What follows belongs to an exercise in optimizing a design on an open flow for a short achievable clock period and few clock cycles; a production flow would make more cautious choices. At most, simulation tests tie the RTL to the original design; equivalence was not proved. The series may have gaps, and a smaller design here may also do less where the tests do not look. Function not checked in runs 6 and 8 to 11: the RTL went through the layout flow alone. Power is estimated from default activity; no workload was simulated.

**design/flow/run.sh**
```bash
#!/bin/bash
# synth_recipe.tcl (not shown) runs the flow's synth.tcl, then flattens the netlist and writes it again
# the make line also repeats each setting of config.mk as NAME=value (left out here)
make -C /OpenROAD-flow-scripts/flow DESIGN_CONFIG=/design/flow/config.mk WORK_HOME=/design/flow/orfs CLKGATE_MAP_FILE= SYNTH_SCRIPT=/design/flow/synth_recipe.tcl finish
```
**design/flow/design.v**
```verilog
module RegFile(
	rdata1,			 
	rdata2,			 
	clock,		
	wdata,			 
	waddr,			 
	raddr1,			 
	raddr2,			 
	write,			 
	reset
	);			
output [15:0] rdata1, rdata2; 	
input clock;
input reset;
input [15:0] wdata; 			
input [2:0] raddr1, raddr2; 	
input [2:0] waddr; 			
input write;					
reg [15:0] rdata1, rdata2;
reg [15:0] regcell[0:7];		 
always @(posedge clock)
	begin
	if (reset == 1)
		begin
		regcell[0] <= 0;
		regcell[1] <= 0;
		regcell[2] <= 0;
		regcell[3] <= 0;
		regcell[4] <= 0;
		regcell[5] <= 0;
		regcell[6] <= 0;
		regcell[7] <= 0;
		end
	else if (write==1) regcell[waddr]<=wdata;
	end
always @(*) 
	if (raddr1 == 0) 	rdata1 = 0;
	else rdata1 = regcell[raddr1];
always @(*) 
	if (raddr2 == 0) 	rdata2 = 0;
	else rdata2 = regcell[raddr2];
endmodule
module ALU(
	result,			 
	zero_result,	 
	indata0,		 
	indata1,		 
	select			 
	);		
output [15:0] result;
output zero_result;
input [15:0] indata0, indata1;
input [2:0] select;
reg [15:0] result;
reg zero_result;
always @(indata0 or indata1 or select)
	case(select)
	0: result = indata0 + indata1;
	1: result = indata0 - indata1;
	2: result = (indata0 - indata1) >> 15;
	3: result = indata0 | indata1;
	4: result = indata0 & indata1;
	default: result = 0;
	endcase
always @(result)  
	if (result == 0) 	zero_result = 1;
	else 			  	zero_result = 0;
endmodule
module MUX2(
	result,		 
	indata0,	 
	indata1,	 
	select		 
	);	
output [15:0] result;
input [15:0] indata0, indata1;
input select;
reg [15:0] result;
always @(indata0 or indata1 or select)
	case(select)
	0: result = indata0;
	1: result = indata1;
	endcase
endmodule
module MUX2S(
	result,		 
	indata0,	    
	indata1,	    
	select		 
	);	
output [2:0] result;
input [2:0] indata0, indata1;
input select;
reg [2:0] result;
always @(indata0 or indata1 or select)
	case(select)
	0: result = indata0;
	1: result = indata1;
	endcase
endmodule
module MUX4(
	result,		 
	indata0,	 
	indata1,	 
	indata2,	 
	indata3,	 
	select		 
	);	
output [15:0] result;
input [15:0] indata0, indata1, indata2, indata3;
input [1:0] select;
reg [15:0] result;
always @(indata0 or indata1 or indata2 or indata3 or select)
	case(select)
	0: result = indata0;
	1: result = indata1;
	2: result = indata2;
	3: result = indata3;
	endcase
endmodule
module SignExt(
	result,		 
	value		 
	);		
output [15:0] result;
input [6:0] value;
assign result = {{9{value[6]}},value };  
endmodule
module Control(
	PCControl,   
	RegWrite,    
	RegDst,      
	ALUSrc,      
	ALUSelect, 	 
	Branch,		 
	Jump,        
	MemWrite,    
	MemRead,     
	MemtoReg,    
	clock,	    
	OpCode,	    
	reset		    
	);
output [1:0] PCControl;		
output RegWrite;
output RegDst;
output ALUSrc;
output [2:0] ALUSelect;
output Branch;
output Jump;
output MemWrite;
output MemRead;
output MemtoReg;
input  clock;
input  [3:0] OpCode;		
input  reset;		
reg [1:0] PCControl;
reg RegWrite;
reg RegDst;
reg ALUSrc;
reg [2:0] ALUSelect;
reg Branch;
reg Jump;
reg MemWrite;
reg MemRead;
reg MemtoReg;
reg [1:0] state;	
always @(posedge clock)   
	begin
	if (reset == 1) state <= 0;
	else
		case(state)
			0: state <= 1;
			1: state <= 2;
			2: state <= 3;
			default: state <= 0;
		endcase
	end
always @(*)
	case (state)
		0: PCControl = 1;
		1: PCControl = 0;
		2: PCControl = 0;
		3: PCControl = 2;
	endcase
always @(*)
	begin 
	if (state == 1) 
		begin
		case(OpCode)
		0:			 
			begin
				RegDst = 1;     
				Jump = 0;       
				Branch = 0;     
				MemRead = 0;    
				MemtoReg = 0;   
				ALUSelect = 0;  
				MemWrite = 0;   
				ALUSrc = 0;     
				RegWrite = 1;   
			end
		1:			 
			begin
				RegDst = 1;			 
				Jump = 0;			 
				Branch = 0;			 
				MemRead = 0;		 
				MemtoReg = 0;		 
				ALUSelect = 1;	 
				MemWrite = 0;		 
				ALUSrc = 0;			 
				RegWrite = 1;		 
			end
		2:			 
			begin
				RegDst = 1;			 
				Jump = 0;			 
				Branch = 0;			 
				MemRead = 0;		 
				MemtoReg = 0;		 
				ALUSelect = 2;	 
				MemWrite = 0;		 
				ALUSrc = 0;			 
				RegWrite = 1;		 
			end
		3: 		 
			begin
				RegDst = 0;			 
				Jump = 0;			 
				Branch = 0;			 
				MemRead = 1;		 
				MemtoReg = 1;		 
				ALUSelect = 0;	 
				MemWrite = 0;		 
				ALUSrc = 1;			 
				RegWrite = 1;		 
			end
		4:			 
			begin
				RegDst = 0;			 
				Jump = 0;			 
				Branch = 0;			 
				MemRead = 0;		 
				MemtoReg = 0;		 
				ALUSelect = 0;	 
				MemWrite = 1;		 
				ALUSrc = 1;			 
				RegWrite = 0;		 
			end
		5:			 
			begin
				RegDst = 0;			 
				Jump = 0;			 
				Branch = 1;			 
				MemRead = 0;		 
				MemtoReg = 0;		 
				ALUSelect = 1;	 
				MemWrite = 0;		 
				ALUSrc = 0;			 
				RegWrite = 0;		 
			end
		6: 		 
			begin
				RegDst = 0;			 
				Jump = 0;			 
				Branch = 0;			 
				MemRead = 0;		 
				MemtoReg = 0;		 
				ALUSelect = 0;	 
				MemWrite = 0;		 
				ALUSrc = 1;			 
				RegWrite = 1;		 
			end
		7:			 
			begin
				RegDst = 0;			 
				Jump = 0;			 
				Branch = 0;			 
				MemRead = 0;		 
				MemtoReg = 0;		 
				ALUSelect = 4;	 
				MemWrite = 0;		 
				ALUSrc = 1;			 
				RegWrite = 1;		 
			end
		8:			 
			begin 
				RegDst = 0;
				Jump = 1;
				Branch = 0;
				MemRead = 0;
				MemtoReg = 0;
				ALUSelect = 0;
				MemWrite = 0;
				ALUSrc = 0;
				RegWrite = 0;
			end
		9: 		 
			begin
				RegDst = 0;
				Jump = 1;
				Branch = 0;
				MemRead = 0;
				MemtoReg = 0;
				ALUSelect = 0;
				MemWrite = 0;
				ALUSrc = 0;
				RegWrite = 0;
			end
		10: 		 
			begin
				RegDst = 0;
				Jump = 1;
				Branch = 0;
				MemRead = 0;
				MemtoReg = 0;
				ALUSelect = 0;
				MemWrite = 0;
				ALUSrc = 0;
				RegWrite = 0;
			end
		default:			
			begin
				RegDst = 0;
				Jump = 0;
				Branch = 0;
				MemRead = 0;
				MemtoReg = 0;
				ALUSelect = 0;
				MemWrite = 0;
				ALUSrc = 0;
				RegWrite = 0;
			end
		endcase
	end
	else  
		begin
		RegWrite = 0;
		RegDst = 0;
		ALUSrc = 0;
		ALUSelect = 0;
		Branch = 0;
		Jump = 0;
		MemWrite = 0;
		MemRead = 0;
		MemtoReg = 0;
		end
	end
endmodule
module PMIPSL0(
	imemaddr, 	 
	dmemaddr,	 
	dmemwdata,	 
	dmemwrite,	 
	dmemread,	 
	clock,
	imemrdata,	 
	dmemrdata,	 
	reset		 
	);
output [15:0] imemaddr;     
output [15:0] dmemaddr;     
output [15:0] dmemwdata;    
output dmemwrite;	          
output dmemread;	          
input [16:0] imemrdata;	    
input [15:0] dmemrdata;
input clock;
input reset; 
reg	[31:0] PC; 
wire 	[31:0] PCPlus2;
reg [16:0] IFIDInstr; 
reg [15:0] IFIDPCPlus2;
wire [3:0] IFIDOpcode;
wire [2:0] IFIDReadAddr1;
wire [2:0] IFIDReadAddr2;
wire [2:0] IFIDReadAddr3;
wire [6:0] IFIDConst;
wire [15:0] IDJumpAddr;				 
wire [15:0] IDReadData1; 			 
wire [15:0] IDReadData2;			 
wire [15:0] IDSignExt; 				 
wire [1:0] PCControl;	 
wire RegWrite;
wire RegDst;
wire [2:0] ALUSelect;
wire ALUSrc;
wire Branch;
wire Jump;
wire MemWrite;
wire MemRead;
wire MemtoReg;
reg [15:0] IDEXPCPlus2; 
reg [15:0] IDEXReadData1;
reg [15:0] IDEXReadData2;
reg [2:0] IDEXReadAddr2;
reg [2:0] IDEXReadAddr3;
reg [15:0] IDEXSignExtend;
reg [2:0] IDEXALUSelect;
reg [15:0] IDEXJumpAddr;
reg IDEXALUSrc;
reg IDEXRegDst;
reg IDEXJump;
reg IDEXBranch;
reg IDEXMemRead;
reg IDEXMemtoReg;
reg IDEXMemWrite;
reg IDEXRegWrite;
wire [15:0] EXALUSrc;
wire [15:0] EXALUOut;
wire EXALUZero;
wire [15:0] EXBranchAddr;
wire [2:0] EXWriteAddr;
reg [15:0] EXMEMALUOut;
reg EXMEMALUZero;
reg [15:0] EXMEMBranchAddr;
reg EXMEMBranch;
reg EXMEMRegWrite;
reg EXMEMJump;
reg EXMEMMemWrite;
reg EXMEMMemRead;
reg EXMEMMemtoReg;
reg [15:0] EXMEMReadData2;
reg [2:0] EXMEMWriteAddr;
reg [15:0] EXMEMJumpAddr;
reg [15:0] EXMEMPCPlus2;
wire MEMBranch;
reg [15:0] MEMWBMemRead;
reg [2:0] MEMWBWriteAddr;
reg [15:0] MEMWBALUOut;
reg MEMWBRegWrite;
reg MEMWBMemtoReg;
wire [15:0] WBData;
assign PCPlus2 = PC + 2;  
always @(posedge clock)
	begin
	if (reset==1) 	PC <= 0;
	else if (PCControl == 0) PC <= PC;
	else if (PCControl == 1) PC <= PCPlus2;
	else if (PCControl == 2)
		begin
			if(MEMBranch == 1)
				PC <= EXMEMBranchAddr;
			else if (EXMEMJump == 1)
				PC <= EXMEMJumpAddr;
			else
				PC <= PC;
		end
	end
assign imemaddr = PC;  
always @(posedge clock)
	begin
	if (reset == 1)
		begin
		IFIDInstr <= 0;
		IFIDPCPlus2 <= 0;
		end
	else
		begin
		IFIDPCPlus2 <= PCPlus2;
		IFIDInstr <= imemrdata;
		end
	end
assign IFIDOpcode = IFIDInstr[16:13];
assign IFIDReadAddr1 = IFIDInstr[12:10];
assign IFIDReadAddr2 = IFIDInstr[9:7];
assign IFIDReadAddr3 = IFIDInstr[6:4];
assign IFIDConst = IFIDInstr[6:0];
 RegFile RegFile(
 	IDReadData1,		 
	IDReadData2,		 
	clock,		
	WBData,				 
	MEMWBWriteAddr,	 
	IFIDReadAddr1,		 
	IFIDReadAddr2,		 
	MEMWBRegWrite,
	reset
	);			
assign IDSignExt = {{9{IFIDInstr[6]}},IFIDInstr[6:0]};
assign IDJumpAddr = {IFIDPCPlus2[15:14],IFIDInstr[12:0]<<1};
Control Control(
	PCControl,					
	RegWrite,
	RegDst,
	ALUSrc,
	ALUSelect,
	Branch,
	Jump,
	MemWrite,
	MemRead,
	MemtoReg,
	clock,			
	IFIDOpcode,	 
	reset
	);
always @(posedge clock)
	begin
	IDEXPCPlus2 <= IFIDPCPlus2;	   
	IDEXReadData1 <= IDReadData1;		 
	IDEXReadData2 <= IDReadData2;		 
	IDEXSignExtend <= IDSignExt;	    
	IDEXALUSelect <= ALUSelect;	    
	IDEXReadAddr2 <= IFIDReadAddr2;   
	IDEXReadAddr3 <= IFIDReadAddr3;   
	IDEXBranch <= Branch;
	IDEXJump <= Jump;
	IDEXALUSrc <= ALUSrc;
	IDEXRegDst <= RegDst;
	IDEXRegWrite <= RegWrite;
	IDEXMemWrite <= MemWrite;
	IDEXMemRead <= MemRead;
	IDEXMemWrite <= MemWrite;
	IDEXMemtoReg <= MemtoReg;
	IDEXJumpAddr <= IDJumpAddr;
	end
MUX2S RegDstMux(
	EXWriteAddr,		 
	IDEXReadAddr2,	    
	IDEXReadAddr3,	    
	IDEXRegDst			 
	);
MUX2 ALUMux(
	EXALUSrc,			 
	IDEXReadData2,	    
	IDEXSignExtend,	 
	IDEXALUSrc			 
	);	
ALU ALU(
	EXALUOut,			 
	EXALUZero,			 
	IDEXReadData1,	    
	EXALUSrc,			 
	IDEXALUSelect		 
	);		
assign EXBranchAddr = (IDEXSignExtend << 1) + IDEXPCPlus2;  
always @(posedge clock)
 	begin
	EXMEMALUOut <= EXALUOut;
	EXMEMALUZero <= EXALUZero;
	EXMEMMemtoReg <= IDEXMemtoReg;
	EXMEMMemRead <= IDEXMemRead;
	EXMEMMemWrite <= IDEXMemWrite;
	EXMEMJump <= IDEXJump;
	EXMEMRegWrite <= IDEXRegWrite;
	EXMEMBranch <= IDEXBranch;
	EXMEMBranchAddr <= EXBranchAddr;
	EXMEMReadData2 <= IDEXReadData2;
	EXMEMWriteAddr <= EXWriteAddr;
	EXMEMJumpAddr <= IDEXJumpAddr;
	EXMEMPCPlus2 <= IDEXPCPlus2;
	end
assign MEMBranch = (EXMEMBranch&EXMEMALUZero);
assign dmemaddr = EXMEMALUOut;
assign dmemwdata = EXMEMReadData2;
assign dmemwrite = EXMEMMemWrite;	
assign dmemread = EXMEMMemRead;		
always @(posedge clock)
 	begin
	MEMWBMemRead <= dmemrdata;
	MEMWBALUOut <= EXMEMALUOut;
	MEMWBWriteAddr <= EXMEMWriteAddr;
	MEMWBMemtoReg <= EXMEMMemtoReg;
	MEMWBRegWrite <= EXMEMRegWrite;
	end
MUX2 wbmux(  
	WBData,		
	MEMWBALUOut,
	MEMWBMemRead,		
	MEMWBMemtoReg		
	);	
endmodule
```
**design/flow/config.mk**
```make
export PLATFORM = sky130hd
export DESIGN_NAME = PMIPSL0
export DESIGN_NICKNAME = PMIPSL0
export VERILOG_FILES = /design/flow/design.v
export SDC_FILE = /design/flow/constraint.sdc
export NUM_CORES = 4
export LEC_CHECK = 0
export CAP_MARGIN = 20
export CORE_MARGIN = 2
export CORE_UTILIZATION = 40
export PLACE_DENSITY = 0.6
export SLEW_MARGIN = 20
```
**design/flow/constraint.sdc**
```tcl
create_clock -name core_clock -period 8.0 [get_ports {clock}]
set_input_delay 1.6000 -clock core_clock [delete_from_list [all_inputs] [get_ports {clock}]]
set_output_delay 1.6000 -clock core_clock [all_outputs]
set_load 0.01 [all_outputs]
```
==> summary.txt, run 1 <==
GRT
  • Met2 GRT Util: 31.53%
  • Met1 usage: 28.96%
  • Pin count of the biggest net entering global routing: 62
  • Total track usage: between 20% and 30%
  • Initial antenna violation count: 0
  • First-pass GRT wire length: 60650 µm
  • Aggregate global routing overflow: 0
  • GR Util met3: between 3 and 4%
  • GR peak layer: met2
  • Vias in the first global route: 10307

Setup path
  • Worst setup path endpoint: EXMEMALUZero$_DFF_P_
  • Worst Path Max Fanout: 10
  • WP data required: around 8.5 ns
  • Crit-path cells: clkinv_1 -> a21oi_1 -> ha_1 -> nor4_2 -> nand3_1 -> a211oi_1 -> o31ai_1 -> a21oi_1 -> xor2_1 -> o221ai_1 -> nor4b_2
  • FF-to-FF End: EXMEMALUZero$_DFF_P_
  • Delay of the slowest cell on the worst path: 0.61 ns
  • Stages on the worst setup path: 11
  • Cells on worst reg2reg path: 11
  • Worst R2R Start: IDEXALUSrc$_SDFF_PP0_
  • CP dominant cell by count: a21oi_1
  • Critical Path Sink Type: flip-flop
  • WS Path Type: reg2reg
  • CP delay by family, top: compound AO/OA/AOI/OAI gates
  • Worst Path Arrival: ~4.3 ns
  • Buf/Inv on CP: 1
  • Startpoint types: flip-flop
  • Crit. Startpoint: IDEXALUSrc$_SDFF_PP0_
  • Slowest library cell on the worst path: dfxtp_1
  • Setup slack, reg-to-reg: 4.16 ns

Floorplanning
  • Core area: 0.03749 mm²
  • Full die area: a little under 0.04 mm²
  • Die width: around 200 µm
  • Well Taps: 511
  • Starting density of the core: between 40% and 50%
  • Die height: just under 200 µm
  • FP Rows: 71
  • I/O Pins: 85

Cells and area
  • Comb_multi_in: just under 900
  • Inverters, non-clock: 60
  • FFs & Latches: 346
  • Ant diodes: 0
  • Fraction of layout cells with a size suffix above 1: 11.14%
  • Biggest regs: RegFile.regcell (117), IFIDInstr (17)
  • Largest register FFs: approximately 120
  • Commonest non-fill, non-tap cell in the layout: dfxtp_1
  • Clock buffer cells: between 50 and 60
  • Multi-input logic area: about 0.0065 mm²
  • Clock-cell share of area: 7.075%
  • Biggest register: RegFile.regcell
  • Non-clock buffer share: under 10%
  • Layout area overhead: 16.72%
  • Commonest non-fill, non-tap cells in the layout: dfxtp_1 (227), nor2_1 (186), edfxtp_1 (117)
  • Non-CTS buffers: 97
  • Fill cells: about 3500
  • Largest class: registers
  • # nets final: 1550
  • Design Area, Final: around 0.018 mm²
  • Multi-input combinational area share: 36.84%

Power
  • Sw frac: 29.53%
  • Clk power: ~1.7 mW
  • Flop pwr share: 44.1%
  • Pwr Total: 4.867 mW
  • Int Power: between 3 and 4 mW
  • Max power group: registers
  • Leak pwr: just under 7 nW
  • Worst-case vdd ir drop: 0.1564 mV
  • Pwr Density: 275.7 mW/mm²
  • Sw Pwr: about 1.4 mW
  • Comb. pwr: ~990 µW
  • Comb power frac: between 20 and 25%
  • Clock share of power: 35.6%

Synth
  • Largest cells by area after synthesis: dfxtp_1 (30%), edfxtp_1 (23%), ha_1 (6.5%), mux4_2 (4.8%), nor2_1 (4.6%)
  • Most used DFF post-synth: dfxtp_1
  • Synthesis Warnings: 6
  • Sequential fraction of the synthesis area: 53.55%
  • Post-synth top area share: between 30% and 40%
  • Multiplexer area fraction after synthesis: roughly a tenth
  • Cell count after synthesis: ~1400
  • Post-Synth XOR/XNOR Area: 2.143%
  • Largest family of logic cells by synthesized area: simple AND/OR/NAND/NOR gates
  • Synth cell types: between 80 and 90
  • Compound-gate portion of the synthesized area: 10.40%
  • Synth Area in Simple Gates: 13.42%
  • Flops & latches, synth: ~350
  • Ys async rst share: 0%
  • Area share of fa/ha/maj cells after synthesis: between 6 and 7%
  • Most common cell in the netlist: dfxtp_1
  • Post-synthesis cell area: 0.01512 mm²
  • Commonest cells in the netlist: dfxtp_1 (229), nor2_1 (186), edfxtp_1 (117), nand2_1 (92), ha_1 (78)
  • Post-synth EDFFs: 117
  • Syn Nets: 1482
  • Post-synth top area cell: dfxtp_1
  • Synth Area per Inst: around 11 µm²

Clocking
  • Postcts setup bufs: 0
  • CTS tree: built
  • CTS Buffer Depth: 3
  • Clock-pin slew on the worst setup and hold paths: around 0.06 ns
  • H-tree depth: 2
  • Root buffer cell: clkbuf_16
  • Clock Latency Late Sink: 0.54 ns
  • CTS buffer count: 38
  • Hold_buf cts: 0
  • Resized Gates After CTS: 0
  • Clk sink count: between 300 and 400

Drt
  • Vias: 10493
  • TritonRoute pass-1 iters: 5
  • Top Metal Used: met4
  • Number of vias per cell: 5.316
  • DRT iter0 DRCs: 959
  • Routed wire length per instance: 19.89 µm
  • Metal3 WL: just under 2000 µm
  • Antenna Violating Nets Remaining: 0
  • Routed met2 length: between 15000 and 20000 µm
  • Met1 wire length: 18360 µm
  • Residual DRC: 0
  • Final wirelength: 39260 µm

Placement
  • # port buffers: 84
  • Hpwl dp: 27800 µm
  • Gp weighted congestion: 0.8631
  • Dpl cell area: about 0.016 mm²
  • Setup slack at placement: 3.785 ns
  • Placed insts: between 1500 and 2000

Timing
  • Worst slew margin: around a quarter
  • Hold slack: 0.3188 ns
  • Worst-Margin Slew: 1.100 ns
  • RSZ-0062 raised after global routing: false
  • Final setup viols: 0
  • Tcrit/Tclk final: a little under half
  • Worst Skew: ~0.021 ns
  • Slew Viols, Final: 0
  • Final hold violations: 0
  • Fmax achieved: 260.6 MHz

Flow run
  • Max cap viols: 0

Worst hold path
  • Worst Hold Launch: IFIDPCPlus2[13]$_SDFF_PP0_
  • Hold/Removal Path Class: reg2reg
  • Cell count of the worst hold path: 0
  • Worst Hold Path EP: IDEXPCPlus2[13]$_DFF_P_

Outcome
  • Status: timing/DRC/antenna clean
Testbench counts for the RTL of run 1, summed over its fixed seeds: cycles 414,360.
Figure 1. Sequential cells grouped by signal name (run 1).
Scale: 2 px per µm.
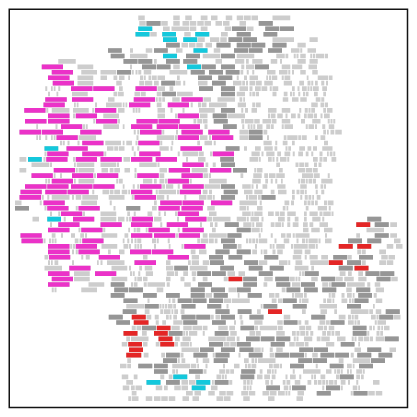
[`IFIDInstr`] red | flops: 17
[`MEMWBMemRead`] cyan | flops: 16
[`RegFile.regcell`] magenta | flops: 117
not coloured: 196
Seq. pwr: 2.15 mW
Storage cell area: 0.008100 mm²
Core Util, Final: 47.08%
sequential cell area share: 45.90%

Figure 2. I/O pins on the die edge (run 1).
Scale: 2 px per µm. Pins as bars across the die edge, other pins in grey.
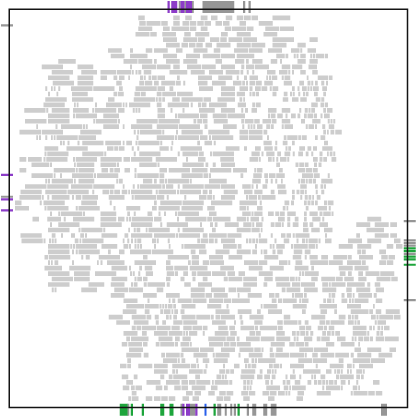
[`imemrdata`] green | pins: 17 | direction: input | edge: 12 bottom, 5 right
[`dmemrdata`] purple | pins: 16 | direction: input | edge: 9 top, 4 bottom, 3 left
[`dmemread`] blue | pins: 1 | direction: output | edge: bottom
all pins by edge: 38 bottom, 31 top, 11 right, 5 left

Figure 3. The worst timing path (run 1).
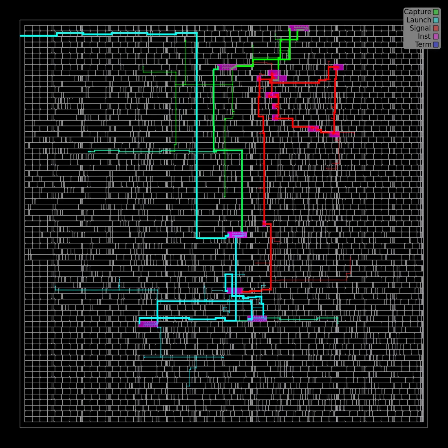
crit path time final: 3.838 ns
final setup margin: 4.162 ns
Non-Filler Instances: 1974
setup TNS: 0 ns

--- run 2 (changed files replaced; the others as in run 1) ---
==> design/flow/design.v <==
module PMIPSL0(
	imemaddr,	 
	dmemaddr,	 
	dmemwdata,	 
	dmemwrite,	 
	dmemread,	 
	clock,
	imemrdata,	 
	dmemrdata,	 
	reset		 
	);
output [15:0] imemaddr;
output [15:0] dmemaddr;
output [15:0] dmemwdata;
output dmemwrite;
output dmemread;
input [16:0] imemrdata;
input [15:0] dmemrdata;
input clock;
input reset;
parameter NB = 4;	 
integer i;
reg [15:0] pc;
reg        id_valid;
reg [16:0] id_ins;
reg [15:0] id_pc;
reg [15:0] id_pc2;
reg        id_pred;		 
reg [15:0] id_ptgt;		 
reg        ex_rw;		 
reg        ex_load;
reg        ex_store;
reg [2:0]  ex_dest;
reg        ex_cbeq;		 
reg        ex_fix;		 
reg [15:0] ex_tgt;
reg [15:0] ex_a, ex_b, ex_sd;
reg        ex_fa, ex_fb, ex_fsd;	 
reg        ex_sel_sum, ex_sel_diff, ex_sel_slt, ex_sel_and;
reg        m_rw;
reg        m_load;
reg        m_store;
reg [2:0]  m_dest;
reg [15:0] m_res;
reg [15:0] m_sd;
reg [15:0] rf [1:7];
wire [15:0] m_wdata = m_load ? dmemrdata : m_res;
always @(posedge clock)
	if (reset) begin
		for (i = 1; i < 8; i = i + 1) rf[i] <= 16'd0;
	end else if (m_rw)
		rf[m_dest] <= m_wdata;
wire [3:0] op = id_ins[16:13];
wire [2:0] rs = id_ins[12:10];
wire [2:0] rt = id_ins[9:7];
wire [2:0] rd = id_ins[6:4];
wire [15:0] simm = {{9{id_ins[6]}}, id_ins[6:0]};
wire d_rtype = (op == 4'd0) | (op == 4'd1) | (op == 4'd2);
wire d_lw    = (op == 4'd3);
wire d_sw    = (op == 4'd4);
wire d_beq   = (op == 4'd5);
wire d_addi  = (op == 4'd6);
wire d_andi  = (op == 4'd7);
wire d_j     = (op == 4'd8) | (op == 4'd9) | (op == 4'd10);
wire d_same  = (rs == rt);
wire d_ubeq  = d_beq & d_same;
wire d_cbeq  = d_beq & ~d_same;
wire d_uncond = d_j | d_ubeq;
wire d_use_rs = d_rtype | d_lw | d_sw | d_cbeq | d_addi | d_andi;
wire d_use_rt = d_rtype | d_sw | d_cbeq;
wire [2:0] d_dest = d_rtype ? rd : rt;
wire d_rw = (d_rtype | d_lw | d_addi | d_andi) & (d_dest != 3'd0);
wire [15:0] d_btgt = id_pc2 + {simm[14:0], 1'b0};
wire [15:0] d_jtgt = {1'b0, id_pc2[15:14], id_ins[11:0], 1'b0};
wire [15:0] d_tgt  = d_j ? d_jtgt : d_btgt;
wire stall = id_valid & ex_load & ex_rw &
	((d_use_rs & (rs == ex_dest)) | (d_use_rt & (rt == ex_dest)));
wire id_redirect = id_valid & ~stall & (d_uncond ^ id_pred);
wire [15:0] id_rtgt = d_uncond ? d_tgt : id_pc2;
wire [15:0] rf_a = (rs == 3'd0) ? 16'd0 : rf[rs];
wire [15:0] rf_b = (rt == 3'd0) ? 16'd0 : rf[rt];
wire [15:0] v_a = (m_rw & (m_dest == rs)) ? m_wdata : rf_a;
wire [15:0] v_b = (m_rw & (m_dest == rt)) ? m_wdata : rf_b;
wire f_a = ex_rw & (ex_dest == rs);
wire f_b = ex_rw & (ex_dest == rt);
wire d_imm = d_lw | d_sw | d_addi | d_andi;
wire [15:0] A  = ex_fa  ? m_res : ex_a;
wire [15:0] B  = ex_fb  ? m_res : ex_b;
wire [15:0] SD = ex_fsd ? m_res : ex_sd;
wire [15:0] sum  = A + B;
wire [15:0] diff = A - B;
wire [15:0] alu = ({16{ex_sel_sum}}  & sum)
                | ({16{ex_sel_diff}} & diff)
                | ({16{ex_sel_slt}}  & {15'd0, diff[15]})
                | ({16{ex_sel_and}}  & (A & B));
wire eq = (A == B);
wire ex_redirect = (ex_cbeq & eq) | ex_fix;
reg [15:1] btb_tag [0:NB-1];
reg [15:0] btb_tgt [0:NB-1];
reg [NB-1:0] btb_v;
reg [1:0]  btb_ptr;
reg        btb_hit;
reg [15:0] btb_target;
always @(*) begin
	btb_hit = 1'b0;
	btb_target = 16'd0;
	for (i = 0; i < NB; i = i + 1)
		if (btb_v[i] && btb_tag[i] == pc[15:1]) begin
			btb_hit = 1'b1;
			btb_target = btb_target | btb_tgt[i];
		end
end
wire btb_we = id_valid & ~stall & ~ex_redirect & d_uncond & ~id_pred;
always @(posedge clock)
	if (reset) begin
		btb_v <= 0;
		btb_ptr <= 0;
	end else if (btb_we) begin
		btb_v[btb_ptr] <= 1'b1;
		btb_tag[btb_ptr] <= id_pc[15:1];
		btb_tgt[btb_ptr] <= d_tgt;
		btb_ptr <= btb_ptr + 1'b1;
	end
wire [15:0] pc2 = pc + 16'd2;
always @(posedge clock)
	if (reset) pc <= 16'd0;
	else if (ex_redirect) pc <= ex_tgt;
	else if (id_redirect) pc <= id_rtgt;
	else if (stall) pc <= pc;
	else if (btb_hit) pc <= btb_target;
	else pc <= pc2;
assign imemaddr = pc;
always @(posedge clock)
	if (reset | ex_redirect) id_valid <= 1'b0;
	else if (!stall) id_valid <= ~id_redirect;
always @(posedge clock)
	if (!stall) begin
		id_ins <= imemrdata;
		id_pc <= pc;
		id_pc2 <= pc2;
		id_pred <= btb_hit;
		id_ptgt <= btb_target;
	end
wire id_go = id_valid & ~stall & ~ex_redirect;
always @(posedge clock)
	if (reset | ~id_go) begin
		ex_rw <= 1'b0;
		ex_load <= 1'b0;
		ex_store <= 1'b0;
		ex_cbeq <= 1'b0;
		ex_fix <= 1'b0;
	end else begin
		ex_rw <= d_rw;
		ex_load <= d_lw;
		ex_store <= d_sw;
		ex_cbeq <= d_cbeq;
		ex_fix <= id_pred & d_uncond & (id_ptgt != d_tgt);
	end
always @(posedge clock) begin
	ex_dest <= d_dest;
	ex_tgt <= d_tgt;
	ex_a <= v_a;
	ex_b <= d_imm ? simm : v_b;
	ex_sd <= v_b;
	ex_fa <= f_a;
	ex_fb <= f_b & ~d_imm;
	ex_fsd <= f_b;
	ex_sel_sum  <= (op == 4'd0) | d_lw | d_sw | d_addi;
	ex_sel_diff <= (op == 4'd1);
	ex_sel_slt  <= (op == 4'd2);
	ex_sel_and  <= d_andi;
end
always @(posedge clock)
	if (reset) begin
		m_rw <= 1'b0;
		m_load <= 1'b0;
		m_store <= 1'b0;
	end else begin
		m_rw <= ex_rw;
		m_load <= ex_load;
		m_store <= ex_store;
	end
always @(posedge clock) begin
	m_dest <= ex_dest;
	m_res <= alu;
	m_sd <= SD;
end
assign dmemaddr = m_res;
assign dmemwdata = m_sd;
assign dmemwrite = m_store;
assign dmemread = m_load;
endmodule
==> run 2 against run 1 <==
Net effect:
- fmax is 11% lower
- clock power is 36% higher
- hold slack better by 0.071 ns
- highest routed layer is now met5
- first-iteration DRC count rose by 21%
- final cell count up 27%
- global-route usage about the same
- flip-flop and latch count increased by 117
- via count rose by 37%
- synthesized cell count rose by 26%
- total power grew 22%
- design area grew 42%
- sequential share of layout area grew 3.8 points
==> summary.txt, run 2 <==
Placement
  • Setup slack at placement: 3.300 ns
  • Dpl cell area: 0.02336 mm²
  • Gp weighted congestion: about 0.86

Timing
  • Worst Skew: 0.02340 ns
  • RSZ-0062 raised after global routing: false
  • Tcrit/Tclk final: 53.69%
  • Hold slack: roughly 0.39 ns
  • Final hold violations: 0

Power
  • Clk power: approximately 2.4 mW
  • Pwr Density: 236.0 mW/mm²
  • Worst-case vdd ir drop: ~0.17 mV
  • Sw frac: between 20 and 30%
  • Flop pwr share: 47.2%
  • Comb power frac: about an eighth
  • Clock share of power: 40.0%
  • Pwr Total: about 5.9 mW

Flow run
  • Max cap viols: 0

Cells and area
  • Comb_multi_in: 1078
  • Clock buffer cells: 61
  • Non-clock buffer share: under 10%
  • Storage cell area: around 0.012 mm²
  • Fraction of layout cells with a size suffix above 1: 15.15%
  • Biggest register: rf
  • Sequential cell area share: a little under 50%
  • Ant diodes: 0
  • Biggest regs: rf (128), btb_tgt (64), btb_tag (60)
  • # nets final: 1865
  • Non-CTS buffers: 113
  • Clock-cell share of area: between 6 and 7%
  • Largest class: registers
  • Inverters, non-clock: 70
  • Multi-input combinational area share: 34.90%

Synth
  • Cell count after synthesis: 1715
  • Sequential fraction of the synthesis area: 56.90%
  • Synth cell types: between 80 and 90
  • Flops & latches, synth: between 400 and 500
  • Ys async rst share: 0%
  • Post-synthesis cell area: 0.02186 mm²
  • Most common cell in the netlist: edfxtp_1
  • Synthesis Warnings: 1

Floorplanning
  • Well Taps: 696
  • Full die area: between 0.05 and 0.06 mm²
  • FP Rows: 85
  • Core area: ~0.054 mm²
  • Starting density of the core: 40.55%
  • I/O Pins: between 80 and 90

Clocking
  • H-tree depth: 2
  • Resized Gates After CTS: 0
  • Hold_buf cts: 0
  • CTS tree: built
  • Clk sink count: 463
  • Clock Latency Late Sink: 0.58 ns
  • CTS buffer count: 50
  • Root buffer cell: clkbuf_16
  • Postcts setup bufs: 0

GRT
  • Vias in the first global route: 14376
  • First-pass GRT wire length: 87620 µm
  • Pin count of the biggest net entering global routing: 74
  • GR Util met3: under 10%

Drt
  • Top Metal Used: met5
  • Antenna Violating Nets Remaining: 0
  • Residual DRC: 0
  • Final wirelength: 58120 µm
  • Routed wire length per instance: 23.15 µm
  • Routed met2 length: 29200 µm

Setup path
  • Crit. Startpoint: ex_fb$_DFF_P_
  • Critical Path Sink Type: flip-flop
  • Worst Path Arrival: 4.50 ns
  • FF-to-FF End: btb_tgt[3][10]$_DFFE_PP_
  • Worst Path Max Fanout: 32
  • Buf/Inv on CP: 2
  • WP data required: 8.20 ns
  • Delay of the slowest cell on the worst path: 1.04 ns
  • Stages on the worst setup path: 10
  • Cells on worst reg2reg path: 10
  • Setup slack, reg-to-reg: 3.70 ns

Outcome
  • Status: timing/DRC/antenna clean
Testbench counts for the RTL of run 2, summed over its fixed seeds: cycles 113,422.
Figure 4. The worst timing path (run 2).
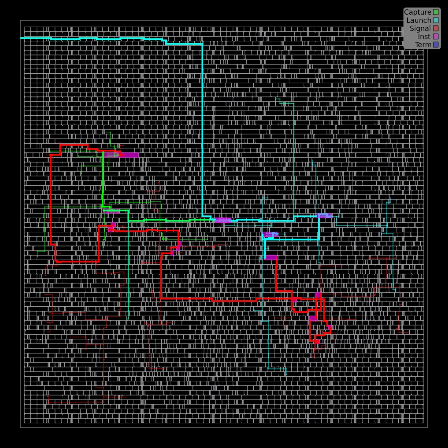
Core Util, Final: 46.49%
crit path time final: 4.296 ns
Non-Filler Instances: 2511
final setup margin: 3.704 ns

Figure 5. I/O pins on the die edge (run 2).
Scale: 2 px per µm. Pins as bars across the die edge, other pins in grey.
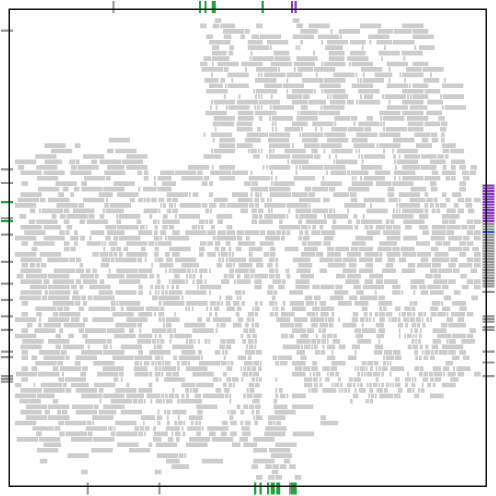
[`imemrdata`] green | pins: 17 | direction: input | edge: 10 bottom, 5 top, 2 left
[`dmemread`] blue | pins: 1 | direction: output | edge: right
[`dmemrdata`] purple | pins: 16 | direction: input | edge: 14 right, 2 top
die height: 237.8 µm
die width: 237.8 µm
# port buffers: 84

Figure 6. Gate families picked out (run 2).
Scale: 1.5 px per µm.
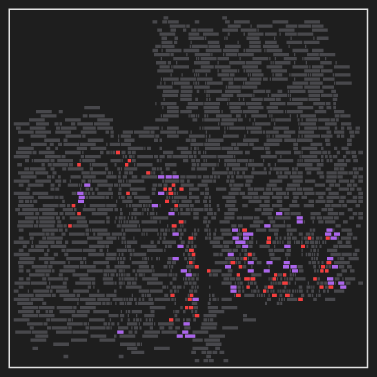
[fa/ha/maj cells] purple | cells: 54
[non-inverting ao/oa cells] red | cells: 62

==> run 2 -> run 3 <==
--- a/design/flow/design.v
+++ b/design/flow/design.v
@@ -111,5 +111,5 @@
 		end
 end
-wire btb_we = id_valid & ~stall & ~ex_redirect & d_uncond & ~id_pred;
+wire btb_we = id_valid & ~stall & d_uncond & ~id_pred;
 always @(posedge clock)
 	if (reset) begin
--- a/design/flow/config.mk
+++ b/design/flow/config.mk
@@ -6,7 +6,10 @@
 export NUM_CORES = 4
 export LEC_CHECK = 0
+export ABC_CLOCK_PERIOD_IN_PS = 2000
 export CAP_MARGIN = 20
 export CORE_MARGIN = 2
 export CORE_UTILIZATION = 40
 export PLACE_DENSITY = 0.6
+export SETUP_SLACK_MARGIN = 5
 export SLEW_MARGIN = 20
+export TNS_END_PERCENT = 100
==> run 3 against run 2 <==
Net effect:
- die area fell by 0.67%
- fmax is 44% higher
- non-clock buffer count grew 116
- total power grew 7.6%
- critical endpoint is now m_res[14]$_DFF_P_
- largest cell class unchanged
- highest routed layer unchanged
==> summary.txt, run 3 <==
Clocking
  • CTS tree: built
  • Clk sink count: around 460
  • Resized Gates After CTS: 226
  • Postcts setup bufs: 60
  • Clock-pin slew on the worst setup and hold paths: 0.06 ns
  • Clock Latency Late Sink: 0.59 ns
  • Root buffer cell: clkbuf_16

Cells and area
  • Inverters, non-clock: 63
  • Comb_multi_in: about 1100
  • Biggest regs: rf (128), btb_tgt (64), btb_tag (60)
  • FFs & Latches: around 460
  • Non-CTS buffers: 229
  • Fraction of layout cells with a size suffix above 1: 29.25%
  • Non-Filler Instances: 2614
  • Commonest non-fill, non-tap cells in the layout: edfxtp_1 (317), nor2_1 (162), buf_4 (124)
  • Multi-input logic area: 0.009679 mm²
  • Multi-input combinational area share: roughly 36%
  • # nets final: 1965
  • Sequential cell area share: between 40% and 50%
  • Largest register FFs: 128
  • Layout area overhead: 25.19%
  • Clock-cell share of area: 6.609%

Power
  • Seq. pwr: around 2.8 mW
  • Sw frac: roughly a quarter
  • Pwr Density: 234.0 mW/mm²
  • Clk power: around 2.5 mW
  • Comb power frac: 16.4%

Setup path
  • Worst Path Arrival: ~3.4 ns
  • Critical Path Sink Type: flip-flop
  • Crit-path cells: mux2_4 -> buf_6 -> fa_2 -> a21o_1 -> a21o_1 -> a221o_1 -> a21oi_2 -> o21ai_1 -> a21oi_2 -> xnor2_1 -> a222oi_1 -> o21ai_1
  • Stages on the worst setup path: 12
  • Crit. Startpoint: ex_fa$_DFF_P_
  • WS Path Type: reg2reg
  • Cells on worst reg2reg path: 12
  • Setup slack, reg-to-reg: 5.01 ns
  • Slowest library cell on the worst path: fa_2
  • Startpoint types: flip-flop

Placement
  • Setup slack at placement: 3.498 ns
  • # port buffers: 84
  • Placed insts: 2392
  • Dpl cell area: 0.02330 mm²

Drt
  • Met1 wire length: around 27000 µm
  • Vias: 14989
  • Metal3 WL: 4120 µm
  • Final wirelength: 63340 µm
  • Number of vias per cell: 5.734
  • Top Metal Used: met5
  • Routed met2 length: 30270 µm

GRT
  • Vias in the first global route: 14539
  • GR Util met3: 3.159%
  • Met2 GRT Util: roughly 36%
  • GR peak layer: met2
  • Aggregate global routing overflow: 0
  • Total track usage: 21.62%
  • First-pass GRT wire length: 91660 µm

Floorplanning
  • Core area: about 0.054 mm²
  • Starting density of the core: 40.43%
  • Full die area: 0.05617 mm²

Synth
  • Post-synth top area share: approximately 44%
  • Most common cell in the netlist: edfxtp_1
  • Synth cell types: 81
  • Post-Synth XOR/XNOR Area: 5.283%
  • Post-synthesis cell area: 0.02172 mm²
  • Compound-gate portion of the synthesized area: 9.000%
  • Post-synth EDFFs: 317
  • Synth Area per Inst: ~13 µm²
  • Sequential fraction of the synthesis area: 57.29%
  • Area share of fa/ha/maj cells after synthesis: 3.215%
  • Largest cells by area after synthesis: edfxtp_1 (44%), dfxtp_1 (13%), mux4_2 (6.6%), xnor2_1 (4.4%), mux2i_1 (3.6%)
  • Synth Area in Simple Gates: 8.568%
  • Post-synth top area cell: edfxtp_1
  • Ys async rst share: 0%

Outcome
  • Status: timing/DRC/antenna clean

Worst hold path
  • Worst Hold Launch: ex_dest[1]$_DFF_P_
  • Cell count of the worst hold path: 0
  • Hold/Removal Path Class: reg2reg
  • Worst Hold Path EP: m_dest[1]$_DFF_P_

Timing
  • Tcrit/Tclk final: between 30% and 40%
  • Hold slack: 0.3994 ns
  • Crit path time final: 2.992 ns
  • RSZ-0062 raised after global routing: true
  • Final hold violations: 0
  • Setup TNS: 0 ns
  • Worst Skew: 0.02314 ns
  • Final setup margin: 5.008 ns
Testbench counts for the RTL of run 3, summed over its fixed seeds: cycles 113,421.
Figure 7. The whole layout, all layers (run 3).
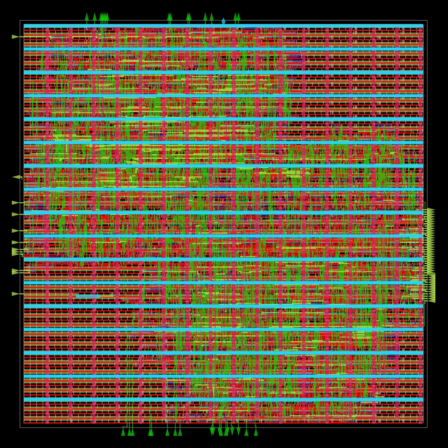
die width: 237 µm
I/O Pins: 85
FP Rows: 85
Core Util, Final: 50.62%

Figure 8. Gate families picked out (run 3).
Scale: 1.5 px per µm.
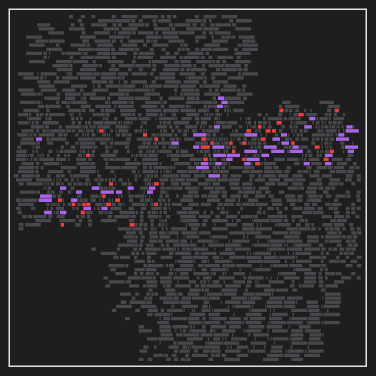
[fa/ha/maj cells] purple | cells: 54 | where: a band across the middle
[non-inverting ao/oa cells] red | cells: 39 | where: a band across the middle

Figure 9. Sequential cells grouped by signal name (run 3).
Scale: 1.5 px per µm.
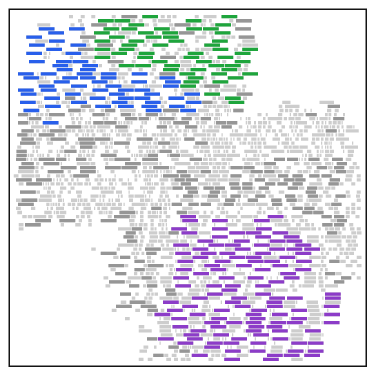
[`rf`] purple | flops: 128
[`btb_tgt`] blue | flops: 64 | where: upper left
[`btb_tag`] green | flops: 60 | where: top centre
not coloured: 211

--- run 4 (changed files replaced; the others as in run 3) ---
removed: design/flow/run.sh
==> design/flow/design.v <==
module PMIPSL0(
	imemaddr,	 
	dmemaddr,	 
	dmemwdata,	 
	dmemwrite,	 
	dmemread,	 
	clock,
	imemrdata,	 
	dmemrdata,	 
	reset		 
	);
output [15:0] imemaddr;
output [15:0] dmemaddr;
output [15:0] dmemwdata;
output dmemwrite;
output dmemread;
input [16:0] imemrdata;
input [15:0] dmemrdata;
input clock;
input reset;
integer i;
function [15:0] ksadd;
	input [15:0] a;
	input [15:0] b;
	input cin;
	reg [15:0] g, p, gg, pp, g2, p2;
	integer k, d;
	begin
		g = a & b;
		p = a ^ b;
		gg = g;
		pp = p;
		gg[0] = g[0] | (p[0] & cin);
		for (d = 1; d < 16; d = d * 2) begin
			g2 = gg;
			p2 = pp;
			for (k = d; k < 16; k = k + 1) begin
				g2[k] = gg[k] | (pp[k] & gg[k-d]);
				p2[k] = pp[k] & pp[k-d];
			end
			gg = g2;
			pp = p2;
		end
		ksadd = p ^ {gg[14:0], cin};
	end
endfunction
reg [15:1] pc;
reg        id_valid;
reg [16:0] id_ins;
reg [15:1] id_pc2;
reg        ex_rw;		 
reg        ex_load;
reg        ex_store;
reg [2:0]  ex_dest;
reg        ex_cbeq;		 
reg [15:1] ex_tgt;
reg [15:0] ex_a, ex_b, ex_sd;
reg        ex_fa, ex_fb, ex_fsd;	 
reg        ex_sel_sum, ex_sel_diff, ex_sel_slt, ex_sel_and;
reg        m_rw;
reg        m_load;
reg        m_store;
reg [2:0]  m_dest;
reg [15:0] m_res;
reg [15:0] m_sd;
reg [15:0] rf [1:7];
wire [15:0] m_wdata = m_load ? dmemrdata : m_res;
always @(posedge clock)
	if (reset) begin
		for (i = 1; i < 8; i = i + 1) rf[i] <= 16'd0;
	end else if (m_rw)
		rf[m_dest] <= m_wdata;
wire [3:0] op = id_ins[16:13];
wire [2:0] rs = id_ins[12:10];
wire [2:0] rt = id_ins[9:7];
wire [2:0] rd = id_ins[6:4];
wire [15:0] simm = {{9{id_ins[6]}}, id_ins[6:0]};
wire d_rtype = (op == 4'd0) | (op == 4'd1) | (op == 4'd2);
wire d_lw    = (op == 4'd3);
wire d_sw    = (op == 4'd4);
wire d_beq   = (op == 4'd5);
wire d_addi  = (op == 4'd6);
wire d_andi  = (op == 4'd7);
wire d_cbeq  = d_beq & (rs != rt);
wire d_use_rs = d_rtype | d_lw | d_sw | d_cbeq | d_addi | d_andi;
wire d_use_rt = d_rtype | d_sw | d_cbeq;
wire [2:0] d_dest = d_rtype ? rd : rt;
wire d_rw = (d_rtype | d_lw | d_addi | d_andi) & (d_dest != 3'd0);
wire d_imm = d_lw | d_sw | d_addi | d_andi;
wire [15:1] d_btgt = id_pc2 + simm[14:0];
wire stall = id_valid & ex_load & ex_rw &
	((d_use_rs & (rs == ex_dest)) | (d_use_rt & (rt == ex_dest)));
wire [15:0] rf_a = (rs == 3'd0) ? 16'd0 : rf[rs];
wire [15:0] rf_b = (rt == 3'd0) ? 16'd0 : rf[rt];
wire [15:0] v_a = (m_rw & (m_dest == rs)) ? m_wdata : rf_a;
wire [15:0] v_b = (m_rw & (m_dest == rt)) ? m_wdata : rf_b;
wire f_a = ex_rw & (ex_dest == rs);
wire f_b = ex_rw & (ex_dest == rt);
wire [15:0] A  = ex_fa  ? m_res : ex_a;
wire [15:0] B  = ex_fb  ? m_res : ex_b;
wire [15:0] SD = ex_fsd ? m_res : ex_sd;
wire [15:0] sum  = ksadd(A, B, 1'b0);
wire [15:0] diff = ksadd(A, ~B, 1'b1);
wire [15:0] alu = ({16{ex_sel_sum}}  & sum)
                | ({16{ex_sel_diff}} & diff)
                | ({16{ex_sel_slt}}  & {15'd0, diff[15]})
                | ({16{ex_sel_and}}  & (A & B));
wire eq = (A == B);
wire ex_redirect = ex_cbeq & eq;
wire [15:1] pc2 = pc + 15'd1;
wire [3:0] f_op = imemrdata[16:13];
wire f_j = f_op[3] & ~f_op[2] & ~(f_op[1] & f_op[0]);	 
wire f_ubeq = (f_op == 4'd5) & (imemrdata[12:10] == imemrdata[9:7]);
wire [15:1] f_jtgt = {1'b0, pc2[15:14], imemrdata[11:0]};
wire [7:0] f_lo = {1'b0, pc2[7:1]} + {1'b0, imemrdata[6:0]};
wire [15:8] hi0 = pc2[15:8];
wire [15:8] hip = pc2[15:8] + 8'd1;
wire [15:8] him = pc2[15:8] - 8'd1;
wire [15:8] f_hi = imemrdata[6] ? (f_lo[7] ? hi0 : him) : (f_lo[7] ? hip : hi0);
wire [15:1] f_btgt = {f_hi, f_lo[6:0]};
always @(posedge clock)
	if (reset) pc <= 15'd0;
	else if (ex_redirect) pc <= ex_tgt;
	else if (stall) pc <= pc;
	else if (f_j) pc <= f_jtgt;
	else if (f_ubeq) pc <= f_btgt;
	else pc <= pc2;
assign imemaddr = {pc, 1'b0};
always @(posedge clock)
	if (reset | ex_redirect) id_valid <= 1'b0;
	else if (!stall) id_valid <= 1'b1;
always @(posedge clock)
	if (!stall) begin
		id_ins <= imemrdata;
		id_pc2 <= pc2;
	end
wire id_go = id_valid & ~stall & ~ex_redirect;
always @(posedge clock)
	if (reset | ~id_go) begin
		ex_rw <= 1'b0;
		ex_load <= 1'b0;
		ex_store <= 1'b0;
		ex_cbeq <= 1'b0;
	end else begin
		ex_rw <= d_rw;
		ex_load <= d_lw;
		ex_store <= d_sw;
		ex_cbeq <= d_cbeq;
	end
always @(posedge clock) begin
	ex_dest <= d_dest;
	ex_tgt <= d_btgt;
	ex_a <= v_a;
	ex_b <= d_imm ? simm : v_b;
	ex_sd <= v_b;
	ex_fa <= f_a;
	ex_fb <= f_b & ~d_imm;
	ex_fsd <= f_b;
	ex_sel_sum  <= (op == 4'd0) | d_lw | d_sw | d_addi;
	ex_sel_diff <= (op == 4'd1);
	ex_sel_slt  <= (op == 4'd2);
	ex_sel_and  <= d_andi;
end
always @(posedge clock)
	if (reset) begin
		m_rw <= 1'b0;
		m_load <= 1'b0;
		m_store <= 1'b0;
	end else begin
		m_rw <= ex_rw;
		m_load <= ex_load;
		m_store <= ex_store;
	end
always @(posedge clock) begin
	m_dest <= ex_dest;
	m_res <= alu;
	m_sd <= SD;
end
assign dmemaddr = m_res;
assign dmemwdata = m_sd;
assign dmemwrite = m_store;
assign dmemread = m_load;
endmodule
==> design/flow/flow/run.sh <==
#!/bin/bash
# Standard ORFS layout, with timing repair aimed below the real clock period
# (the SDC is unchanged; only repair_timing's setup margin is larger).
set -euo pipefail
MARGIN=${MARGIN:-5.6}
bash standard.sh SETUP_SLACK_MARGIN=$MARGIN TNS_END_PERCENT=100 finish > standard_flow.log 2>&1
==> design/flow/standard.sh <==
#!/bin/bash
# synth_recipe.tcl (not shown) runs the flow's synth.tcl, then flattens the netlist and writes it again
# the make line also repeats each setting of config.mk as NAME=value (left out here)
make -C /OpenROAD-flow-scripts/flow DESIGN_CONFIG=/design/flow/config.mk WORK_HOME=/design/flow/orfs CLKGATE_MAP_FILE= SYNTH_SCRIPT=/design/flow/synth_recipe.tcl "${@:-finish}"
==> design/flow/config.mk <==
export PLATFORM = sky130hd
export DESIGN_NAME = PMIPSL0
export DESIGN_NICKNAME = PMIPSL0
export VERILOG_FILES = /design/flow/design.v
export SDC_FILE = /design/flow/constraint.sdc
export NUM_CORES = 4
export LEC_CHECK = 0
export ABC_CLOCK_PERIOD_IN_PS = 2000
export CAP_MARGIN = 20
export CORE_MARGIN = 2
export CORE_UTILIZATION = 40
export PLACE_DENSITY = 0.6
export SLEW_MARGIN = 20
export TNS_END_PERCENT = 100
==> run 4 against run 3 <==
Net effect:
- still clean on timing, DRC and antenna
- area after synthesis fell by 28%
- final cell count decreased by 17%
- global-route usage increased by 1.8 points
- hold slack worse by 0.0063 ns
- sequential power decreased by 35%
- via count fell by 18%
- sequential share of layout area down 11 points
- register-to-register slack got worse by 0.09 ns
- worst setup slack got worse by 0.12 ns
- design area fell by 19%
- core utilization up 6.4 points
- combinational power grew 21%
==> summary.txt, run 4 <==
Drt
  • Routed wire length per instance: between 20 and 25 µm
  • Number of vias per cell: approximately 5.7
  • Top Metal Used: met4
  • TritonRoute pass-1 iters: 5
  • Vias: 12287
  • Routed met2 length: around 24000 µm
  • Metal3 WL: between 3000 and 4000 µm
  • Residual DRC: 0
  • Final wirelength: about 50000 µm
  • DRT iter0 DRCs: 997
  • Met1 wire length: 20890 µm

GRT
  • First-pass GRT wire length: ~73000 µm
  • Aggregate global routing overflow: 0
  • Pin count of the biggest net entering global routing: 42
  • Met1 usage: 31.11%
  • GR peak layer: met2
  • Vias in the first global route: 12240
  • GR Util met3: 3.887%

Synth
  • Area share of fa/ha/maj cells after synthesis: 4.926%
  • Ys async rst share: 0%
  • Largest cells by area after synthesis: edfxtp_1 (31%), dfxtp_1 (18%), mux4_2 (9.2%), mux2i_1 (4.6%), ha_1 (4.4%)
  • Synth cell types: 80
  • Post-synth EDFFs: between 150 and 200
  • Synth Area per Inst: approximately 12 µm²
  • Synthesis Warnings: 1
  • Sequential fraction of the synthesis area: 48.39%
  • Post-synth top area cell: edfxtp_1
  • Synth Area in Simple Gates: 11.51%
  • Post-Synth XOR/XNOR Area: 3.081%
  • Multiplexer area fraction after synthesis: 18.19%
  • Most common cell in the netlist: nor2_1
  • Post-synthesis cell area: 0.01560 mm²
  • Largest family of logic cells by synthesized area: multiplexers
  • Syn Nets: 1448
  • Post-synth top area share: a little under a third

Power
  • Clk power: 1.58 mW
  • Seq. pwr: 1.84 mW
  • Worst-case vdd ir drop: ~0.12 mV
  • Comb power frac: 26.9%
  • Clock share of power: 33.8%
  • Comb. pwr: approximately 1.3 mW
  • Sw frac: 29.41%
  • Int Power: approximately 3.3 mW
  • Pwr Density: around 210 mW/mm²

Setup path
  • Delay of the slowest cell on the worst path: 0.41 ns
  • WS Path Type: in2reg
  • Slowest library cell on the worst path: or3_1
  • Setup slack, reg-to-reg: approximately 5 ns
  • Cells on worst reg2reg path: 12
  • Worst Path Arrival: 3.53 ns
  • Stages on the worst setup path: 9
  • Crit. Startpoint: imemrdata[5]
  • WP data required: 8.42 ns
  • Startpoint types: primary input
  • Buf/Inv on CP: 1
  • Worst R2R Start: pc[2]$_SDFFE_PP0P_
  • Crit-path cells: clkdlybuf4s15_2 -> ha_4 -> o21ai_4 -> nand2b_4 -> a2111oi_4 -> a31oi_1 -> or3_1 -> a211oi_2 -> o21ai_1
  • Critical Path Sink Type: flip-flop
  • Worst Path Max Fanout: 3
  • CP delay by family, top: compound AO/OA/AOI/OAI gates
  • FF-to-FF End: pc[12]$_SDFFE_PP0P_

Clocking
  • CTS Buffer Depth: 3
  • Root buffer cell: clkbuf_16
  • Clk sink count: 297
  • Hold_buf cts: 0
  • Postcts setup bufs: 130
  • Clock-pin slew on the worst setup and hold paths: 0.06 ns
  • CTS buffer count: 35
  • Resized Gates After CTS: roughly 480
  • Clock Latency Late Sink: 0.53 ns

Cells and area
  • Ant diodes: 0
  • Biggest register: rf
  • Sequential cell area share: 34.95%
  • Inverters, non-clock: 66
  • Clock-cell share of area: roughly 5.2%
  • Multi-input logic area: 0.009085 mm²
  • FFs & Latches: 297
  • Non-clock buffer share: 14.43%
  • Commonest non-fill, non-tap cells in the layout: edfxtp_1 (160), buf_4 (153), nor2_1 (148)
  • Clock buffer cells: 53
  • Fraction of layout cells with a size suffix above 1: 45.09%
  • Largest register FFs: 128
  • Layout area overhead: 41.00%
  • Multi-input combinational area share: between 40% and 50%
  • Biggest regs: rf (128), id_ins (17)
  • # nets final: 1708
  • Non-CTS buffers: just over 300
  • Comb_multi_in: 910
  • Storage cell area: 0.007686 mm²
  • Commonest non-fill, non-tap cell in the layout: edfxtp_1
  • Fill cells: 3183

Timing
  • Worst-Margin Slew: 1.007 ns
  • Final setup viols: 0
  • Final setup margin: 4.884 ns
  • Tcrit/Tclk final: 38.95%
  • Fmax achieved: 320.9 MHz
  • Setup TNS: 0 ns
  • RSZ-0062 raised after global routing: true
  • Hold slack: about 0.39 ns
  • Worst Skew: 0.02149 ns
  • Final hold violations: 0
  • Crit path time final: 3.116 ns
  • Slew Viols, Final: 0

Floorplanning
  • Core area: 0.03856 mm²
  • Starting density of the core: 40.45%
  • Well Taps: 518
  • Full die area: approximately 0.041 mm²

Worst hold path
  • Hold/Removal Path Class: reg2reg
  • Worst Hold Launch: ex_dest[0]$_DFF_P_
  • Worst Hold Path EP: m_dest[0]$_DFF_P_
  • Cell count of the worst hold path: 0

Placement
  • Gp weighted congestion: 0.8346
  • Placed insts: between 1500 and 2000
  • Hpwl dp: between 20000 and 30000 µm
  • Dpl cell area: 0.01761 mm²
  • # port buffers: 83

Flow run
  • Max cap viols: 0

Outcome
  • Status: timing/DRC/antenna clean
Testbench counts for the RTL of run 4, summed over its fixed seeds: cycles 110,208.
Figure 10. Sequential cells grouped by signal name (run 4).
Scale: 2 px per µm.
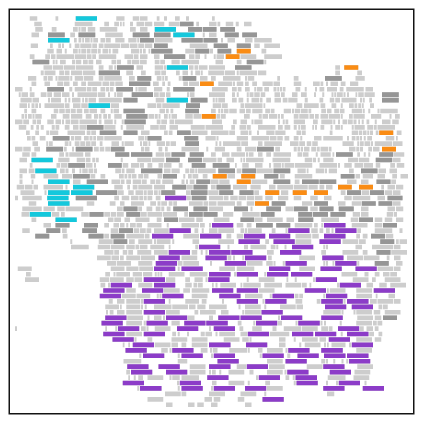
[`rf`] purple | flops: 128
[`id_ins`] cyan | flops: 17
[`ex_b`] orange | flops: 16
not coloured: 136

Figure 11. The whole layout, all layers (run 4).
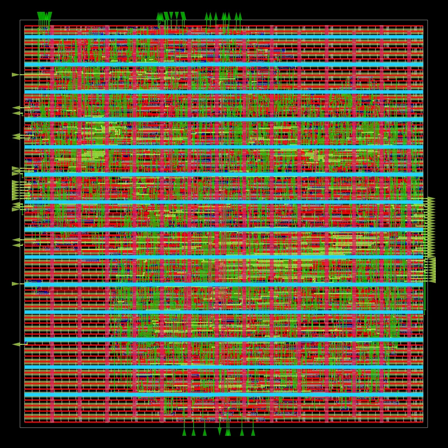
die height: 201.5 µm
die width: 201.5 µm
Design Area, Final: 0.02199 mm²
Non-Filler Instances: 2159
Core Util, Final: 57.04%

Figure 12. I/O pins on the die edge (run 4).
Scale: 2 px per µm. Pins as bars across the die edge, other pins in grey.
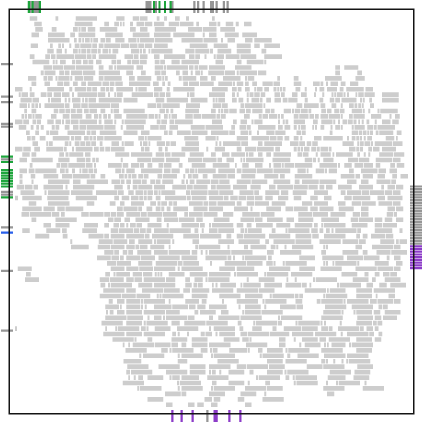
[`dmemread`] blue | pins: 1 | direction: output | edge: left
[`dmemrdata`] purple | pins: 16 | direction: input | edge: 9 right, 7 bottom
[`imemrdata`] green | pins: 17 | direction: input | edge: 10 left, 7 top

==> run 4 -> run 5 <==
==> design/flow/run.sh (new file) <==
#!/bin/bash
# synth_recipe.tcl (not shown) runs the flow's synth.tcl, then flattens the netlist and writes it again
# the make line also repeats each setting of config.mk as NAME=value (left out here)
make -C /OpenROAD-flow-scripts/flow DESIGN_CONFIG=/design/flow/config.mk WORK_HOME=/design/flow/orfs CLKGATE_MAP_FILE= SYNTH_SCRIPT=/design/flow/synth_recipe.tcl finish
--- a/design/flow/config.mk
+++ b/design/flow/config.mk
@@ -11,4 +11,5 @@
 export CORE_UTILIZATION = 40
 export PLACE_DENSITY = 0.6
+export SETUP_SLACK_MARGIN = 5
 export SLEW_MARGIN = 20
 export TNS_END_PERCENT = 100
removed: design/flow/flow/run.sh
removed: design/flow/standard.sh
==> run 5 against run 4 <==
Net effect:
- combinational power decreased by 27%
- design area decreased by 11%
- non-clock buffer count decreased by 147
- critical path depth decreased by 8
- hold slack improved by 0.00055 ns
- clock power increased by 3%
- global-route usage decreased by 1.5 points
- die area unchanged
- sequential power about the same
- flip-flop and latch count unchanged
==> summary.txt, run 5 <==
Timing
  • RSZ-0062 raised after global routing: true
  • Hold slack: approximately 0.39 ns
  • Slew Viols, Final: 0
  • Tcrit/Tclk final: between 30% and 40%
  • Worst slew margin: 25.83%
  • Final hold violations: 0
  • Worst Skew: 0.01737 ns
  • Fmax achieved: roughly 320 MHz
  • Worst-Margin Slew: roughly 1.1 ns
  • Final setup viols: 0
  • Crit path time final: 3.147 ns
  • Setup TNS: 0 ns
  • Final setup margin: approximately 4.9 ns

Drt
  • Final wirelength: 45240 µm
  • Residual DRC: 0
  • Routed met2 length: 21780 µm
  • TritonRoute pass-1 iters: 5
  • Top Metal Used: met4
  • Metal3 WL: 2798 µm
  • Antenna Violating Nets Remaining: 0
  • Vias: 11524
  • Number of vias per cell: 5.728
  • DRT iter0 DRCs: about 1000
  • Met1 wire length: 19530 µm
  • Routed wire length per instance: 22.48 µm

Synth
  • Multiplexer area fraction after synthesis: 18.19%
  • Commonest cells in the netlist: nor2_1 (167), edfxtp_1 (160), dfxtp_1 (137), mux2i_1 (72), inv_1 (66)
  • Largest family of logic cells by synthesized area: multiplexers
  • Compound-gate portion of the synthesized area: 10.22%
  • Post-Synth XOR/XNOR Area: 3.081%
  • Sequential fraction of the synthesis area: 48.39%
  • Post-synth EDFFs: 160
  • Synthesis Warnings: 1
  • Post-synthesis cell area: 0.01560 mm²
  • Cell count after synthesis: 1354
  • Post-synth top area cell: edfxtp_1
  • Synth Area in Simple Gates: 11.51%
  • Largest cells by area after synthesis: edfxtp_1 (31%), dfxtp_1 (18%), mux4_2 (9.2%), mux2i_1 (4.6%), ha_1 (4.4%)
  • Synth cell types: 80
  • Ys async rst share: 0%
  • Most used DFF post-synth: edfxtp_1
  • Syn Nets: 1448
  • Flops & latches, synth: 297
  • Post-synth top area share: 30.81%
  • Most common cell in the netlist: nor2_1
  • Synth Area per Inst: 11.52 µm²
  • Area share of fa/ha/maj cells after synthesis: 4.926%

GRT
  • Total track usage: a little over a fifth
  • Pin count of the biggest net entering global routing: 44
  • Met1 usage: 29.39%
  • GR peak layer: met2
  • First-pass GRT wire length: 68620 µm
  • Aggregate global routing overflow: 0
  • Initial antenna violation count: 1
  • Vias in the first global route: 11555
  • GR Util met3: approximately 4.1%
  • Met2 GRT Util: 36.00%

Floorplanning
  • Full die area: 0.04059 mm²
  • Starting density of the core: 40.45%
  • I/O Pins: 85
  • Die width: 201.5 µm
  • Die height: 201.5 µm
  • Core area: 0.03856 mm²
  • Well Taps: 518

Worst hold path
  • Worst Hold Path EP: m_dest[2]$_DFF_P_
  • Worst Hold Launch: ex_dest[2]$_DFF_P_
  • Cell count of the worst hold path: 0
  • Hold/Removal Path Class: reg2reg

Power
  • Comb power frac: 21.0%
  • Max power group: registers
  • Clock share of power: a little under two fifths
  • Worst-case vdd ir drop: about 0.14 mV
  • Clk power: between 1.5 and 2 mW
  • Pwr Density: between 200 and 250 mW/mm²
  • Pwr Total: roughly 4.4 mW
  • Int Power: between 3 and 4 mW
  • Sw frac: 28.62%
  • Comb. pwr: just over 900 µW
  • Seq. pwr: about 1.9 mW
  • Sw Pwr: 1.257 mW
  • Leak pwr: 7.667 nW
  • Flop pwr share: 42.2%

Cells and area
  • Ant diodes: 0
  • Largest class: multi-input gates
  • Fill cells: 3413
  • Comb_multi_in: 911
  • Clock-cell share of area: 5.986%
  • Largest register FFs: 128
  • Multi-input logic area: 0.008364 mm²
  • Inverters, non-clock: 66
  • Core Util, Final: between 50% and 60%
  • Biggest register: rf
  • Biggest regs: rf (128), id_ins (17)
  • Clock buffer cells: 56
  • Fraction of layout cells with a size suffix above 1: 29.18%
  • Commonest non-fill, non-tap cell in the layout: nor2_1
  • Storage cell area: ~0.0076 mm²
  • Non-clock buffer share: 7.809%
  • Commonest non-fill, non-tap cells in the layout: nor2_1 (165), edfxtp_1 (160), dfxtp_1 (105)
  • Multi-input combinational area share: 42.75%
  • # nets final: 1562
  • Layout area overhead: 25.44%
  • Sequential cell area share: 38.87%
  • Non-CTS buffers: between 150 and 200
  • Non-Filler Instances: 2012
  • FFs & Latches: 297

Setup path
  • Slowest library cell on the worst path: clkdlybuf4s50_1
  • Delay of the slowest cell on the worst path: between 0.5 and 0.6 ns
  • Crit. Startpoint: pc[7]$_SDFFE_PP0P_
  • Stages on the worst setup path: 1
  • Buf/Inv on CP: 1
  • Cells on worst reg2reg path: 9
  • Startpoint types: flip-flop
  • Critical Path Sink Type: output port
  • Worst R2R Start: ex_fa$_DFF_P_
  • Worst Path Arrival: 1.55 ns
  • Setup slack, reg-to-reg: around 5.1 ns
  • FF-to-FF End: m_res[13]$_DFF_P_
  • Crit-path cells: clkdlybuf4s50_1
  • WP data required: ~6.4 ns
  • WS Path Type: reg2out
  • CP delay by family, top: buffers and inverters
  • Worst setup path endpoint: imemaddr[7]
  • Worst Path Max Fanout: 5

Clocking
  • Hold_buf cts: 0
  • Clock Latency Late Sink: 0.52 ns
  • Clk sink count: between 200 and 300
  • CTS buffer count: 35
  • Resized Gates After CTS: ~200
  • Root buffer cell: clkbuf_16
  • CTS tree: built
  • Postcts setup bufs: 39
  • CTS Buffer Depth: 3
  • H-tree depth: 2
  • Clock-pin slew on the worst setup and hold paths: 0.06 ns

Flow run
  • Max cap viols: 0

Placement
  • Hpwl dp: 29620 µm
  • Setup slack at placement: 3.490 ns
  • Dpl cell area: 0.01706 mm²
  • Gp weighted congestion: 0.8496
  • Placed insts: 1888

Outcome
  • Status: timing/DRC/antenna clean
Figure 13. I/O pins on the die edge (run 5).
Scale: 2 px per µm. Pins as bars across the die edge, other pins in grey.
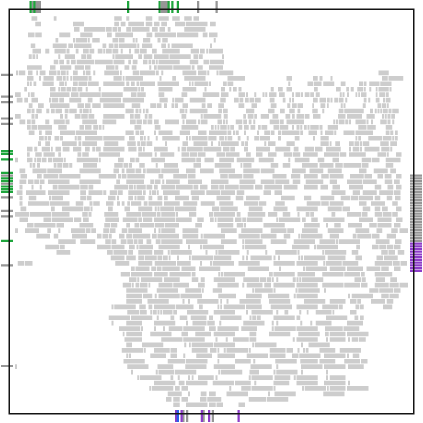
[`dmemrdata`] purple | pins: 16 | direction: input | edge: 11 right, 5 bottom
[`imemrdata`] green | pins: 17 | direction: input | edge: 10 left, 7 top
[`dmemread`] blue | pins: 1 | direction: output | edge: bottom
all pins by edge: 36 right, 22 left, 17 top, 10 bottom
# port buffers: 83

Figure 14. The whole layout, all layers (run 5).
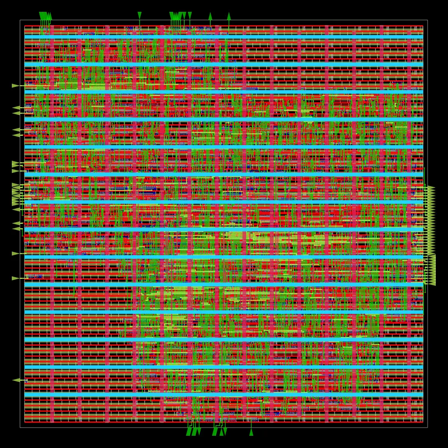
Design Area, Final: 0.01956 mm²
FP Rows: 72

Figure 15. Signal wires on met3 (run 5).
Scale: 3 px per µm.
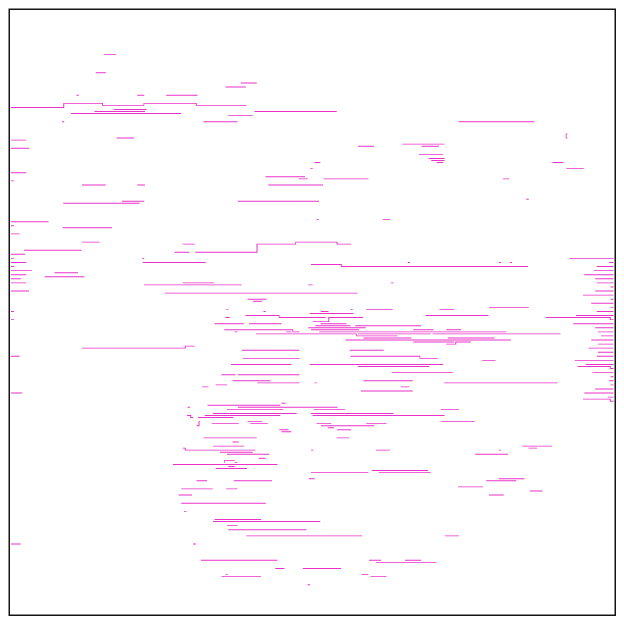
share of all routed wire: 6.2%
longest straight run: 63.9 µm
main direction: horizontal

## Run 6: files that changed since run 5, shown whole
removed: design/flow/run.sh
==> design/flow/design.v <==
module PMIPSL0(
	imemaddr,	 
	dmemaddr,	 
	dmemwdata,	 
	dmemwrite,	 
	dmemread,	 
	clock,
	imemrdata,	 
	dmemrdata,	 
	reset		 
	);
output [15:0] imemaddr;
output [15:0] dmemaddr;
output [15:0] dmemwdata;
output dmemwrite;
output dmemread;
input [16:0] imemrdata;
input [15:0] dmemrdata;
input clock;
input reset;
parameter NB = 4;	 
localparam NBW = (NB > 1) ? $clog2(NB) : 1;
integer i;
function [15:0] ksadd;
	input [15:0] a;
	input [15:0] b;
	input cin;
	reg [15:0] g, p, gg, pp, g2, p2;
	integer k, d;
	begin
		g = a & b;
		p = a ^ b;
		gg = g;
		pp = p;
		gg[0] = g[0] | (p[0] & cin);
		for (d = 1; d < 16; d = d * 2) begin
			g2 = gg;
			p2 = pp;
			for (k = d; k < 16; k = k + 1) begin
				g2[k] = gg[k] | (pp[k] & gg[k-d]);
				p2[k] = pp[k] & pp[k-d];
			end
			gg = g2;
			pp = p2;
		end
		ksadd = p ^ {gg[14:0], cin};
	end
endfunction
reg [15:1] pc;
reg        id_valid;
reg [16:0] id_ins;
reg [15:1] id_pc;
reg [15:1] id_pc2;
reg        id_pred;		 
reg [15:1] id_ptgt;		 
reg        ex_rw;		 
reg        ex_load;
reg        ex_store;
reg [2:0]  ex_dest;
reg        ex_cbeq;		 
reg        ex_chk;		 
reg [15:1] ex_tgt;
reg [15:1] ex_ptgt;
reg [15:0] ex_a, ex_b, ex_sd;
reg        ex_sel_sum, ex_sel_diff, ex_sel_slt, ex_sel_and;
reg        m_rw;
reg        m_load;
reg        m_store;
reg [2:0]  m_dest;
reg [15:0] m_res;
reg [15:0] m_sd;
reg [15:0] rf [1:7];
wire [15:0] m_wdata = m_load ? dmemrdata : m_res;
always @(posedge clock)
	if (reset) begin
		for (i = 1; i < 8; i = i + 1) rf[i] <= 16'd0;
	end else if (m_rw)
		rf[m_dest] <= m_wdata;
wire [3:0] op = id_ins[16:13];
wire [2:0] rs = id_ins[12:10];
wire [2:0] rt = id_ins[9:7];
wire [2:0] rd = id_ins[6:4];
wire [15:0] simm = {{9{id_ins[6]}}, id_ins[6:0]};
wire d_rtype = (op == 4'd0) | (op == 4'd1) | (op == 4'd2);
wire d_lw    = (op == 4'd3);
wire d_sw    = (op == 4'd4);
wire d_beq   = (op == 4'd5);
wire d_addi  = (op == 4'd6);
wire d_andi  = (op == 4'd7);
wire d_same  = (rs == rt);
wire d_ubeq  = d_beq & d_same;
wire d_cbeq  = d_beq & ~d_same;
wire d_use_rs = d_rtype | d_lw | d_sw | d_cbeq | d_addi | d_andi;
wire d_use_rt = d_rtype | d_sw | d_cbeq;
wire [2:0] d_dest = d_rtype ? rd : rt;
wire d_rw = (d_rtype | d_lw | d_addi | d_andi) & (d_dest != 3'd0);
wire d_imm = d_lw | d_sw | d_addi | d_andi;
wire [15:1] d_btgt = id_pc2 + simm[14:0];
wire stall = id_valid & ex_load & ex_rw &
	((d_use_rs & (rs == ex_dest)) | (d_use_rt & (rt == ex_dest)));
wire id_redirect = id_valid & ~stall & (d_ubeq ^ id_pred);
wire [15:1] id_rtgt = d_ubeq ? d_btgt : id_pc2;
wire [15:0] rf_a = (rs == 3'd0) ? 16'd0 : rf[rs];
wire [15:0] rf_b = (rt == 3'd0) ? 16'd0 : rf[rt];
wire [15:0] v_a = (m_rw & (m_dest == rs)) ? m_wdata : rf_a;
wire [15:0] v_b = (m_rw & (m_dest == rt)) ? m_wdata : rf_b;
wire f_a = ex_rw & (ex_dest == rs);
wire f_b = ex_rw & (ex_dest == rt);
wire [15:0] A = ex_a;
wire [15:0] B = ex_b;
wire [15:0] sum  = ksadd(A, B, 1'b0);
wire [15:0] diff = ksadd(A, ~B, 1'b1);
wire [15:0] alu = ({16{ex_sel_sum}}  & sum)
                | ({16{ex_sel_diff}} & diff)
                | ({16{ex_sel_slt}}  & {15'd0, diff[15]})
                | ({16{ex_sel_and}}  & (A & B));
wire eq = (A == B);
wire ex_redirect = (ex_cbeq & eq) | (ex_chk & (ex_ptgt != ex_tgt));
reg [15:1] btb_tag [0:NB-1];
reg [15:1] btb_tgt [0:NB-1];
reg [NB-1:0] btb_v;
reg [NBW-1:0] btb_ptr;
reg        btb_hit;
reg [15:1] btb_target;
always @(*) begin
	btb_hit = 1'b0;
	btb_target = 15'd0;
	for (i = 0; i < NB; i = i + 1)
		if (btb_v[i] && btb_tag[i] == pc) begin
			btb_hit = 1'b1;
			btb_target = btb_target | btb_tgt[i];
		end
end
wire btb_we = id_valid & d_ubeq & ~id_pred;
always @(posedge clock)
	if (reset) begin
		btb_v <= 0;
		btb_ptr <= 0;
	end else if (btb_we) begin
		btb_v[btb_ptr] <= 1'b1;
		btb_ptr <= btb_ptr + 1'b1;
	end
always @(posedge clock)
	if (btb_we) begin
		btb_tag[btb_ptr] <= id_pc;
		btb_tgt[btb_ptr] <= d_btgt;
	end
wire [15:1] pc2 = pc + 15'd1;
wire [3:0] f_op = imemrdata[16:13];
wire f_j = f_op[3] & ~f_op[2] & ~(f_op[1] & f_op[0]);	 
wire [15:1] f_jtgt = {1'b0, pc2[15:14], imemrdata[11:0]};
wire f_pred = btb_hit & ~f_j;
always @(posedge clock)
	if (reset) pc <= 15'd0;
	else if (ex_redirect) pc <= ex_tgt;
	else if (id_redirect) pc <= id_rtgt;
	else if (stall) pc <= pc;
	else if (f_j) pc <= f_jtgt;
	else if (btb_hit) pc <= btb_target;
	else pc <= pc2;
assign imemaddr = {pc, 1'b0};
always @(posedge clock)
	if (reset | ex_redirect) id_valid <= 1'b0;
	else if (!stall) id_valid <= ~id_redirect;
always @(posedge clock)
	if (!stall) begin
		id_ins <= imemrdata;
		id_pc <= pc;
		id_pc2 <= pc2;
		id_pred <= f_pred;
		id_ptgt <= btb_target;
	end
wire id_go = id_valid & ~stall & ~ex_redirect;
always @(posedge clock)
	if (reset | ~id_go) begin
		ex_rw <= 1'b0;
		ex_load <= 1'b0;
		ex_store <= 1'b0;
		ex_cbeq <= 1'b0;
		ex_chk <= 1'b0;
	end else begin
		ex_rw <= d_rw;
		ex_load <= d_lw;
		ex_store <= d_sw;
		ex_cbeq <= d_cbeq;
		ex_chk <= id_pred & d_ubeq;
	end
always @(posedge clock) begin
	ex_dest <= d_dest;
	ex_tgt <= d_btgt;
	ex_ptgt <= id_ptgt;
	ex_a <= f_a ? alu : v_a;
	ex_b <= d_imm ? simm : (f_b ? alu : v_b);
	ex_sd <= f_b ? alu : v_b;
	ex_sel_sum  <= (op == 4'd0) | d_lw | d_sw | d_addi;
	ex_sel_diff <= (op == 4'd1);
	ex_sel_slt  <= (op == 4'd2);
	ex_sel_and  <= d_andi;
end
always @(posedge clock)
	if (reset) begin
		m_rw <= 1'b0;
		m_load <= 1'b0;
		m_store <= 1'b0;
	end else begin
		m_rw <= ex_rw;
		m_load <= ex_load;
		m_store <= ex_store;
	end
always @(posedge clock) begin
	m_dest <= ex_dest;
	m_res <= alu;
	m_sd <= ex_sd;
end
assign dmemaddr = m_res;
assign dmemwdata = m_sd;
assign dmemwrite = m_store;
assign dmemread = m_load;
endmodule
==> design/flow/flow/run.sh <==
#!/bin/bash
# Standard ORFS layout, with timing repair aimed below the real clock period
# (the SDC is unchanged; only repair_timing's setup margin is larger).
set -euo pipefail
MARGIN=${MARGIN:-5.6}
bash standard.sh SETUP_SLACK_MARGIN=$MARGIN TNS_END_PERCENT=100 finish > standard_flow.log 2>&1
==> design/flow/standard.sh <==
#!/bin/bash
# synth_recipe.tcl (not shown) runs the flow's synth.tcl, then flattens the netlist and writes it again
# the make line also repeats each setting of config.mk as NAME=value (left out here)
make -C /OpenROAD-flow-scripts/flow DESIGN_CONFIG=/design/flow/config.mk WORK_HOME=/design/flow/orfs CLKGATE_MAP_FILE= SYNTH_SCRIPT=/design/flow/synth_recipe.tcl "${@:-finish}"
==> design/flow/config.mk <==
export PLATFORM = sky130hd
export DESIGN_NAME = PMIPSL0
export DESIGN_NICKNAME = PMIPSL0
export VERILOG_FILES = /design/flow/design.v
export SDC_FILE = /design/flow/constraint.sdc
export NUM_CORES = 4
export LEC_CHECK = 0
export ABC_CLOCK_PERIOD_IN_PS = 2000
export CAP_MARGIN = 20
export CORE_MARGIN = 2
export CORE_UTILIZATION = 40
export PLACE_DENSITY = 0.6
export SLEW_MARGIN = 20
export TNS_END_PERCENT = 100
==> run 6 against run 5 <==
Net effect:
- still clean on timing, DRC and antenna
- hold slack worse by 0.068 ns
- area after synthesis up 38%
- design area up 53%
- die area up 38%
- non-clock buffer count up 228
- flip-flop and latch count up 170
- worst setup slack better by 0.37 ns
- via count up 42%
- clock-buffer cell count up 17
- core utilization up 5.2 points
==> summary.txt, run 6 <==
Setup path
  • Worst setup path endpoint: pc[15]$_SDFFE_PP0P_
  • FF-to-FF End: pc[15]$_SDFFE_PP0P_
  • Cells on worst reg2reg path: 9
  • WP data required: 8.53 ns
  • Buf/Inv on CP: 1
  • Delay of the slowest cell on the worst path: 0.52 ns
  • CP dominant cell by count: or4_4
  • Crit. Startpoint: id_ins[15]$_DFFE_PP_

Floorplanning
  • Die height: around 240 µm
  • Starting density of the core: 40.28%

GRT
  • Pin count of the biggest net entering global routing: 72
  • Aggregate global routing overflow: 0
  • Total track usage: 24.26%
  • First-pass GRT wire length: 102000 µm
  • Met2 GRT Util: 41.11%
  • Initial antenna violation count: 1

Clocking
  • Clk sink count: 467
  • CTS Buffer Depth: 3
  • Clock Latency Late Sink: 0.60 ns
  • Postcts setup bufs: 195
  • H-tree depth: 2
  • Hold_buf cts: 0
  • Clock-pin slew on the worst setup and hold paths: ~0.06 ns

Drt
  • TritonRoute pass-1 iters: 6
  • Routed wire length per instance: 25.56 µm
  • Antenna Violating Nets Remaining: 0
  • Top Metal Used: met4

Placement
  • Placed insts: 2403
  • Gp weighted congestion: 0.8747
  • # port buffers: 83

Power
  • Worst-case vdd ir drop: 0.1685 mV
  • Int Power: 4.821 mW
  • Clock share of power: 35.1%
  • Comb power frac: 22.1%

Synth
  • Synth cell types: 90
  • Post-synthesis cell area: 0.02159 mm²
  • Largest cells by area after synthesis: edfxtp_1 (43%), dfxtp_1 (14%), mux4_2 (6.7%), xnor2_1 (4.1%), nor2_1 (3.4%)
  • Synth Area per Inst: around 13 µm²
  • Area share of fa/ha/maj cells after synthesis: under 10%
  • Synthesis Warnings: 1
  • Synth Area in Simple Gates: 9.468%
  • Largest family of logic cells by synthesized area: multiplexers
  • Flops & latches, synth: 467
  • Post-synth top area cell: edfxtp_1
  • Post-synth top area share: between 40 and 50%

Timing
  • Hold slack: 0.3261 ns
  • Final setup viols: 0
  • Fmax achieved: 359.9 MHz

Cells and area
  • Largest register FFs: 128
  • Fraction of layout cells with a size suffix above 1: between 40% and 50%
  • Non-CTS buffers: 385
  • Clock buffer cells: 73
  • Design Area, Final: about 0.03 mm²
  • # nets final: 2157
  • Ant diodes: 1
  • Inverters, non-clock: between 80 and 90
  • Multi-input logic area: 0.01044 mm²
  • Commonest non-fill, non-tap cell in the layout: edfxtp_1

Worst hold path
  • Worst Hold Launch: ex_sd[11]$_DFF_P_
  • Worst Hold Path EP: m_sd[11]$_DFF_P_
  • Cell count of the worst hold path: 0

Outcome
  • Status: timing/DRC/antenna clean
Figure 16. Signal wires on met3 (run 6).
Scale: 2 px per µm.
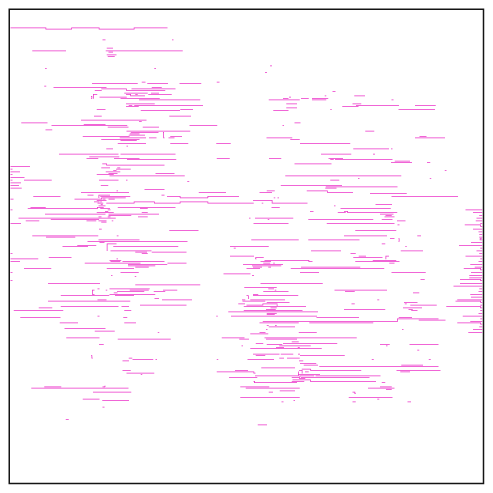
share of all routed wire: 7.5%
main direction: horizontal
GR Util met3: 3.651%
vias: 16340
final wirelength: 71670 µm

Figure 17. Gate families picked out (run 6).
Scale: 1.5 px per µm.
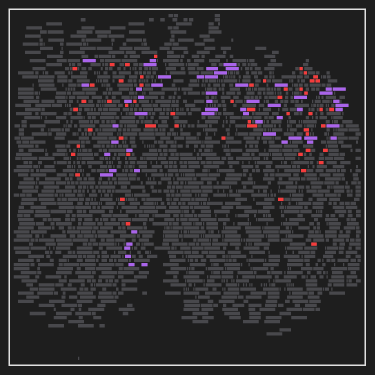
[fa/ha/maj cells] purple | cells: 56
[non-inverting ao/oa cells] red | cells: 54

Figure 18. The worst timing path (run 6).
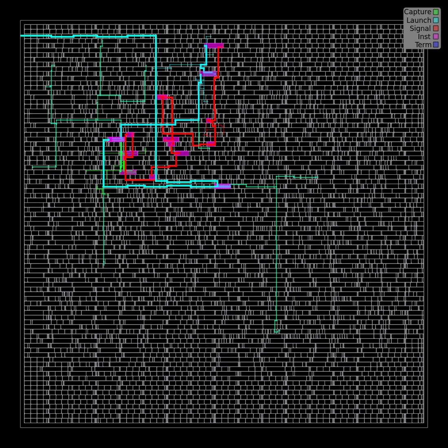
crit path time final: 2.779 ns
Core Util, Final: 55.92%
final setup margin: 5.221 ns
Non-Filler Instances: 2804

==> run 6 -> run 7 <==
--- a/design/flow/design.v
+++ b/design/flow/design.v
@@ -20,5 +20,5 @@
 input reset;
 parameter NB = 4;	 
-localparam NBW = (NB > 1) ? $clog2(NB) : 1;
+localparam NBW = 2;	 
 integer i;
 function [15:0] ksadd;
==> run 7 against run 6 <==
Net effect:
- die area is the same
- sequential power about the same
- area after synthesis did not move
- non-clock buffer count is the same
- flip-flop and latch count stayed put
- final cell count stayed put
- highest routed layer unchanged
- synthesized cell count stayed put
- total power did not move
- design area is the same
- first-iteration DRC count unchanged
- via count did not move
- critical path type unchanged
- clock power about the same
==> summary.txt, run 7 <==
Cells and area
  • Biggest regs: rf (128), btb_tag (60), btb_tgt (60)
  • Non-Filler Instances: 2804
  • Comb_multi_in: 1075
  • Biggest register: rf
  • Non-CTS buffers: between 300 and 400
  • Commonest non-fill, non-tap cells in the layout: edfxtp_1 (311), buf_4 (203), nor2_1 (190)
  • FFs & Latches: between 400 and 500
  • Clock buffer cells: 73
  • Non-clock buffer share: 13.19%
  • Clock-cell share of area: 5.531%
  • Fill cells: 4306
  • Storage cell area: about 0.013 mm²
  • Fraction of layout cells with a size suffix above 1: between 40% and 50%
  • Layout area overhead: 38.82%
  • Inverters, non-clock: 88
  • Multi-input logic area: ~0.010 mm²

Setup path
  • Delay of the slowest cell on the worst path: 0.52 ns
  • CP dominant cell by count: or4_4
  • Crit-path cells: nand2b_1 -> or3_4 -> inv_12 -> ha_4 -> nand2_4 -> a41o_4 -> or4_4 -> or4_4 -> nand3_1
  • Slowest library cell on the worst path: edfxtp_1
  • Stages on the worst setup path: 9
  • Worst R2R Start: id_ins[15]$_DFFE_PP_
  • Startpoint types: flip-flop
  • Critical Path Sink Type: flip-flop
  • CP delay by family, top: simple AND/OR/NAND/NOR gates
  • Worst setup path endpoint: pc[15]$_SDFFE_PP0P_
  • FF-to-FF End: pc[15]$_SDFFE_PP0P_
  • WS Path Type: reg2reg
  • Buf/Inv on CP: 1

Drt
  • Antenna Violating Nets Remaining: 0
  • Met1 wire length: 28300 µm
  • Routed met2 length: 34870 µm
  • Residual DRC: 0
  • TritonRoute pass-1 iters: 6
  • Top Metal Used: met4
  • Vias: 16340

Synth
  • Sequential fraction of the synthesis area: approximately 58%
  • Cell count after synthesis: 1714
  • Largest family of logic cells by synthesized area: multiplexers
  • Commonest cells in the netlist: edfxtp_1 (311), nor2_1 (195), dfxtp_1 (156), xnor2_1 (101), nand2_1 (85)
  • Post-Synth XOR/XNOR Area: under 10%
  • Compound-gate portion of the synthesized area: 10.29%
  • Most used DFF post-synth: edfxtp_1
  • Post-synth EDFFs: 311
  • Synthesis Warnings: 1
  • Largest cells by area after synthesis: edfxtp_1 (43%), dfxtp_1 (14%), mux4_2 (6.7%), xnor2_1 (4.1%), nor2_1 (3.4%)
  • Flops & latches, synth: 467
  • Ys async rst share: 0%
  • Synth cell types: 90
  • Most common cell in the netlist: edfxtp_1

Timing
  • Fmax achieved: 359.9 MHz
  • Hold slack: 0.3261 ns
  • Tcrit/Tclk final: a little over a third
  • Final setup margin: 5.221 ns
  • Worst-Margin Slew: around 1.2 ns
  • Slew Viols, Final: 0

Floorplanning
  • Core area: between 0.05 and 0.06 mm²
  • I/O Pins: 85
  • Well Taps: a little under 700

Worst hold path
  • Cell count of the worst hold path: 0
  • Hold/Removal Path Class: reg2reg
  • Worst Hold Launch: ex_sd[11]$_DFF_P_

Power
  • Max power group: registers
  • Flop pwr share: about 43%
  • Clock share of power: a little over a third
  • Int Power: a little under 5 mW
  • Worst-case vdd ir drop: 0.1685 mV
  • Pwr Density: 222.1 mW/mm²

GRT
  • Aggregate global routing overflow: 0
  • First-pass GRT wire length: slightly above 100000 µm
  • Total track usage: approximately a quarter
  • GR peak layer: met2
  • Initial antenna violation count: 1

Placement
  • Dpl cell area: 0.02342 mm²
  • Placed insts: between 2000 and 2500
  • Gp weighted congestion: between 0.8 and 0.9

Flow run
  • Max cap viols: 0

Clocking
  • Clock Latency Late Sink: 0.60 ns
  • Root buffer cell: clkbuf_16
  • Hold_buf cts: 0

Outcome
  • Status: timing/DRC/antenna clean
Testbench counts for the RTL of run 7, summed over its fixed seeds: cycles 111,632.
Figure 19. Sequential cells grouped by signal name (run 7).
Scale: 1.5 px per µm.
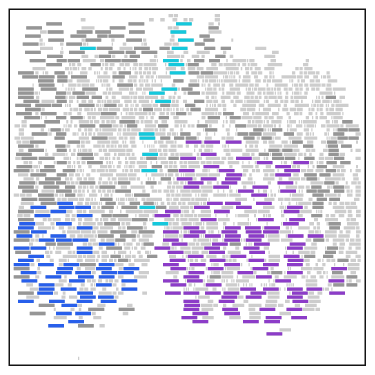
[`rf`] purple | flops: 128
[`btb_tag`] blue | flops: 60 | where: lower left
[`id_ins`] cyan | flops: 17

Figure 20. The whole layout, all layers (run 7).
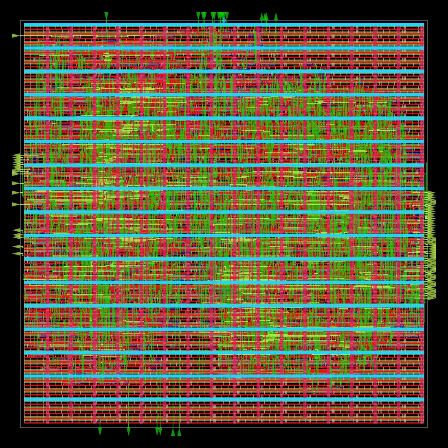
full die area: 0.05586 mm²
Design Area, Final: 0.02998 mm²

Figure 21. I/O pins on the die edge (run 7).
Scale: 2 px per µm. Pins as bars across the die edge, other pins in grey.
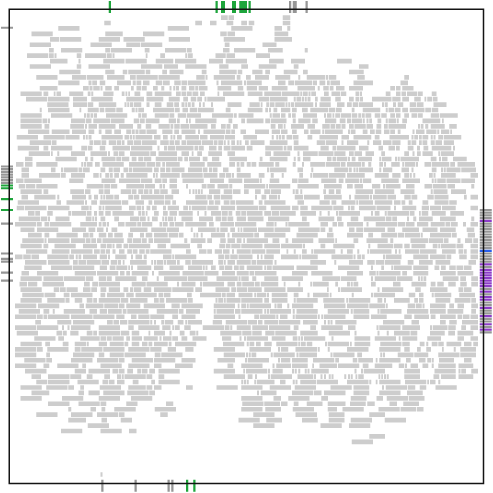
[`dmemrdata`] purple | pins: 16 | direction: input | edge: right
[`imemrdata`] green | pins: 17 | direction: input | edge: 11 top, 4 left, 2 bottom
[`dmemread`] blue | pins: 1 | direction: output | edge: right

==> run 7 -> run 8 <==
--- a/design/flow/design.v
+++ b/design/flow/design.v
@@ -20,5 +20,5 @@
 input reset;
 parameter NB = 4;	 
-localparam NBW = 2;	 
+localparam NBW = (NB > 1) ? $clog2(NB) : 1;
 integer i;
 function [15:0] ksadd;
==> design/flow/run.sh (new file) <==
#!/bin/bash
# synth_recipe.tcl (not shown) runs the flow's synth.tcl, then flattens the netlist and writes it again
# the make line also repeats each setting of config.mk as NAME=value (left out here)
make -C /OpenROAD-flow-scripts/flow DESIGN_CONFIG=/design/flow/config.mk WORK_HOME=/design/flow/orfs CLKGATE_MAP_FILE= SYNTH_SCRIPT=/design/flow/synth_recipe.tcl finish
--- a/design/flow/config.mk
+++ b/design/flow/config.mk
@@ -11,4 +11,5 @@
 export CORE_UTILIZATION = 40
 export PLACE_DENSITY = 0.6
+export SETUP_SLACK_MARGIN = 5
 export SLEW_MARGIN = 20
 export TNS_END_PERCENT = 100
removed: design/flow/flow/run.sh
removed: design/flow/standard.sh
==> run 8 against run 7 <==
Net effect:
- still clean on timing, DRC and antenna
- total power is 6.2% lower
- via count is 10% lower
- clock power is 5% higher
- fmax is 7.0% lower
- critical path type is now in2reg
- largest cell class unchanged
- highest routed layer is now met5
==> summary.txt, run 8 <==
Cells and area
  • Comb_multi_in: between 1000 and 1500
  • Fill cells: 4799
  • Layout area overhead: 19.18%
  • Clock buffer cells: 69
  • Storage cell area: about 0.013 mm²
  • Ant diodes: 2
  • Non-CTS buffers: about 160
  • Clock-cell share of area: 6.865%
  • Non-clock buffer share: 5.757%
  • Biggest register: rf
  • Sequential cell area share: between 40% and 50%
  • Multi-input combinational area share: 33.98%
  • Biggest regs: rf (128), btb_tag (60), btb_tgt (60)
  • Commonest non-fill, non-tap cell in the layout: edfxtp_1
  • # nets final: between 1500 and 2000
  • Largest register FFs: 128
  • Design Area, Final: 0.02573 mm²
  • Multi-input logic area: 0.008745 mm²
  • Core Util, Final: 48.01%
  • Inverters, non-clock: 83
  • Largest class: registers
  • FFs & Latches: about 470
  • Fraction of layout cells with a size suffix above 1: 20.10%
  • Non-Filler Instances: 2569
  • Commonest non-fill, non-tap cells in the layout: edfxtp_1 (311), nor2_1 (195), dfxtp_1 (138)

Timing
  • Final setup margin: 5.013 ns
  • Setup TNS: 0 ns
  • Final setup viols: 0
  • RSZ-0062 raised after global routing: true
  • Worst Skew: 0.03695 ns
  • Hold slack: 0.2976 ns
  • Worst slew margin: 32.64%
  • Slew Viols, Final: 0
  • Tcrit/Tclk final: between 30% and 40%
  • Crit path time final: 2.987 ns
  • Final hold violations: 0
  • Worst-Margin Slew: 1.010 ns
  • Fmax achieved: 334.8 MHz

Power
  • Leak pwr: 9.639 nW
  • Clk power: roughly 2.4 mW
  • Worst-case vdd ir drop: around 0.21 mV
  • Pwr Total: 6.242 mW
  • Comb. pwr: 963 µW
  • Seq. pwr: roughly 2.8 mW
  • Sw Pwr: 1.690 mW
  • Clock share of power: 39.3%
  • Comb power frac: 15.4%
  • Int Power: 4.552 mW
  • Flop pwr share: a little under half
  • Pwr Density: 242.6 mW/mm²
  • Max power group: registers
  • Sw frac: between 20% and 30%

Drt
  • Routed wire length per instance: 23.87 µm
  • TritonRoute pass-1 iters: 6
  • Antenna Violating Nets Remaining: 0
  • Routed met2 length: about 30000 µm
  • DRT iter0 DRCs: 1170
  • Met1 wire length: ~25000 µm
  • Number of vias per cell: 5.697
  • Residual DRC: 0
  • Metal3 WL: 3538 µm
  • Top Metal Used: met5

Setup path
  • Critical Path Sink Type: flip-flop
  • Crit-path cells: clkdlybuf4s50_1 -> buf_8 -> nor3b_4 -> buf_4 -> nand3_4 -> nand2b_4 -> buf_12
  • Startpoint types: primary input
  • Worst R2R Start: ex_b[12]$_DFF_P_
  • WP data required: 8.31 ns
  • Setup slack, reg-to-reg: 5.05 ns
  • Buf/Inv on CP: 4
  • WS Path Type: in2reg
  • Slowest library cell on the worst path: clkdlybuf4s50_1
  • Delay of the slowest cell on the worst path: 0.46 ns
  • FF-to-FF End: ex_b[0]$_DFF_P_
  • Worst Path Max Fanout: 41
  • Stages on the worst setup path: 7
  • Crit. Startpoint: reset
  • CP delay by family, top: buffers and inverters
  • Worst Path Arrival: 3.29 ns
  • Cells on worst reg2reg path: 11
  • Worst setup path endpoint: rf[3][0]$_SDFFCE_PN0P_

Clocking
  • Clock Latency Late Sink: 0.62 ns
  • Postcts setup bufs: 33
  • CTS Buffer Depth: 3
  • H-tree depth: 2
  • CTS tree: built
  • Resized Gates After CTS: 140
  • Root buffer cell: clkbuf_16
  • Clock-pin slew on the worst setup and hold paths: 0.06 ns
  • CTS buffer count: 50
  • Clk sink count: 467
  • Hold_buf cts: 0

GRT
  • GR peak layer: met2
  • Pin count of the biggest net entering global routing: 45
  • First-pass GRT wire length: around 90000 µm
  • Vias in the first global route: 14725
  • Met2 GRT Util: between 30% and 40%
  • Met1 usage: 27.54%
  • Total track usage: 21.69%
  • Initial antenna violation count: 3
  • Aggregate global routing overflow: 0

Synth
  • Synth Area per Inst: between 10 and 15 µm²
  • Largest cells by area after synthesis: edfxtp_1 (43%), dfxtp_1 (14%), mux4_2 (6.7%), xnor2_1 (4.1%), nor2_1 (3.4%)
  • Post-synthesis cell area: 0.02159 mm²
  • Synth Area in Simple Gates: roughly a tenth
  • Area share of fa/ha/maj cells after synthesis: approximately 3.3%
  • Post-Synth XOR/XNOR Area: around 4.9%
  • Multiplexer area fraction after synthesis: 10.40%
  • Sequential fraction of the synthesis area: 57.71%
  • Synthesis Warnings: 1
  • Synth cell types: 90
  • Commonest cells in the netlist: edfxtp_1 (311), nor2_1 (195), dfxtp_1 (156), xnor2_1 (101), nand2_1 (85)
  • Flops & latches, synth: 467
  • Post-synth EDFFs: 311
  • Compound-gate portion of the synthesized area: 10.29%
  • Cell count after synthesis: 1714
  • Ys async rst share: 0%
  • Post-synth top area share: 43.25%
  • Syn Nets: 1805
  • Largest family of logic cells by synthesized area: multiplexers
  • Post-synth top area cell: edfxtp_1
  • Most used DFF post-synth: edfxtp_1
  • Most common cell in the netlist: edfxtp_1

Placement
  • Placed insts: 2417
  • Hpwl dp: 39980 µm
  • Gp weighted congestion: ~0.87
  • Dpl cell area: roughly 0.023 mm²
  • Setup slack at placement: 3.754 ns
  • # port buffers: 83

Worst hold path
  • Worst Hold Launch: ex_sd[0]$_DFF_P_
  • Hold/Removal Path Class: reg2reg
  • Cell count of the worst hold path: 0
  • Worst Hold Path EP: m_sd[0]$_DFF_P_

Floorplanning
  • FP Rows: 85
  • Core area: ~0.054 mm²
  • I/O Pins: 85
  • Starting density of the core: 40.28%
  • Well Taps: 696

Outcome
  • Status: timing/DRC/antenna clean

Flow run
  • Max cap viols: 0
Figure 22. I/O pins on the die edge (run 8).
Scale: 2 px per µm. Pins as bars across the die edge, other pins in grey.
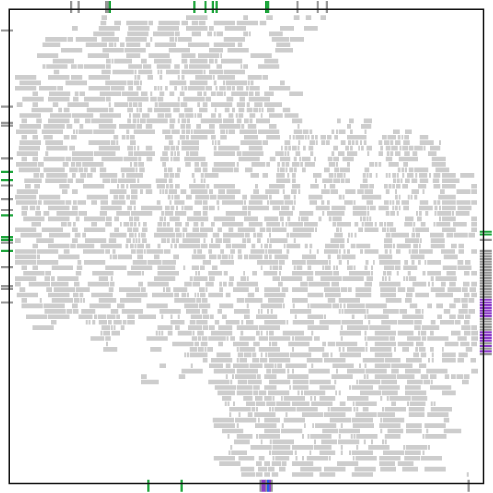
[`imemrdata`] green | pins: 17 | direction: input | edge: 7 top, 6 left, 2 bottom, 2 right
[`dmemread`] blue | pins: 1 | direction: output | edge: bottom
[`dmemrdata`] purple | pins: 16 | direction: input | edge: 13 right, 3 bottom
all pins by edge: 42 right, 19 left, 14 top, 10 bottom
die width: 236.3 µm
die height: 236.3 µm

Figure 23. Signal wires on met3 (run 8).
Scale: 2 px per µm.
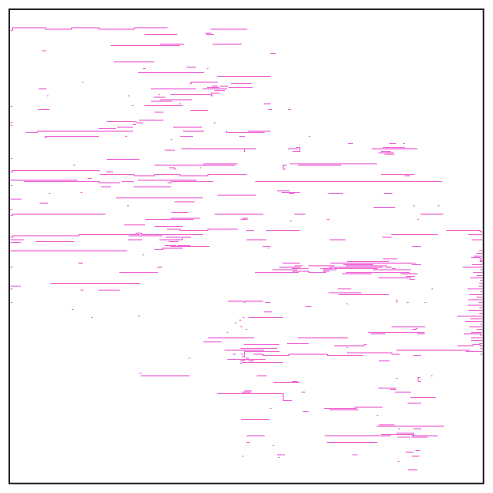
nets with wire on the layer: 213
longest straight run: 93.2 µm
vias: 14635
final wirelength: 61320 µm
GR Util met3: 3.558%

Figure 24. Sequential cells grouped by signal name (run 8).
Scale: 1.5 px per µm.
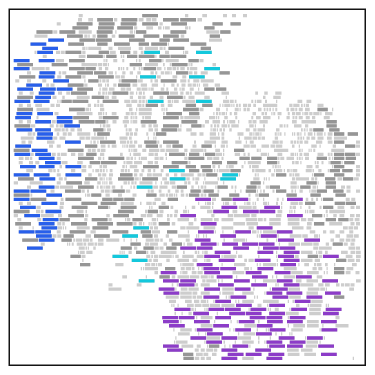
[`rf`] purple | flops: 128
[`id_ins`] cyan | flops: 17
[`btb_tag`] blue | flops: 60
not coloured: 262

==> run 8 -> run 9 <==
==> design/flow/flow/run.sh (new file) <==
#!/bin/bash
# Standard ORFS layout (standard.sh), with timing repair aimed below
# the real clock period (the SDC is unchanged; only repair_timing's setup
# margin is larger), port buffers of a plain buffer cell, and resizing not
# limited to cells of the same footprint.
set -euo pipefail
bash standard.sh SETUP_SLACK_MARGIN=5.6 TNS_END_PERCENT=100 \
  "BUFFER_PORTS_ARGS=-buffer_cell sky130_fd_sc_hd__buf_4" MATCH_CELL_FOOTPRINT=0 \
  finish > standard_flow.log 2>&1
==> design/flow/standard.sh (new file) <==
#!/bin/bash
# synth_recipe.tcl (not shown) runs the flow's synth.tcl, then flattens the netlist and writes it again
# the make line also repeats each setting of config.mk as NAME=value (left out here)
make -C /OpenROAD-flow-scripts/flow DESIGN_CONFIG=/design/flow/config.mk WORK_HOME=/design/flow/orfs CLKGATE_MAP_FILE= SYNTH_SCRIPT=/design/flow/synth_recipe.tcl "${@:-finish}"
--- a/design/flow/config.mk
+++ b/design/flow/config.mk
@@ -11,5 +11,4 @@
 export CORE_UTILIZATION = 40
 export PLACE_DENSITY = 0.6
-export SETUP_SLACK_MARGIN = 5
 export SLEW_MARGIN = 20
 export TNS_END_PERCENT = 100
removed: design/flow/run.sh
==> run 9 against run 8 <==
Net effect:
- clock power shrank 6%
- critical path type is now reg2reg
- die area is the same
- clock skew shrank 0.016 ns
- largest cell class unchanged
- flip-flop and latch count is the same
- highest routed layer unchanged
- critical endpoint is now pc[15]$_SDFFE_PP0P_
- combinational power grew 48%
- worst setup slack gained 0.15 ns
- first-iteration DRC count grew 27%
- core utilization grew 6.7 points
- fmax grew 5.2%
==> summary.txt, run 9 <==
Clocking
  • CTS Buffer Depth: 3
  • CTS tree: built
  • Hold_buf cts: 0
  • Postcts setup bufs: 168
  • Clock Latency Late Sink: 0.61 ns
  • Root buffer cell: clkbuf_16
  • Clock-pin slew on the worst setup and hold paths: around 0.07 ns
  • H-tree depth: 2
  • Clk sink count: 467
  • CTS buffer count: 50
  • Resized Gates After CTS: around 350

Setup path
  • FF-to-FF End: pc[15]$_SDFFE_PP0P_
  • WS Path Type: reg2reg
  • Critical Path Sink Type: flip-flop
  • Setup slack, reg-to-reg: 5.16 ns
  • Cells on worst reg2reg path: 10
  • Startpoint types: flip-flop
  • Worst setup path endpoint: pc[15]$_SDFFE_PP0P_
  • Stages on the worst setup path: 10
  • Delay of the slowest cell on the worst path: 0.53 ns
  • Crit. Startpoint: id_ins[9]$_DFFE_PP_
  • Worst R2R Start: id_ins[9]$_DFFE_PP_
  • Worst Path Max Fanout: 5
  • Worst Path Arrival: 3.39 ns
  • Slowest library cell on the worst path: or4_4
  • Crit-path cells: xnor2_1 -> nand3_2 -> or3_4 -> clkinv_8 -> ha_4 -> nand2_2 -> a41o_2 -> or4_4 -> or4_4 -> nand3_2
  • CP delay by family, top: simple AND/OR/NAND/NOR gates
  • WP data required: roughly 8.6 ns
  • Buf/Inv on CP: 1

Floorplanning
  • Well Taps: 696
  • I/O Pins: 85
  • Full die area: approximately 0.056 mm²
  • Die width: 236.3 µm
  • FP Rows: 85
  • Starting density of the core: 40.28%
  • Core area: around 0.054 mm²
  • Die height: 236.3 µm

Synth
  • Post-synth top area share: 43.25%
  • Synth cell types: 90
  • Synth Area per Inst: 12.60 µm²
  • Multiplexer area fraction after synthesis: 10.40%
  • Synth Area in Simple Gates: under 10%
  • Syn Nets: 1805
  • Most used DFF post-synth: edfxtp_1
  • Synthesis Warnings: 1
  • Largest cells by area after synthesis: edfxtp_1 (43%), dfxtp_1 (14%), mux4_2 (6.7%), xnor2_1 (4.1%), nor2_1 (3.4%)
  • Area share of fa/ha/maj cells after synthesis: under 10%
  • Cell count after synthesis: 1714
  • Compound-gate portion of the synthesized area: 10.29%
  • Most common cell in the netlist: edfxtp_1
  • Ys async rst share: 0%
  • Post-Synth XOR/XNOR Area: under 10%
  • Sequential fraction of the synthesis area: 57.71%
  • Largest family of logic cells by synthesized area: multiplexers
  • Post-synthesis cell area: 0.02159 mm²
  • Post-synth EDFFs: around 310
  • Commonest cells in the netlist: edfxtp_1 (311), nor2_1 (195), dfxtp_1 (156), xnor2_1 (101), nand2_1 (85)
  • Post-synth top area cell: edfxtp_1
  • Flops & latches, synth: around 470

Timing
  • Worst slew margin: 26.02%
  • Fmax achieved: 352.1 MHz
  • Final setup viols: 0
  • RSZ-0062 raised after global routing: true
  • Hold slack: 0.3262 ns
  • Worst-Margin Slew: 1.108 ns
  • Final hold violations: 0
  • Slew Viols, Final: 0
  • Setup TNS: 0 ns
  • Tcrit/Tclk final: 35.50%
  • Worst Skew: 0.02111 ns

Power
  • Sw frac: 28.33%
  • Leak pwr: about 11 nW
  • Clock share of power: 35.1%
  • Sw Pwr: 1.868 mW
  • Pwr Density: 224.8 mW/mm²
  • Pwr Total: 6.594 mW
  • Seq. pwr: 2.85 mW
  • Clk power: 2.31 mW
  • Worst-case vdd ir drop: 0.1896 mV
  • Flop pwr share: 43.3%
  • Max power group: registers
  • Comb. pwr: around 1.4 mW
  • Int Power: approximately 4.7 mW
  • Comb power frac: 21.7%

Outcome
  • Status: timing/DRC/antenna clean

GRT
  • GR peak layer: met2
  • Met1 usage: approximately 30%
  • Aggregate global routing overflow: 0
  • Initial antenna violation count: 1
  • First-pass GRT wire length: 98290 µm
  • Met2 GRT Util: between 30% and 40%
  • Total track usage: between 20% and 30%
  • Vias in the first global route: 15599
  • Pin count of the biggest net entering global routing: 50

Cells and area
  • Non-CTS buffers: roughly 370
  • Storage cell area: 0.01262 mm²
  • Fraction of layout cells with a size suffix above 1: 43.72%
  • # nets final: roughly 2100
  • Fill cells: 4345
  • FFs & Latches: 467
  • Multi-input combinational area share: a little over a third
  • Commonest non-fill, non-tap cell in the layout: edfxtp_1
  • Non-clock buffer share: 12.10%
  • Inverters, non-clock: 83
  • Comb_multi_in: 1069
  • Layout area overhead: 35.81%
  • Biggest regs: rf (128), btb_tag (60), btb_tgt (60)
  • Clock buffer cells: 62
  • Commonest non-fill, non-tap cells in the layout: edfxtp_1 (311), buf_4 (228), nor2_1 (187)
  • Design Area, Final: 0.02933 mm²
  • Multi-input logic area: 0.01031 mm²
  • Largest class: registers
  • Ant diodes: 0
  • Non-Filler Instances: ~2800
  • Sequential cell area share: 43.04%
  • Largest register FFs: 128
  • Clock-cell share of area: 5.564%
  • Biggest register: rf

Drt
  • Antenna Violating Nets Remaining: 0
  • Residual DRC: 0
  • Top Metal Used: met5
  • Routed met2 length: 33190 µm
  • Number of vias per cell: 5.779
  • DRT iter0 DRCs: 1490
  • Met1 wire length: 27430 µm
  • Metal3 WL: 4903 µm
  • Routed wire length per instance: 24.76 µm
  • TritonRoute pass-1 iters: 6

Flow run
  • Max cap viols: 0

Worst hold path
  • Worst Hold Path EP: m_sd[8]$_DFF_P_
  • Hold/Removal Path Class: reg2reg
  • Cell count of the worst hold path: 0
  • Worst Hold Launch: ex_sd[8]$_DFF_P_

Placement
  • Dpl cell area: 0.02322 mm²
  • Placed insts: 2408
  • Hpwl dp: 40520 µm
  • Setup slack at placement: 4.479 ns
  • # port buffers: 83
  • Gp weighted congestion: 0.8959
Figure 25. The worst timing path (run 9).
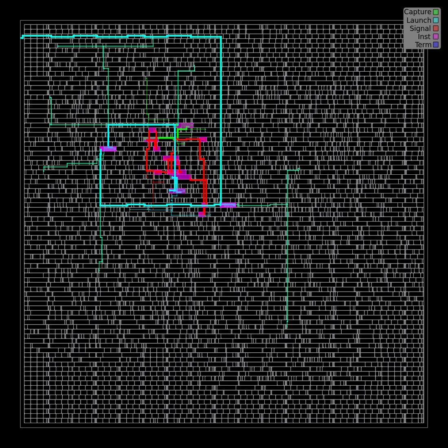
Core Util, Final: 54.71%
crit path time final: 2.840 ns
final setup margin: 5.160 ns

Figure 26. Signal wires on met3 (run 9).
Scale: 2 px per µm.
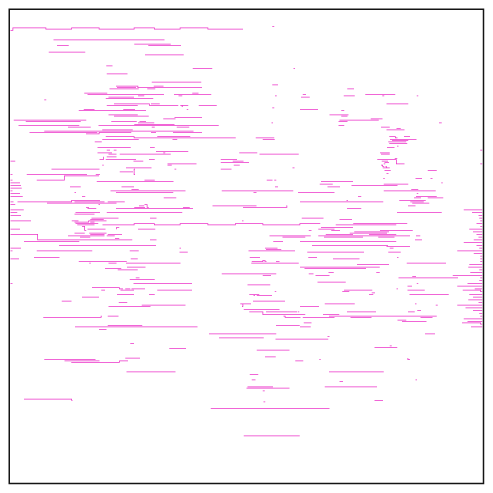
wire length on this layer: 4900 µm
main direction: horizontal
nets with wire on the layer: 298
share of all routed wire: 7.1%
vias: 16025
final wirelength: 68670 µm
GR Util met3: 3.593%

Figure 27. Gate families picked out (run 9).
Scale: 1.5 px per µm.
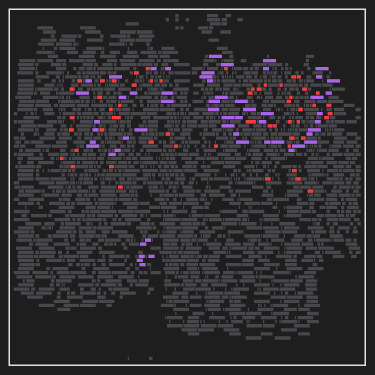
[fa/ha/maj cells] purple | cells: 56
[non-inverting ao/oa cells] red | cells: 54

## Run 10: large edit since run 9, in outline
design/flow/design.v: 219 -> 270 lines; modules unchanged: 0
  PMIPSL0: edited, 219 -> 270 lines
==> run 10 against run 9 <==
Net effect:
- first-iteration DRC count grew 41%
- clock power up 9.5%
- sequential share of layout area rose by 2.4 points
- total power down 6.1%
- critical path depth stayed put
- still clean on timing, DRC and antenna
- clock-buffer cell count is 12 higher
- largest cell class unchanged
- hold slack worse by 0.0079 ns
- core utilization is 0.13 points higher
- sequential power up 2%
- combinational power fell by 47%
- fmax decreased by 6.6%
- die area shrank 2.0%
- critical path type is now in2reg
==> summary.txt, run 10 <==
Clocking
  • Hold_buf cts: 0
  • Clock-pin slew on the worst setup and hold paths: 0.06 ns
  • Clock Latency Late Sink: 0.63 ns
  • CTS tree: built
  • CTS Buffer Depth: 3
  • Resized Gates After CTS: 376
  • H-tree depth: 2
  • Root buffer cell: clkbuf_16
  • Postcts setup bufs: 136

Timing
  • Worst slew margin: 24.57%
  • Worst-Margin Slew: 1.131 ns
  • Setup TNS: 0 ns
  • Final hold violations: 0
  • Worst Skew: 0.05673 ns
  • Fmax achieved: 328.8 MHz
  • Tcrit/Tclk final: 38.02%

Synth
  • Sequential fraction of the synthesis area: between 60 and 70%
  • Post-synthesis cell area: 0.02116 mm²
  • Largest family of logic cells by synthesized area: compound AO/OA/AOI/OAI gates
  • Synth Area in Simple Gates: between 10 and 15%
  • Post-synth EDFFs: 326
  • Post-Synth XOR/XNOR Area: 5.175%
  • Most used DFF post-synth: edfxtp_1
  • Cell count after synthesis: 1685
  • Flops & latches, synth: between 400 and 500
  • Most common cell in the netlist: edfxtp_1
  • Post-synth top area cell: edfxtp_1
  • Syn Nets: 1771
  • Synth Area per Inst: 12.56 µm²
  • Largest cells by area after synthesis: edfxtp_1 (46%), dfxtp_1 (15%), xnor2_1 (4.2%), a22oi_1 (3.1%), ha_1 (2.8%)
  • Ys async rst share: 0%
  • Synthesis Warnings: 2
  • Area share of fa/ha/maj cells after synthesis: 3.170%

Cells and area
  • Storage cell area: 0.01308 mm²
  • Clock-cell share of area: 6.343%
  • Inverters, non-clock: 64
  • Largest class: registers
  • Fill cells: 4163
  • Fraction of layout cells with a size suffix above 1: 38.18%
  • Commonest non-fill, non-tap cell in the layout: edfxtp_1
  • Biggest regs: rf (112), btb_tag (60), btb_tgt (60)
  • Layout area overhead: 35.95%
  • Non-clock buffer share: 11.37%
  • Clock buffer cells: 74
  • Ant diodes: 0
  • Comb_multi_in: 1050
  • Sequential cell area share: a little under half
  • FFs & Latches: 483
  • Multi-input combinational area share: 32.96%
  • Non-CTS buffers: roughly 320
  • Largest register FFs: ~110

Power
  • Clk power: 2.53 mW
  • Worst-case vdd ir drop: 0.1583 mV
  • Comb power frac: 12.3%
  • Flop pwr share: 46.8%
  • Pwr Total: 6.189 mW
  • Leak pwr: 10.81 nW
  • Sw Pwr: between 1.5 and 2 mW
  • Pwr Density: 215.2 mW/mm²
  • Seq. pwr: 2.90 mW
  • Comb. pwr: 762 µW
  • Max power group: registers
  • Clock share of power: 40.9%

Setup path
  • Setup slack, reg-to-reg: between 5 and 6 ns
  • Crit-path cells: buf_8 -> ha_4 -> a21oi_4 -> o211ai_1 -> buf_4 -> o41ai_4 -> and3_1 -> nand3_2 -> o22ai_2 -> xnor2_1
  • FF-to-FF End: id_btgt[14]$_DFFE_PN_
  • Slowest library cell on the worst path: o41ai_4
  • CP delay by family, top: compound AO/OA/AOI/OAI gates
  • Crit. Startpoint: imemrdata[1]
  • WS Path Type: in2reg
  • Buf/Inv on CP: 2
  • Cells on worst reg2reg path: 12
  • Worst R2R Start: pc[2]$_SDFF_PP0_
  • Worst Path Max Fanout: 5
  • Delay of the slowest cell on the worst path: 0.44 ns
  • Worst Path Arrival: 3.39 ns

GRT
  • Vias in the first global route: 15668
  • GR peak layer: met2
  • Initial antenna violation count: 1
  • Total track usage: 24.29%
  • Met2 GRT Util: 36.72%
  • Pin count of the biggest net entering global routing: 33
  • Aggregate global routing overflow: 0

Drt
  • Metal3 WL: just over 7000 µm
  • Met1 wire length: 29210 µm
  • DRT iter0 DRCs: 2101
  • TritonRoute pass-1 iters: 7
  • Residual DRC: 0
  • Routed met2 length: 30760 µm
  • Number of vias per cell: 6.076
  • Routed wire length per instance: 25.90 µm
  • Top Metal Used: met5

Floorplanning
  • Die height: 234.0 µm
  • Die width: 234.0 µm
  • Starting density of the core: between 40% and 50%
  • Core area: 0.05245 mm²

Worst hold path
  • Worst Hold Path EP: m_sd[2]$_DFF_P_
  • Hold/Removal Path Class: reg2reg

Placement
  • Hpwl dp: 40320 µm
  • Dpl cell area: about 0.023 mm²
  • Placed insts: 2391
  • Setup slack at placement: 3.846 ns
  • # port buffers: 83

Outcome
  • Status: timing/DRC/antenna clean
Figure 28. The whole layout, all layers (run 10).
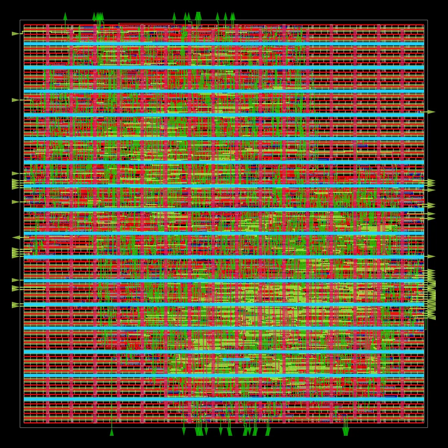
Core Util, Final: 54.84%
Design Area, Final: 0.02876 mm²
FP Rows: 84

Figure 29. The worst timing path (run 10).
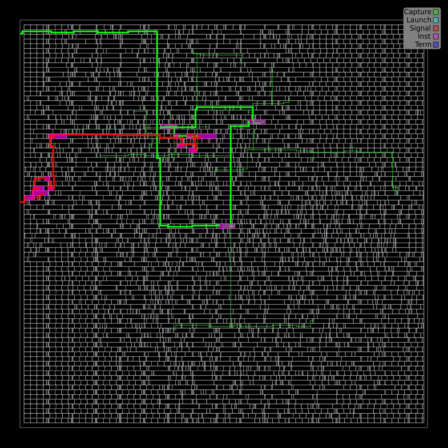
final setup margin: 4.959 ns
crit path time final: 3.041 ns
Non-Filler Instances: 2702

Figure 30. Signal wires on met3 (run 10).
Scale: 2 px per µm.
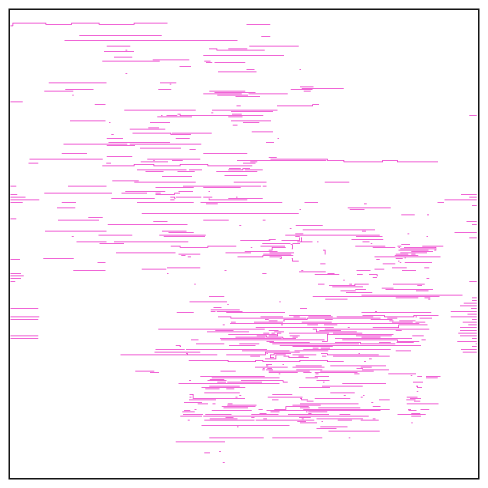
wire length on this layer: 7080 µm
main direction: horizontal
nets with wire on the layer: 333
longest straight run: 94.3 µm
share of all routed wire: 10%
vias: 16418
final wirelength: 69970 µm
GR Util met3: 4.815%

==> run 10 -> run 11 <==
--- a/design/flow/design.v
+++ b/design/flow/design.v
@@ -19,6 +19,6 @@
 input clock;
 input reset;
-parameter NB = 4;	 
-localparam NBW = 2;	 
+parameter NB = 2;	 
+localparam NBW = 1;	 
 integer i;
 function [15:0] ksadd;
@@ -54,10 +54,12 @@
 	end
 endfunction
-reg [15:1] pc;
+reg [15:1] pc_o;
+reg [15:1] pc_n;
+wire [15:1] pc = ~pc_n;
 reg        id_valid;
 reg [16:0] id_ins;
 reg [15:1] id_pc;
-reg [15:1] id_pc2;
-reg [15:1] id_btgt;	 
+reg [7:0]  id_blo;	 
+reg [15:8] id_phi;	 
 reg        id_ubeq;	 
 reg        id_cbeq;	 
@@ -65,4 +67,5 @@
 reg        id_pred;		 
 reg [15:1] id_ptgt;		 
+reg        ex_bad;		 
 reg        ex_rw;		 
 reg        ex_load;
@@ -70,14 +73,16 @@
 reg [2:0]  ex_dest;
 reg        ex_cbeq;		 
-reg        ex_chk;		 
 reg [15:1] ex_tgt;
-reg [15:1] ex_ptgt;
 reg [15:0] ex_a, ex_b, ex_sd;
 reg        ex_sel_sum, ex_sel_diff, ex_sel_slt, ex_sel_and;
 reg        m_rw;
-reg        m_load;
+reg        m_read;
+reg        m_load_n;
+wire       m_load = ~m_load_n;
 reg        m_store;
 reg [2:0]  m_dest;
-reg [15:0] m_res;
+reg [15:0] m_addr;
+reg [15:0] m_res_n;
+wire [15:0] m_res = ~m_res_n;
 reg [15:0] m_sd;
 reg [15:0] rf [1:7];
@@ -105,8 +110,13 @@
 wire d_rw = (d_rtype | d_lw | d_addi | d_andi) & (d_dest != 3'd0);
 wire d_imm = d_lw | d_sw | d_addi | d_andi;
+wire [15:8] id_hip = id_phi + 8'd1;
+wire [15:8] id_him = id_phi - 8'd1;
+wire [15:8] id_bhi = id_ins[6] ? (id_blo[7] ? id_phi : id_him)
+                               : (id_blo[7] ? id_hip : id_phi);
+wire [15:1] id_btgt = {id_bhi, id_blo[6:0]};
 wire stall = id_valid & ex_load & ex_rw &
 	((d_use_rs & (rs == ex_dest)) | (d_use_rt & (rt == ex_dest)));
 wire id_redirect = id_valid & ~stall & (id_ubeq ^ id_pred);
-wire [15:1] id_rtgt = id_ubeq ? id_btgt : id_pc2;
+wire [15:1] id_rtgt = id_ubeq ? id_btgt : (id_pc + 15'd1);
 wire [15:0] A = ex_a;
 wire [15:0] B = ex_b;
@@ -120,5 +130,5 @@
                 | ({16{ex_sel_and}}  & andv);
 wire eq = (A == B);
-wire ex_redirect = (ex_cbeq & eq) | (ex_chk & (ex_ptgt != ex_tgt));
+wire ex_redirect = (ex_cbeq & eq) | ex_bad;
 wire a_ex = ex_rw & (ex_dest == rs);
 wire b_ex = ex_rw & (ex_dest == rt);
@@ -187,8 +197,4 @@
 wire [15:1] f_jtgt = {1'b0, pc2[15:14], imemrdata[11:0]};
 wire [7:0] f_lo = {1'b0, pc2[7:1]} + {1'b0, imemrdata[6:0]};
-wire [15:8] hip = pc2[15:8] + 8'd1;
-wire [15:8] him = pc2[15:8] - 8'd1;
-wire [15:8] f_hi = imemrdata[6] ? (f_lo[7] ? pc2[15:8] : him) : (f_lo[7] ? hip : pc2[15:8]);
-wire [15:1] f_btgt = {f_hi, f_lo[6:0]};
 wire f_pred = btb_hit & ~f_j;
 wire s_ex   = ex_redirect;
@@ -203,7 +209,12 @@
                     | ({15{s_f & ~f_j & ~btb_hit}} & pc2);
 always @(posedge clock)
-	if (reset) pc <= 15'd0;
-	else pc <= pc_next;
-assign imemaddr = {pc, 1'b0};
+	if (reset) begin
+		pc_o <= 15'd0;
+		pc_n <= 15'h7fff;
+	end else begin
+		pc_o <= pc_next;
+		pc_n <= ~pc_next;
+	end
+assign imemaddr = {pc_o, 1'b0};
 always @(posedge clock)
 	if (reset | ex_redirect) id_valid <= 1'b0;
@@ -213,6 +224,6 @@
 		id_ins <= imemrdata;
 		id_pc <= pc;
-		id_pc2 <= pc2;
-		id_btgt <= f_btgt;
+		id_blo <= f_lo;
+		id_phi <= pc2[15:8];
 		id_ubeq <= f_beq & f_same;
 		id_cbeq <= f_beq & ~f_same;
@@ -225,20 +236,19 @@
 always @(posedge clock)
 	if (reset | ~id_go) begin
+		ex_bad <= 1'b0;
 		ex_rw <= 1'b0;
 		ex_load <= 1'b0;
 		ex_store <= 1'b0;
 		ex_cbeq <= 1'b0;
-		ex_chk <= 1'b0;
 	end else begin
+		ex_bad <= id_pred & id_ubeq & (id_ptgt != id_btgt);
 		ex_rw <= d_rw;
 		ex_load <= d_lw;
 		ex_store <= d_sw;
 		ex_cbeq <= id_cbeq;
-		ex_chk <= id_pred & id_ubeq;
 	end
 always @(posedge clock) begin
 	ex_dest <= d_dest;
 	ex_tgt <= id_btgt;
-	ex_ptgt <= id_ptgt;
 	ex_a <= v_a;
 	ex_b <= v_b;
@@ -252,19 +262,22 @@
 	if (reset) begin
 		m_rw <= 1'b0;
-		m_load <= 1'b0;
+		m_read <= 1'b0;
+		m_load_n <= 1'b1;
 		m_store <= 1'b0;
 	end else begin
 		m_rw <= ex_rw;
-		m_load <= ex_load;
+		m_read <= ex_load;
+		m_load_n <= ~ex_load;
 		m_store <= ex_store;
 	end
 always @(posedge clock) begin
 	m_dest <= ex_dest;
-	m_res <= alu;
+	m_addr <= alu;
+	m_res_n <= ~alu;
 	m_sd <= ex_sd;
 end
-assign dmemaddr = m_res;
+assign dmemaddr = m_addr;
 assign dmemwdata = m_sd;
 assign dmemwrite = m_store;
-assign dmemread = m_load;
+assign dmemread = m_read;
 endmodule
==> run 11 against run 10 <==
Net effect:
- still clean
- sequential share of layout area is 1.9 points lower
- fmax increased by 9.0%
- clock-buffer cell count shrank 14
- largest power group unchanged
==> summary.txt, run 11 <==
Synth
  • Synth Area in Simple Gates: 11.04%
  • Largest cells by area after synthesis: edfxtp_1 (41%), dfxtp_1 (19%), ha_1 (2.9%), xor2_1 (2.7%), xnor2_1 (2.5%)
  • Post-synth top area share: between 40% and 50%
  • Largest family of logic cells by synthesized area: compound AO/OA/AOI/OAI gates
  • Cell count after synthesis: 1569
  • Area share of fa/ha/maj cells after synthesis: ~3.2%
  • Most common cell in the netlist: edfxtp_1
  • Syn Nets: 1650
  • Sequential fraction of the synthesis area: about three fifths

Power
  • Sw frac: between 20% and 30%
  • Clk power: approximately 2.1 mW
  • Leak pwr: 9.628 nW
  • Comb. pwr: between 600 and 700 µW
  • Comb power frac: 12.5%
  • Max power group: registers
  • Pwr Density: 206.9 mW/mm²

Cells and area
  • Sequential cell area share: 43.57%
  • Comb_multi_in: slightly below 1000
  • Inverters, non-clock: 76
  • Clock-cell share of area: 5.897%
  • Fill cells: 3698
  • Storage cell area: 0.01108 mm²
  • Non-CTS buffers: 302

Outcome
  • Status: timing/DRC/antenna clean

Floorplanning
  • FP Rows: 78
  • Die height: around 220 µm
  • Die width: 218.9 µm

Timing
  • Final hold violations: 0
  • Worst slew margin: 41.87%
  • Worst-Margin Slew: 0.8672 ns
  • Slew Viols, Final: 0
  • Fmax achieved: 358.4 MHz
  • Setup TNS: 0 ns
  • Final setup viols: 0
  • RSZ-0062 raised after global routing: true

Placement
  • Hpwl dp: 35660 µm

Setup path
  • Buf/Inv on CP: 2
  • Crit-path cells: ha_4 -> fa_2 -> nor2b_4 -> o21ai_2 -> buf_4 -> buf_6 -> a311oi_4 -> or4_4 -> a32oi_4 -> a21oi_4 -> o21ai_4 -> o21a_1
  • Slowest library cell on the worst path: or4_4
  • Critical Path Sink Type: flip-flop
  • Setup slack, reg-to-reg: ~5.2 ns
  • Worst setup path endpoint: ex_b[8]$_DFF_P_

Clocking
  • CTS buffer count: 45
  • CTS tree: built
  • Root buffer cell: clkbuf_16
  • Clk sink count: between 400 and 500
  • Postcts setup bufs: ~110

GRT
  • First-pass GRT wire length: 86310 µm
  • Met2 GRT Util: a little under two fifths
  • Pin count of the biggest net entering global routing: 41
  • Met1 usage: 32.69%

Worst hold path
  • Worst Hold Path EP: m_sd[14]$_DFF_P_
  • Cell count of the worst hold path: 0
  • Worst Hold Launch: ex_sd[14]$_DFF_P_
Figure 31. Sequential cells grouped by signal name (run 11).
Scale: 1.5 px per µm.
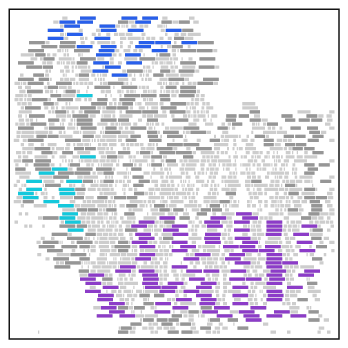
[`btb_tag`] blue | flops: 30
[`rf`] purple | flops: 112
[`id_ins`] cyan | flops: 17 | where: middle left

Figure 32. The worst timing path (run 11).
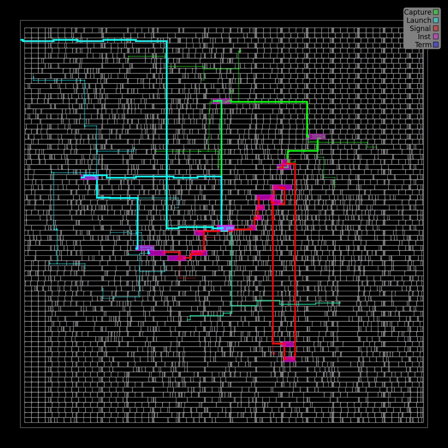
Core Util, Final: 55.93%
crit path time final: 2.790 ns
Non-Filler Instances: 2467
final setup margin: 5.210 ns

Figure 33. Signal wires on met3 (run 11).
Scale: 2 px per µm.
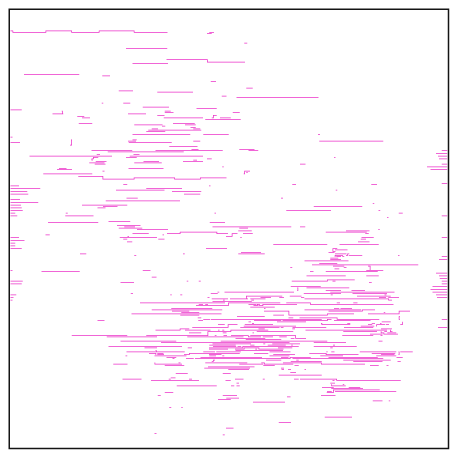
longest straight run: 63.9 µm
share of all routed wire: 8.1%
GR Util met3: 3.631%
final wirelength: 60890 µm
vias: 14753


==> layout pictures side by side <==
Sequential cells grouped by signal name.
image #1
Scale: 2 px per µm.
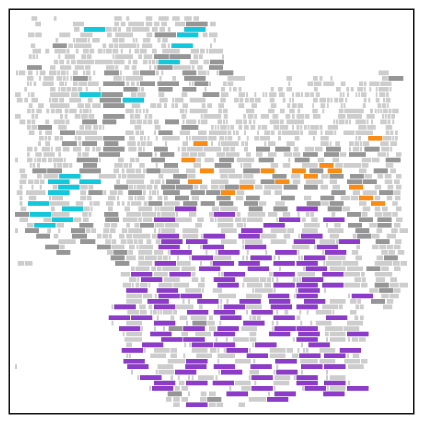
image #2
Scale: 1.5 px per µm.
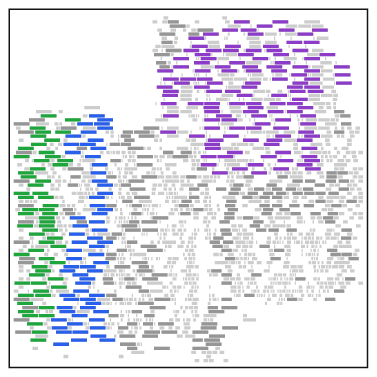
image #3
Scale: 1.5 px per µm.
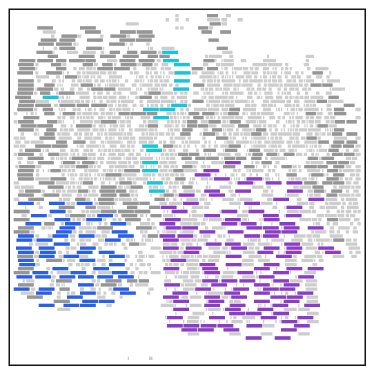
image #4
Scale: 1.5 px per µm.
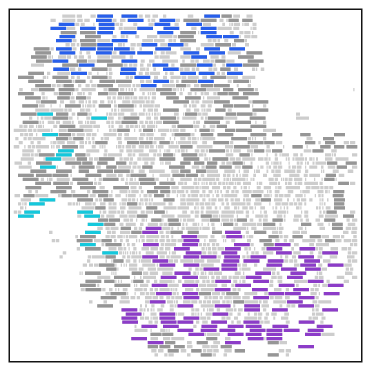
| from | picture |
|---|---|
| run 5 | image #1 |
| run 9 | image #3 |
| run 2 | image #2 |
| run 10 | image #4 |


==> screenshots <==
Signal wires on met3.
shot_01.png
Scale: 3 px per µm.
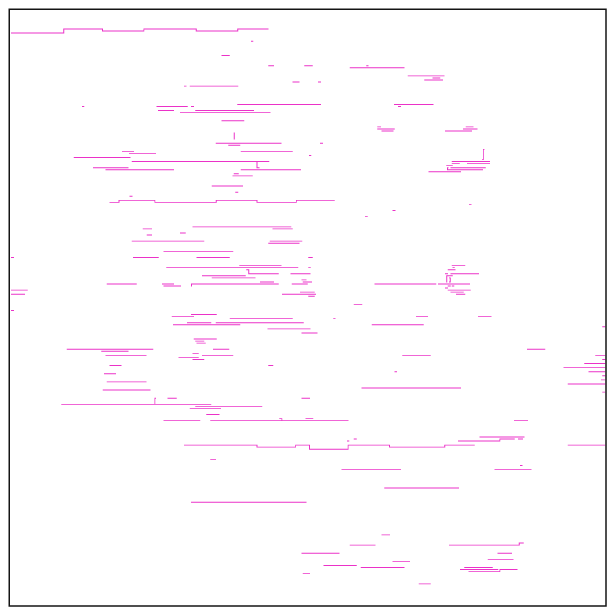
shot_02.png
Scale: 3 px per µm.
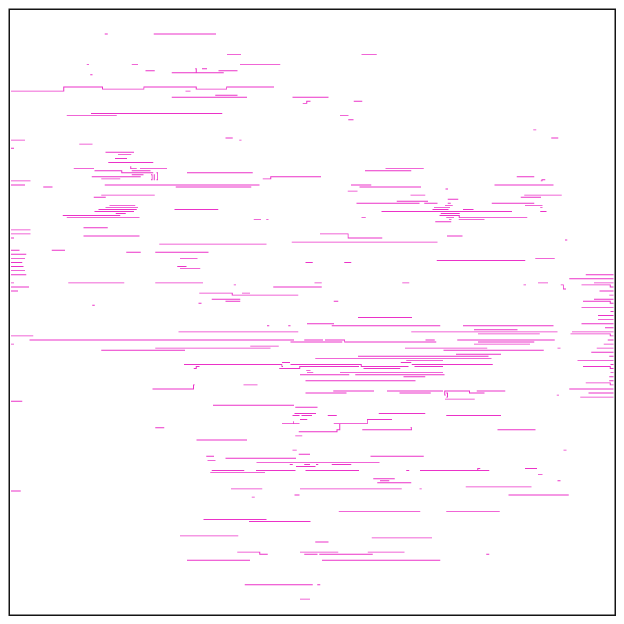
shot_03.png
Scale: 2 px per µm.
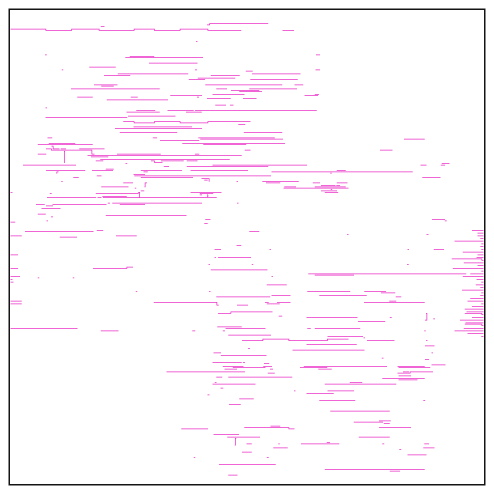
shot_04.png
Scale: 2 px per µm.
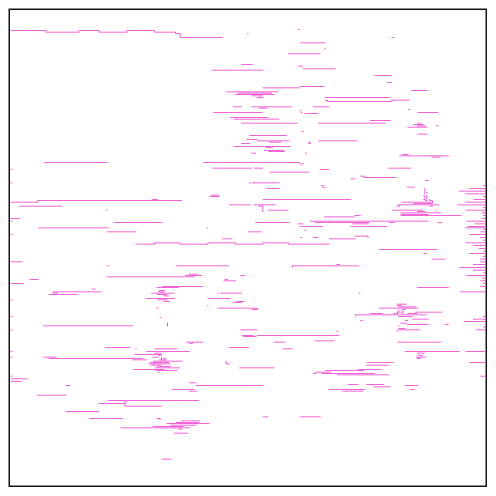
run 4: shot_02.png
run 3: shot_03.png
run 2: shot_04.png
run 1: shot_01.png

Key to shot_01.png:
share of all routed wire: 4.9%
nets with wire on the layer: 119
main direction: horizontal
wire length on this layer: 1930 µm

-- port drivers added, routing unchanged --
Ports are ideal in the flow. The routed layouts listed here were re-timed in OpenROAD. Step 1: set_driving_cell puts a clkbuf_16 on clock and a buf_2 on each other input, an assumption about the parent block. Step 2, shift: input delay + t, output delay - t, t = (earliest + latest rising clock arrival at the registers) / 2. This alone moves slack from input paths to output paths. Slacks: no drivers / after step 1 / after step 2; pairs: no drivers / after step 1.
run | t (ns) | slack for setup (ns) | worst setup path at the end | latest minus earliest clock arrival (ns) | pins driven straight from the clock port
run 1 | 0.591 | 4.162 / 4.162 / 3.747 | input to register | 0.025 / 0.025 | 1
run 2 | 0.627 | 3.704 / 3.704 / 3.229 | input to register | 0.024 / 0.024 | 1
run 3 | 0.638 | 5.008 / 5.008 / 4.468 | input to register | 0.023 / 0.024 | 1
run 4 | 0.578 | 4.884 / 4.902 / 4.324 | input to register | 0.022 / 0.022 | 1
run 5 | 0.565 | 4.853 / 4.798 / 4.364 | input to register | 0.018 / 0.018 | 1
run 6 | 0.643 | 5.221 / 5.196 / 4.769 | input to register | 0.027 / 0.027 | 1
run 7 | 0.643 | 5.221 / 5.196 / 4.769 | input to register | 0.027 / 0.027 | 1
run 8 | 0.661 | 5.013 / 4.994 / 4.388 | input to register | 0.037 / 0.038 | 1
run 9 | 0.652 | 5.160 / 5.153 / 4.801 | input to register | 0.022 / 0.022 | 1
run 10 | 0.659 | 4.959 / 4.982 / 4.323 | input to register | 0.057 / 0.057 | 1
run 11 | 0.627 | 5.210 / 5.210 / 4.786 | input to register | 0.021 / 0.021 | 1
After both steps every run listed still meets setup and hold. For run 10, which loses most, drivers alone change the setup slack by +0.023 ns; drivers and shift together by -0.636 ns.
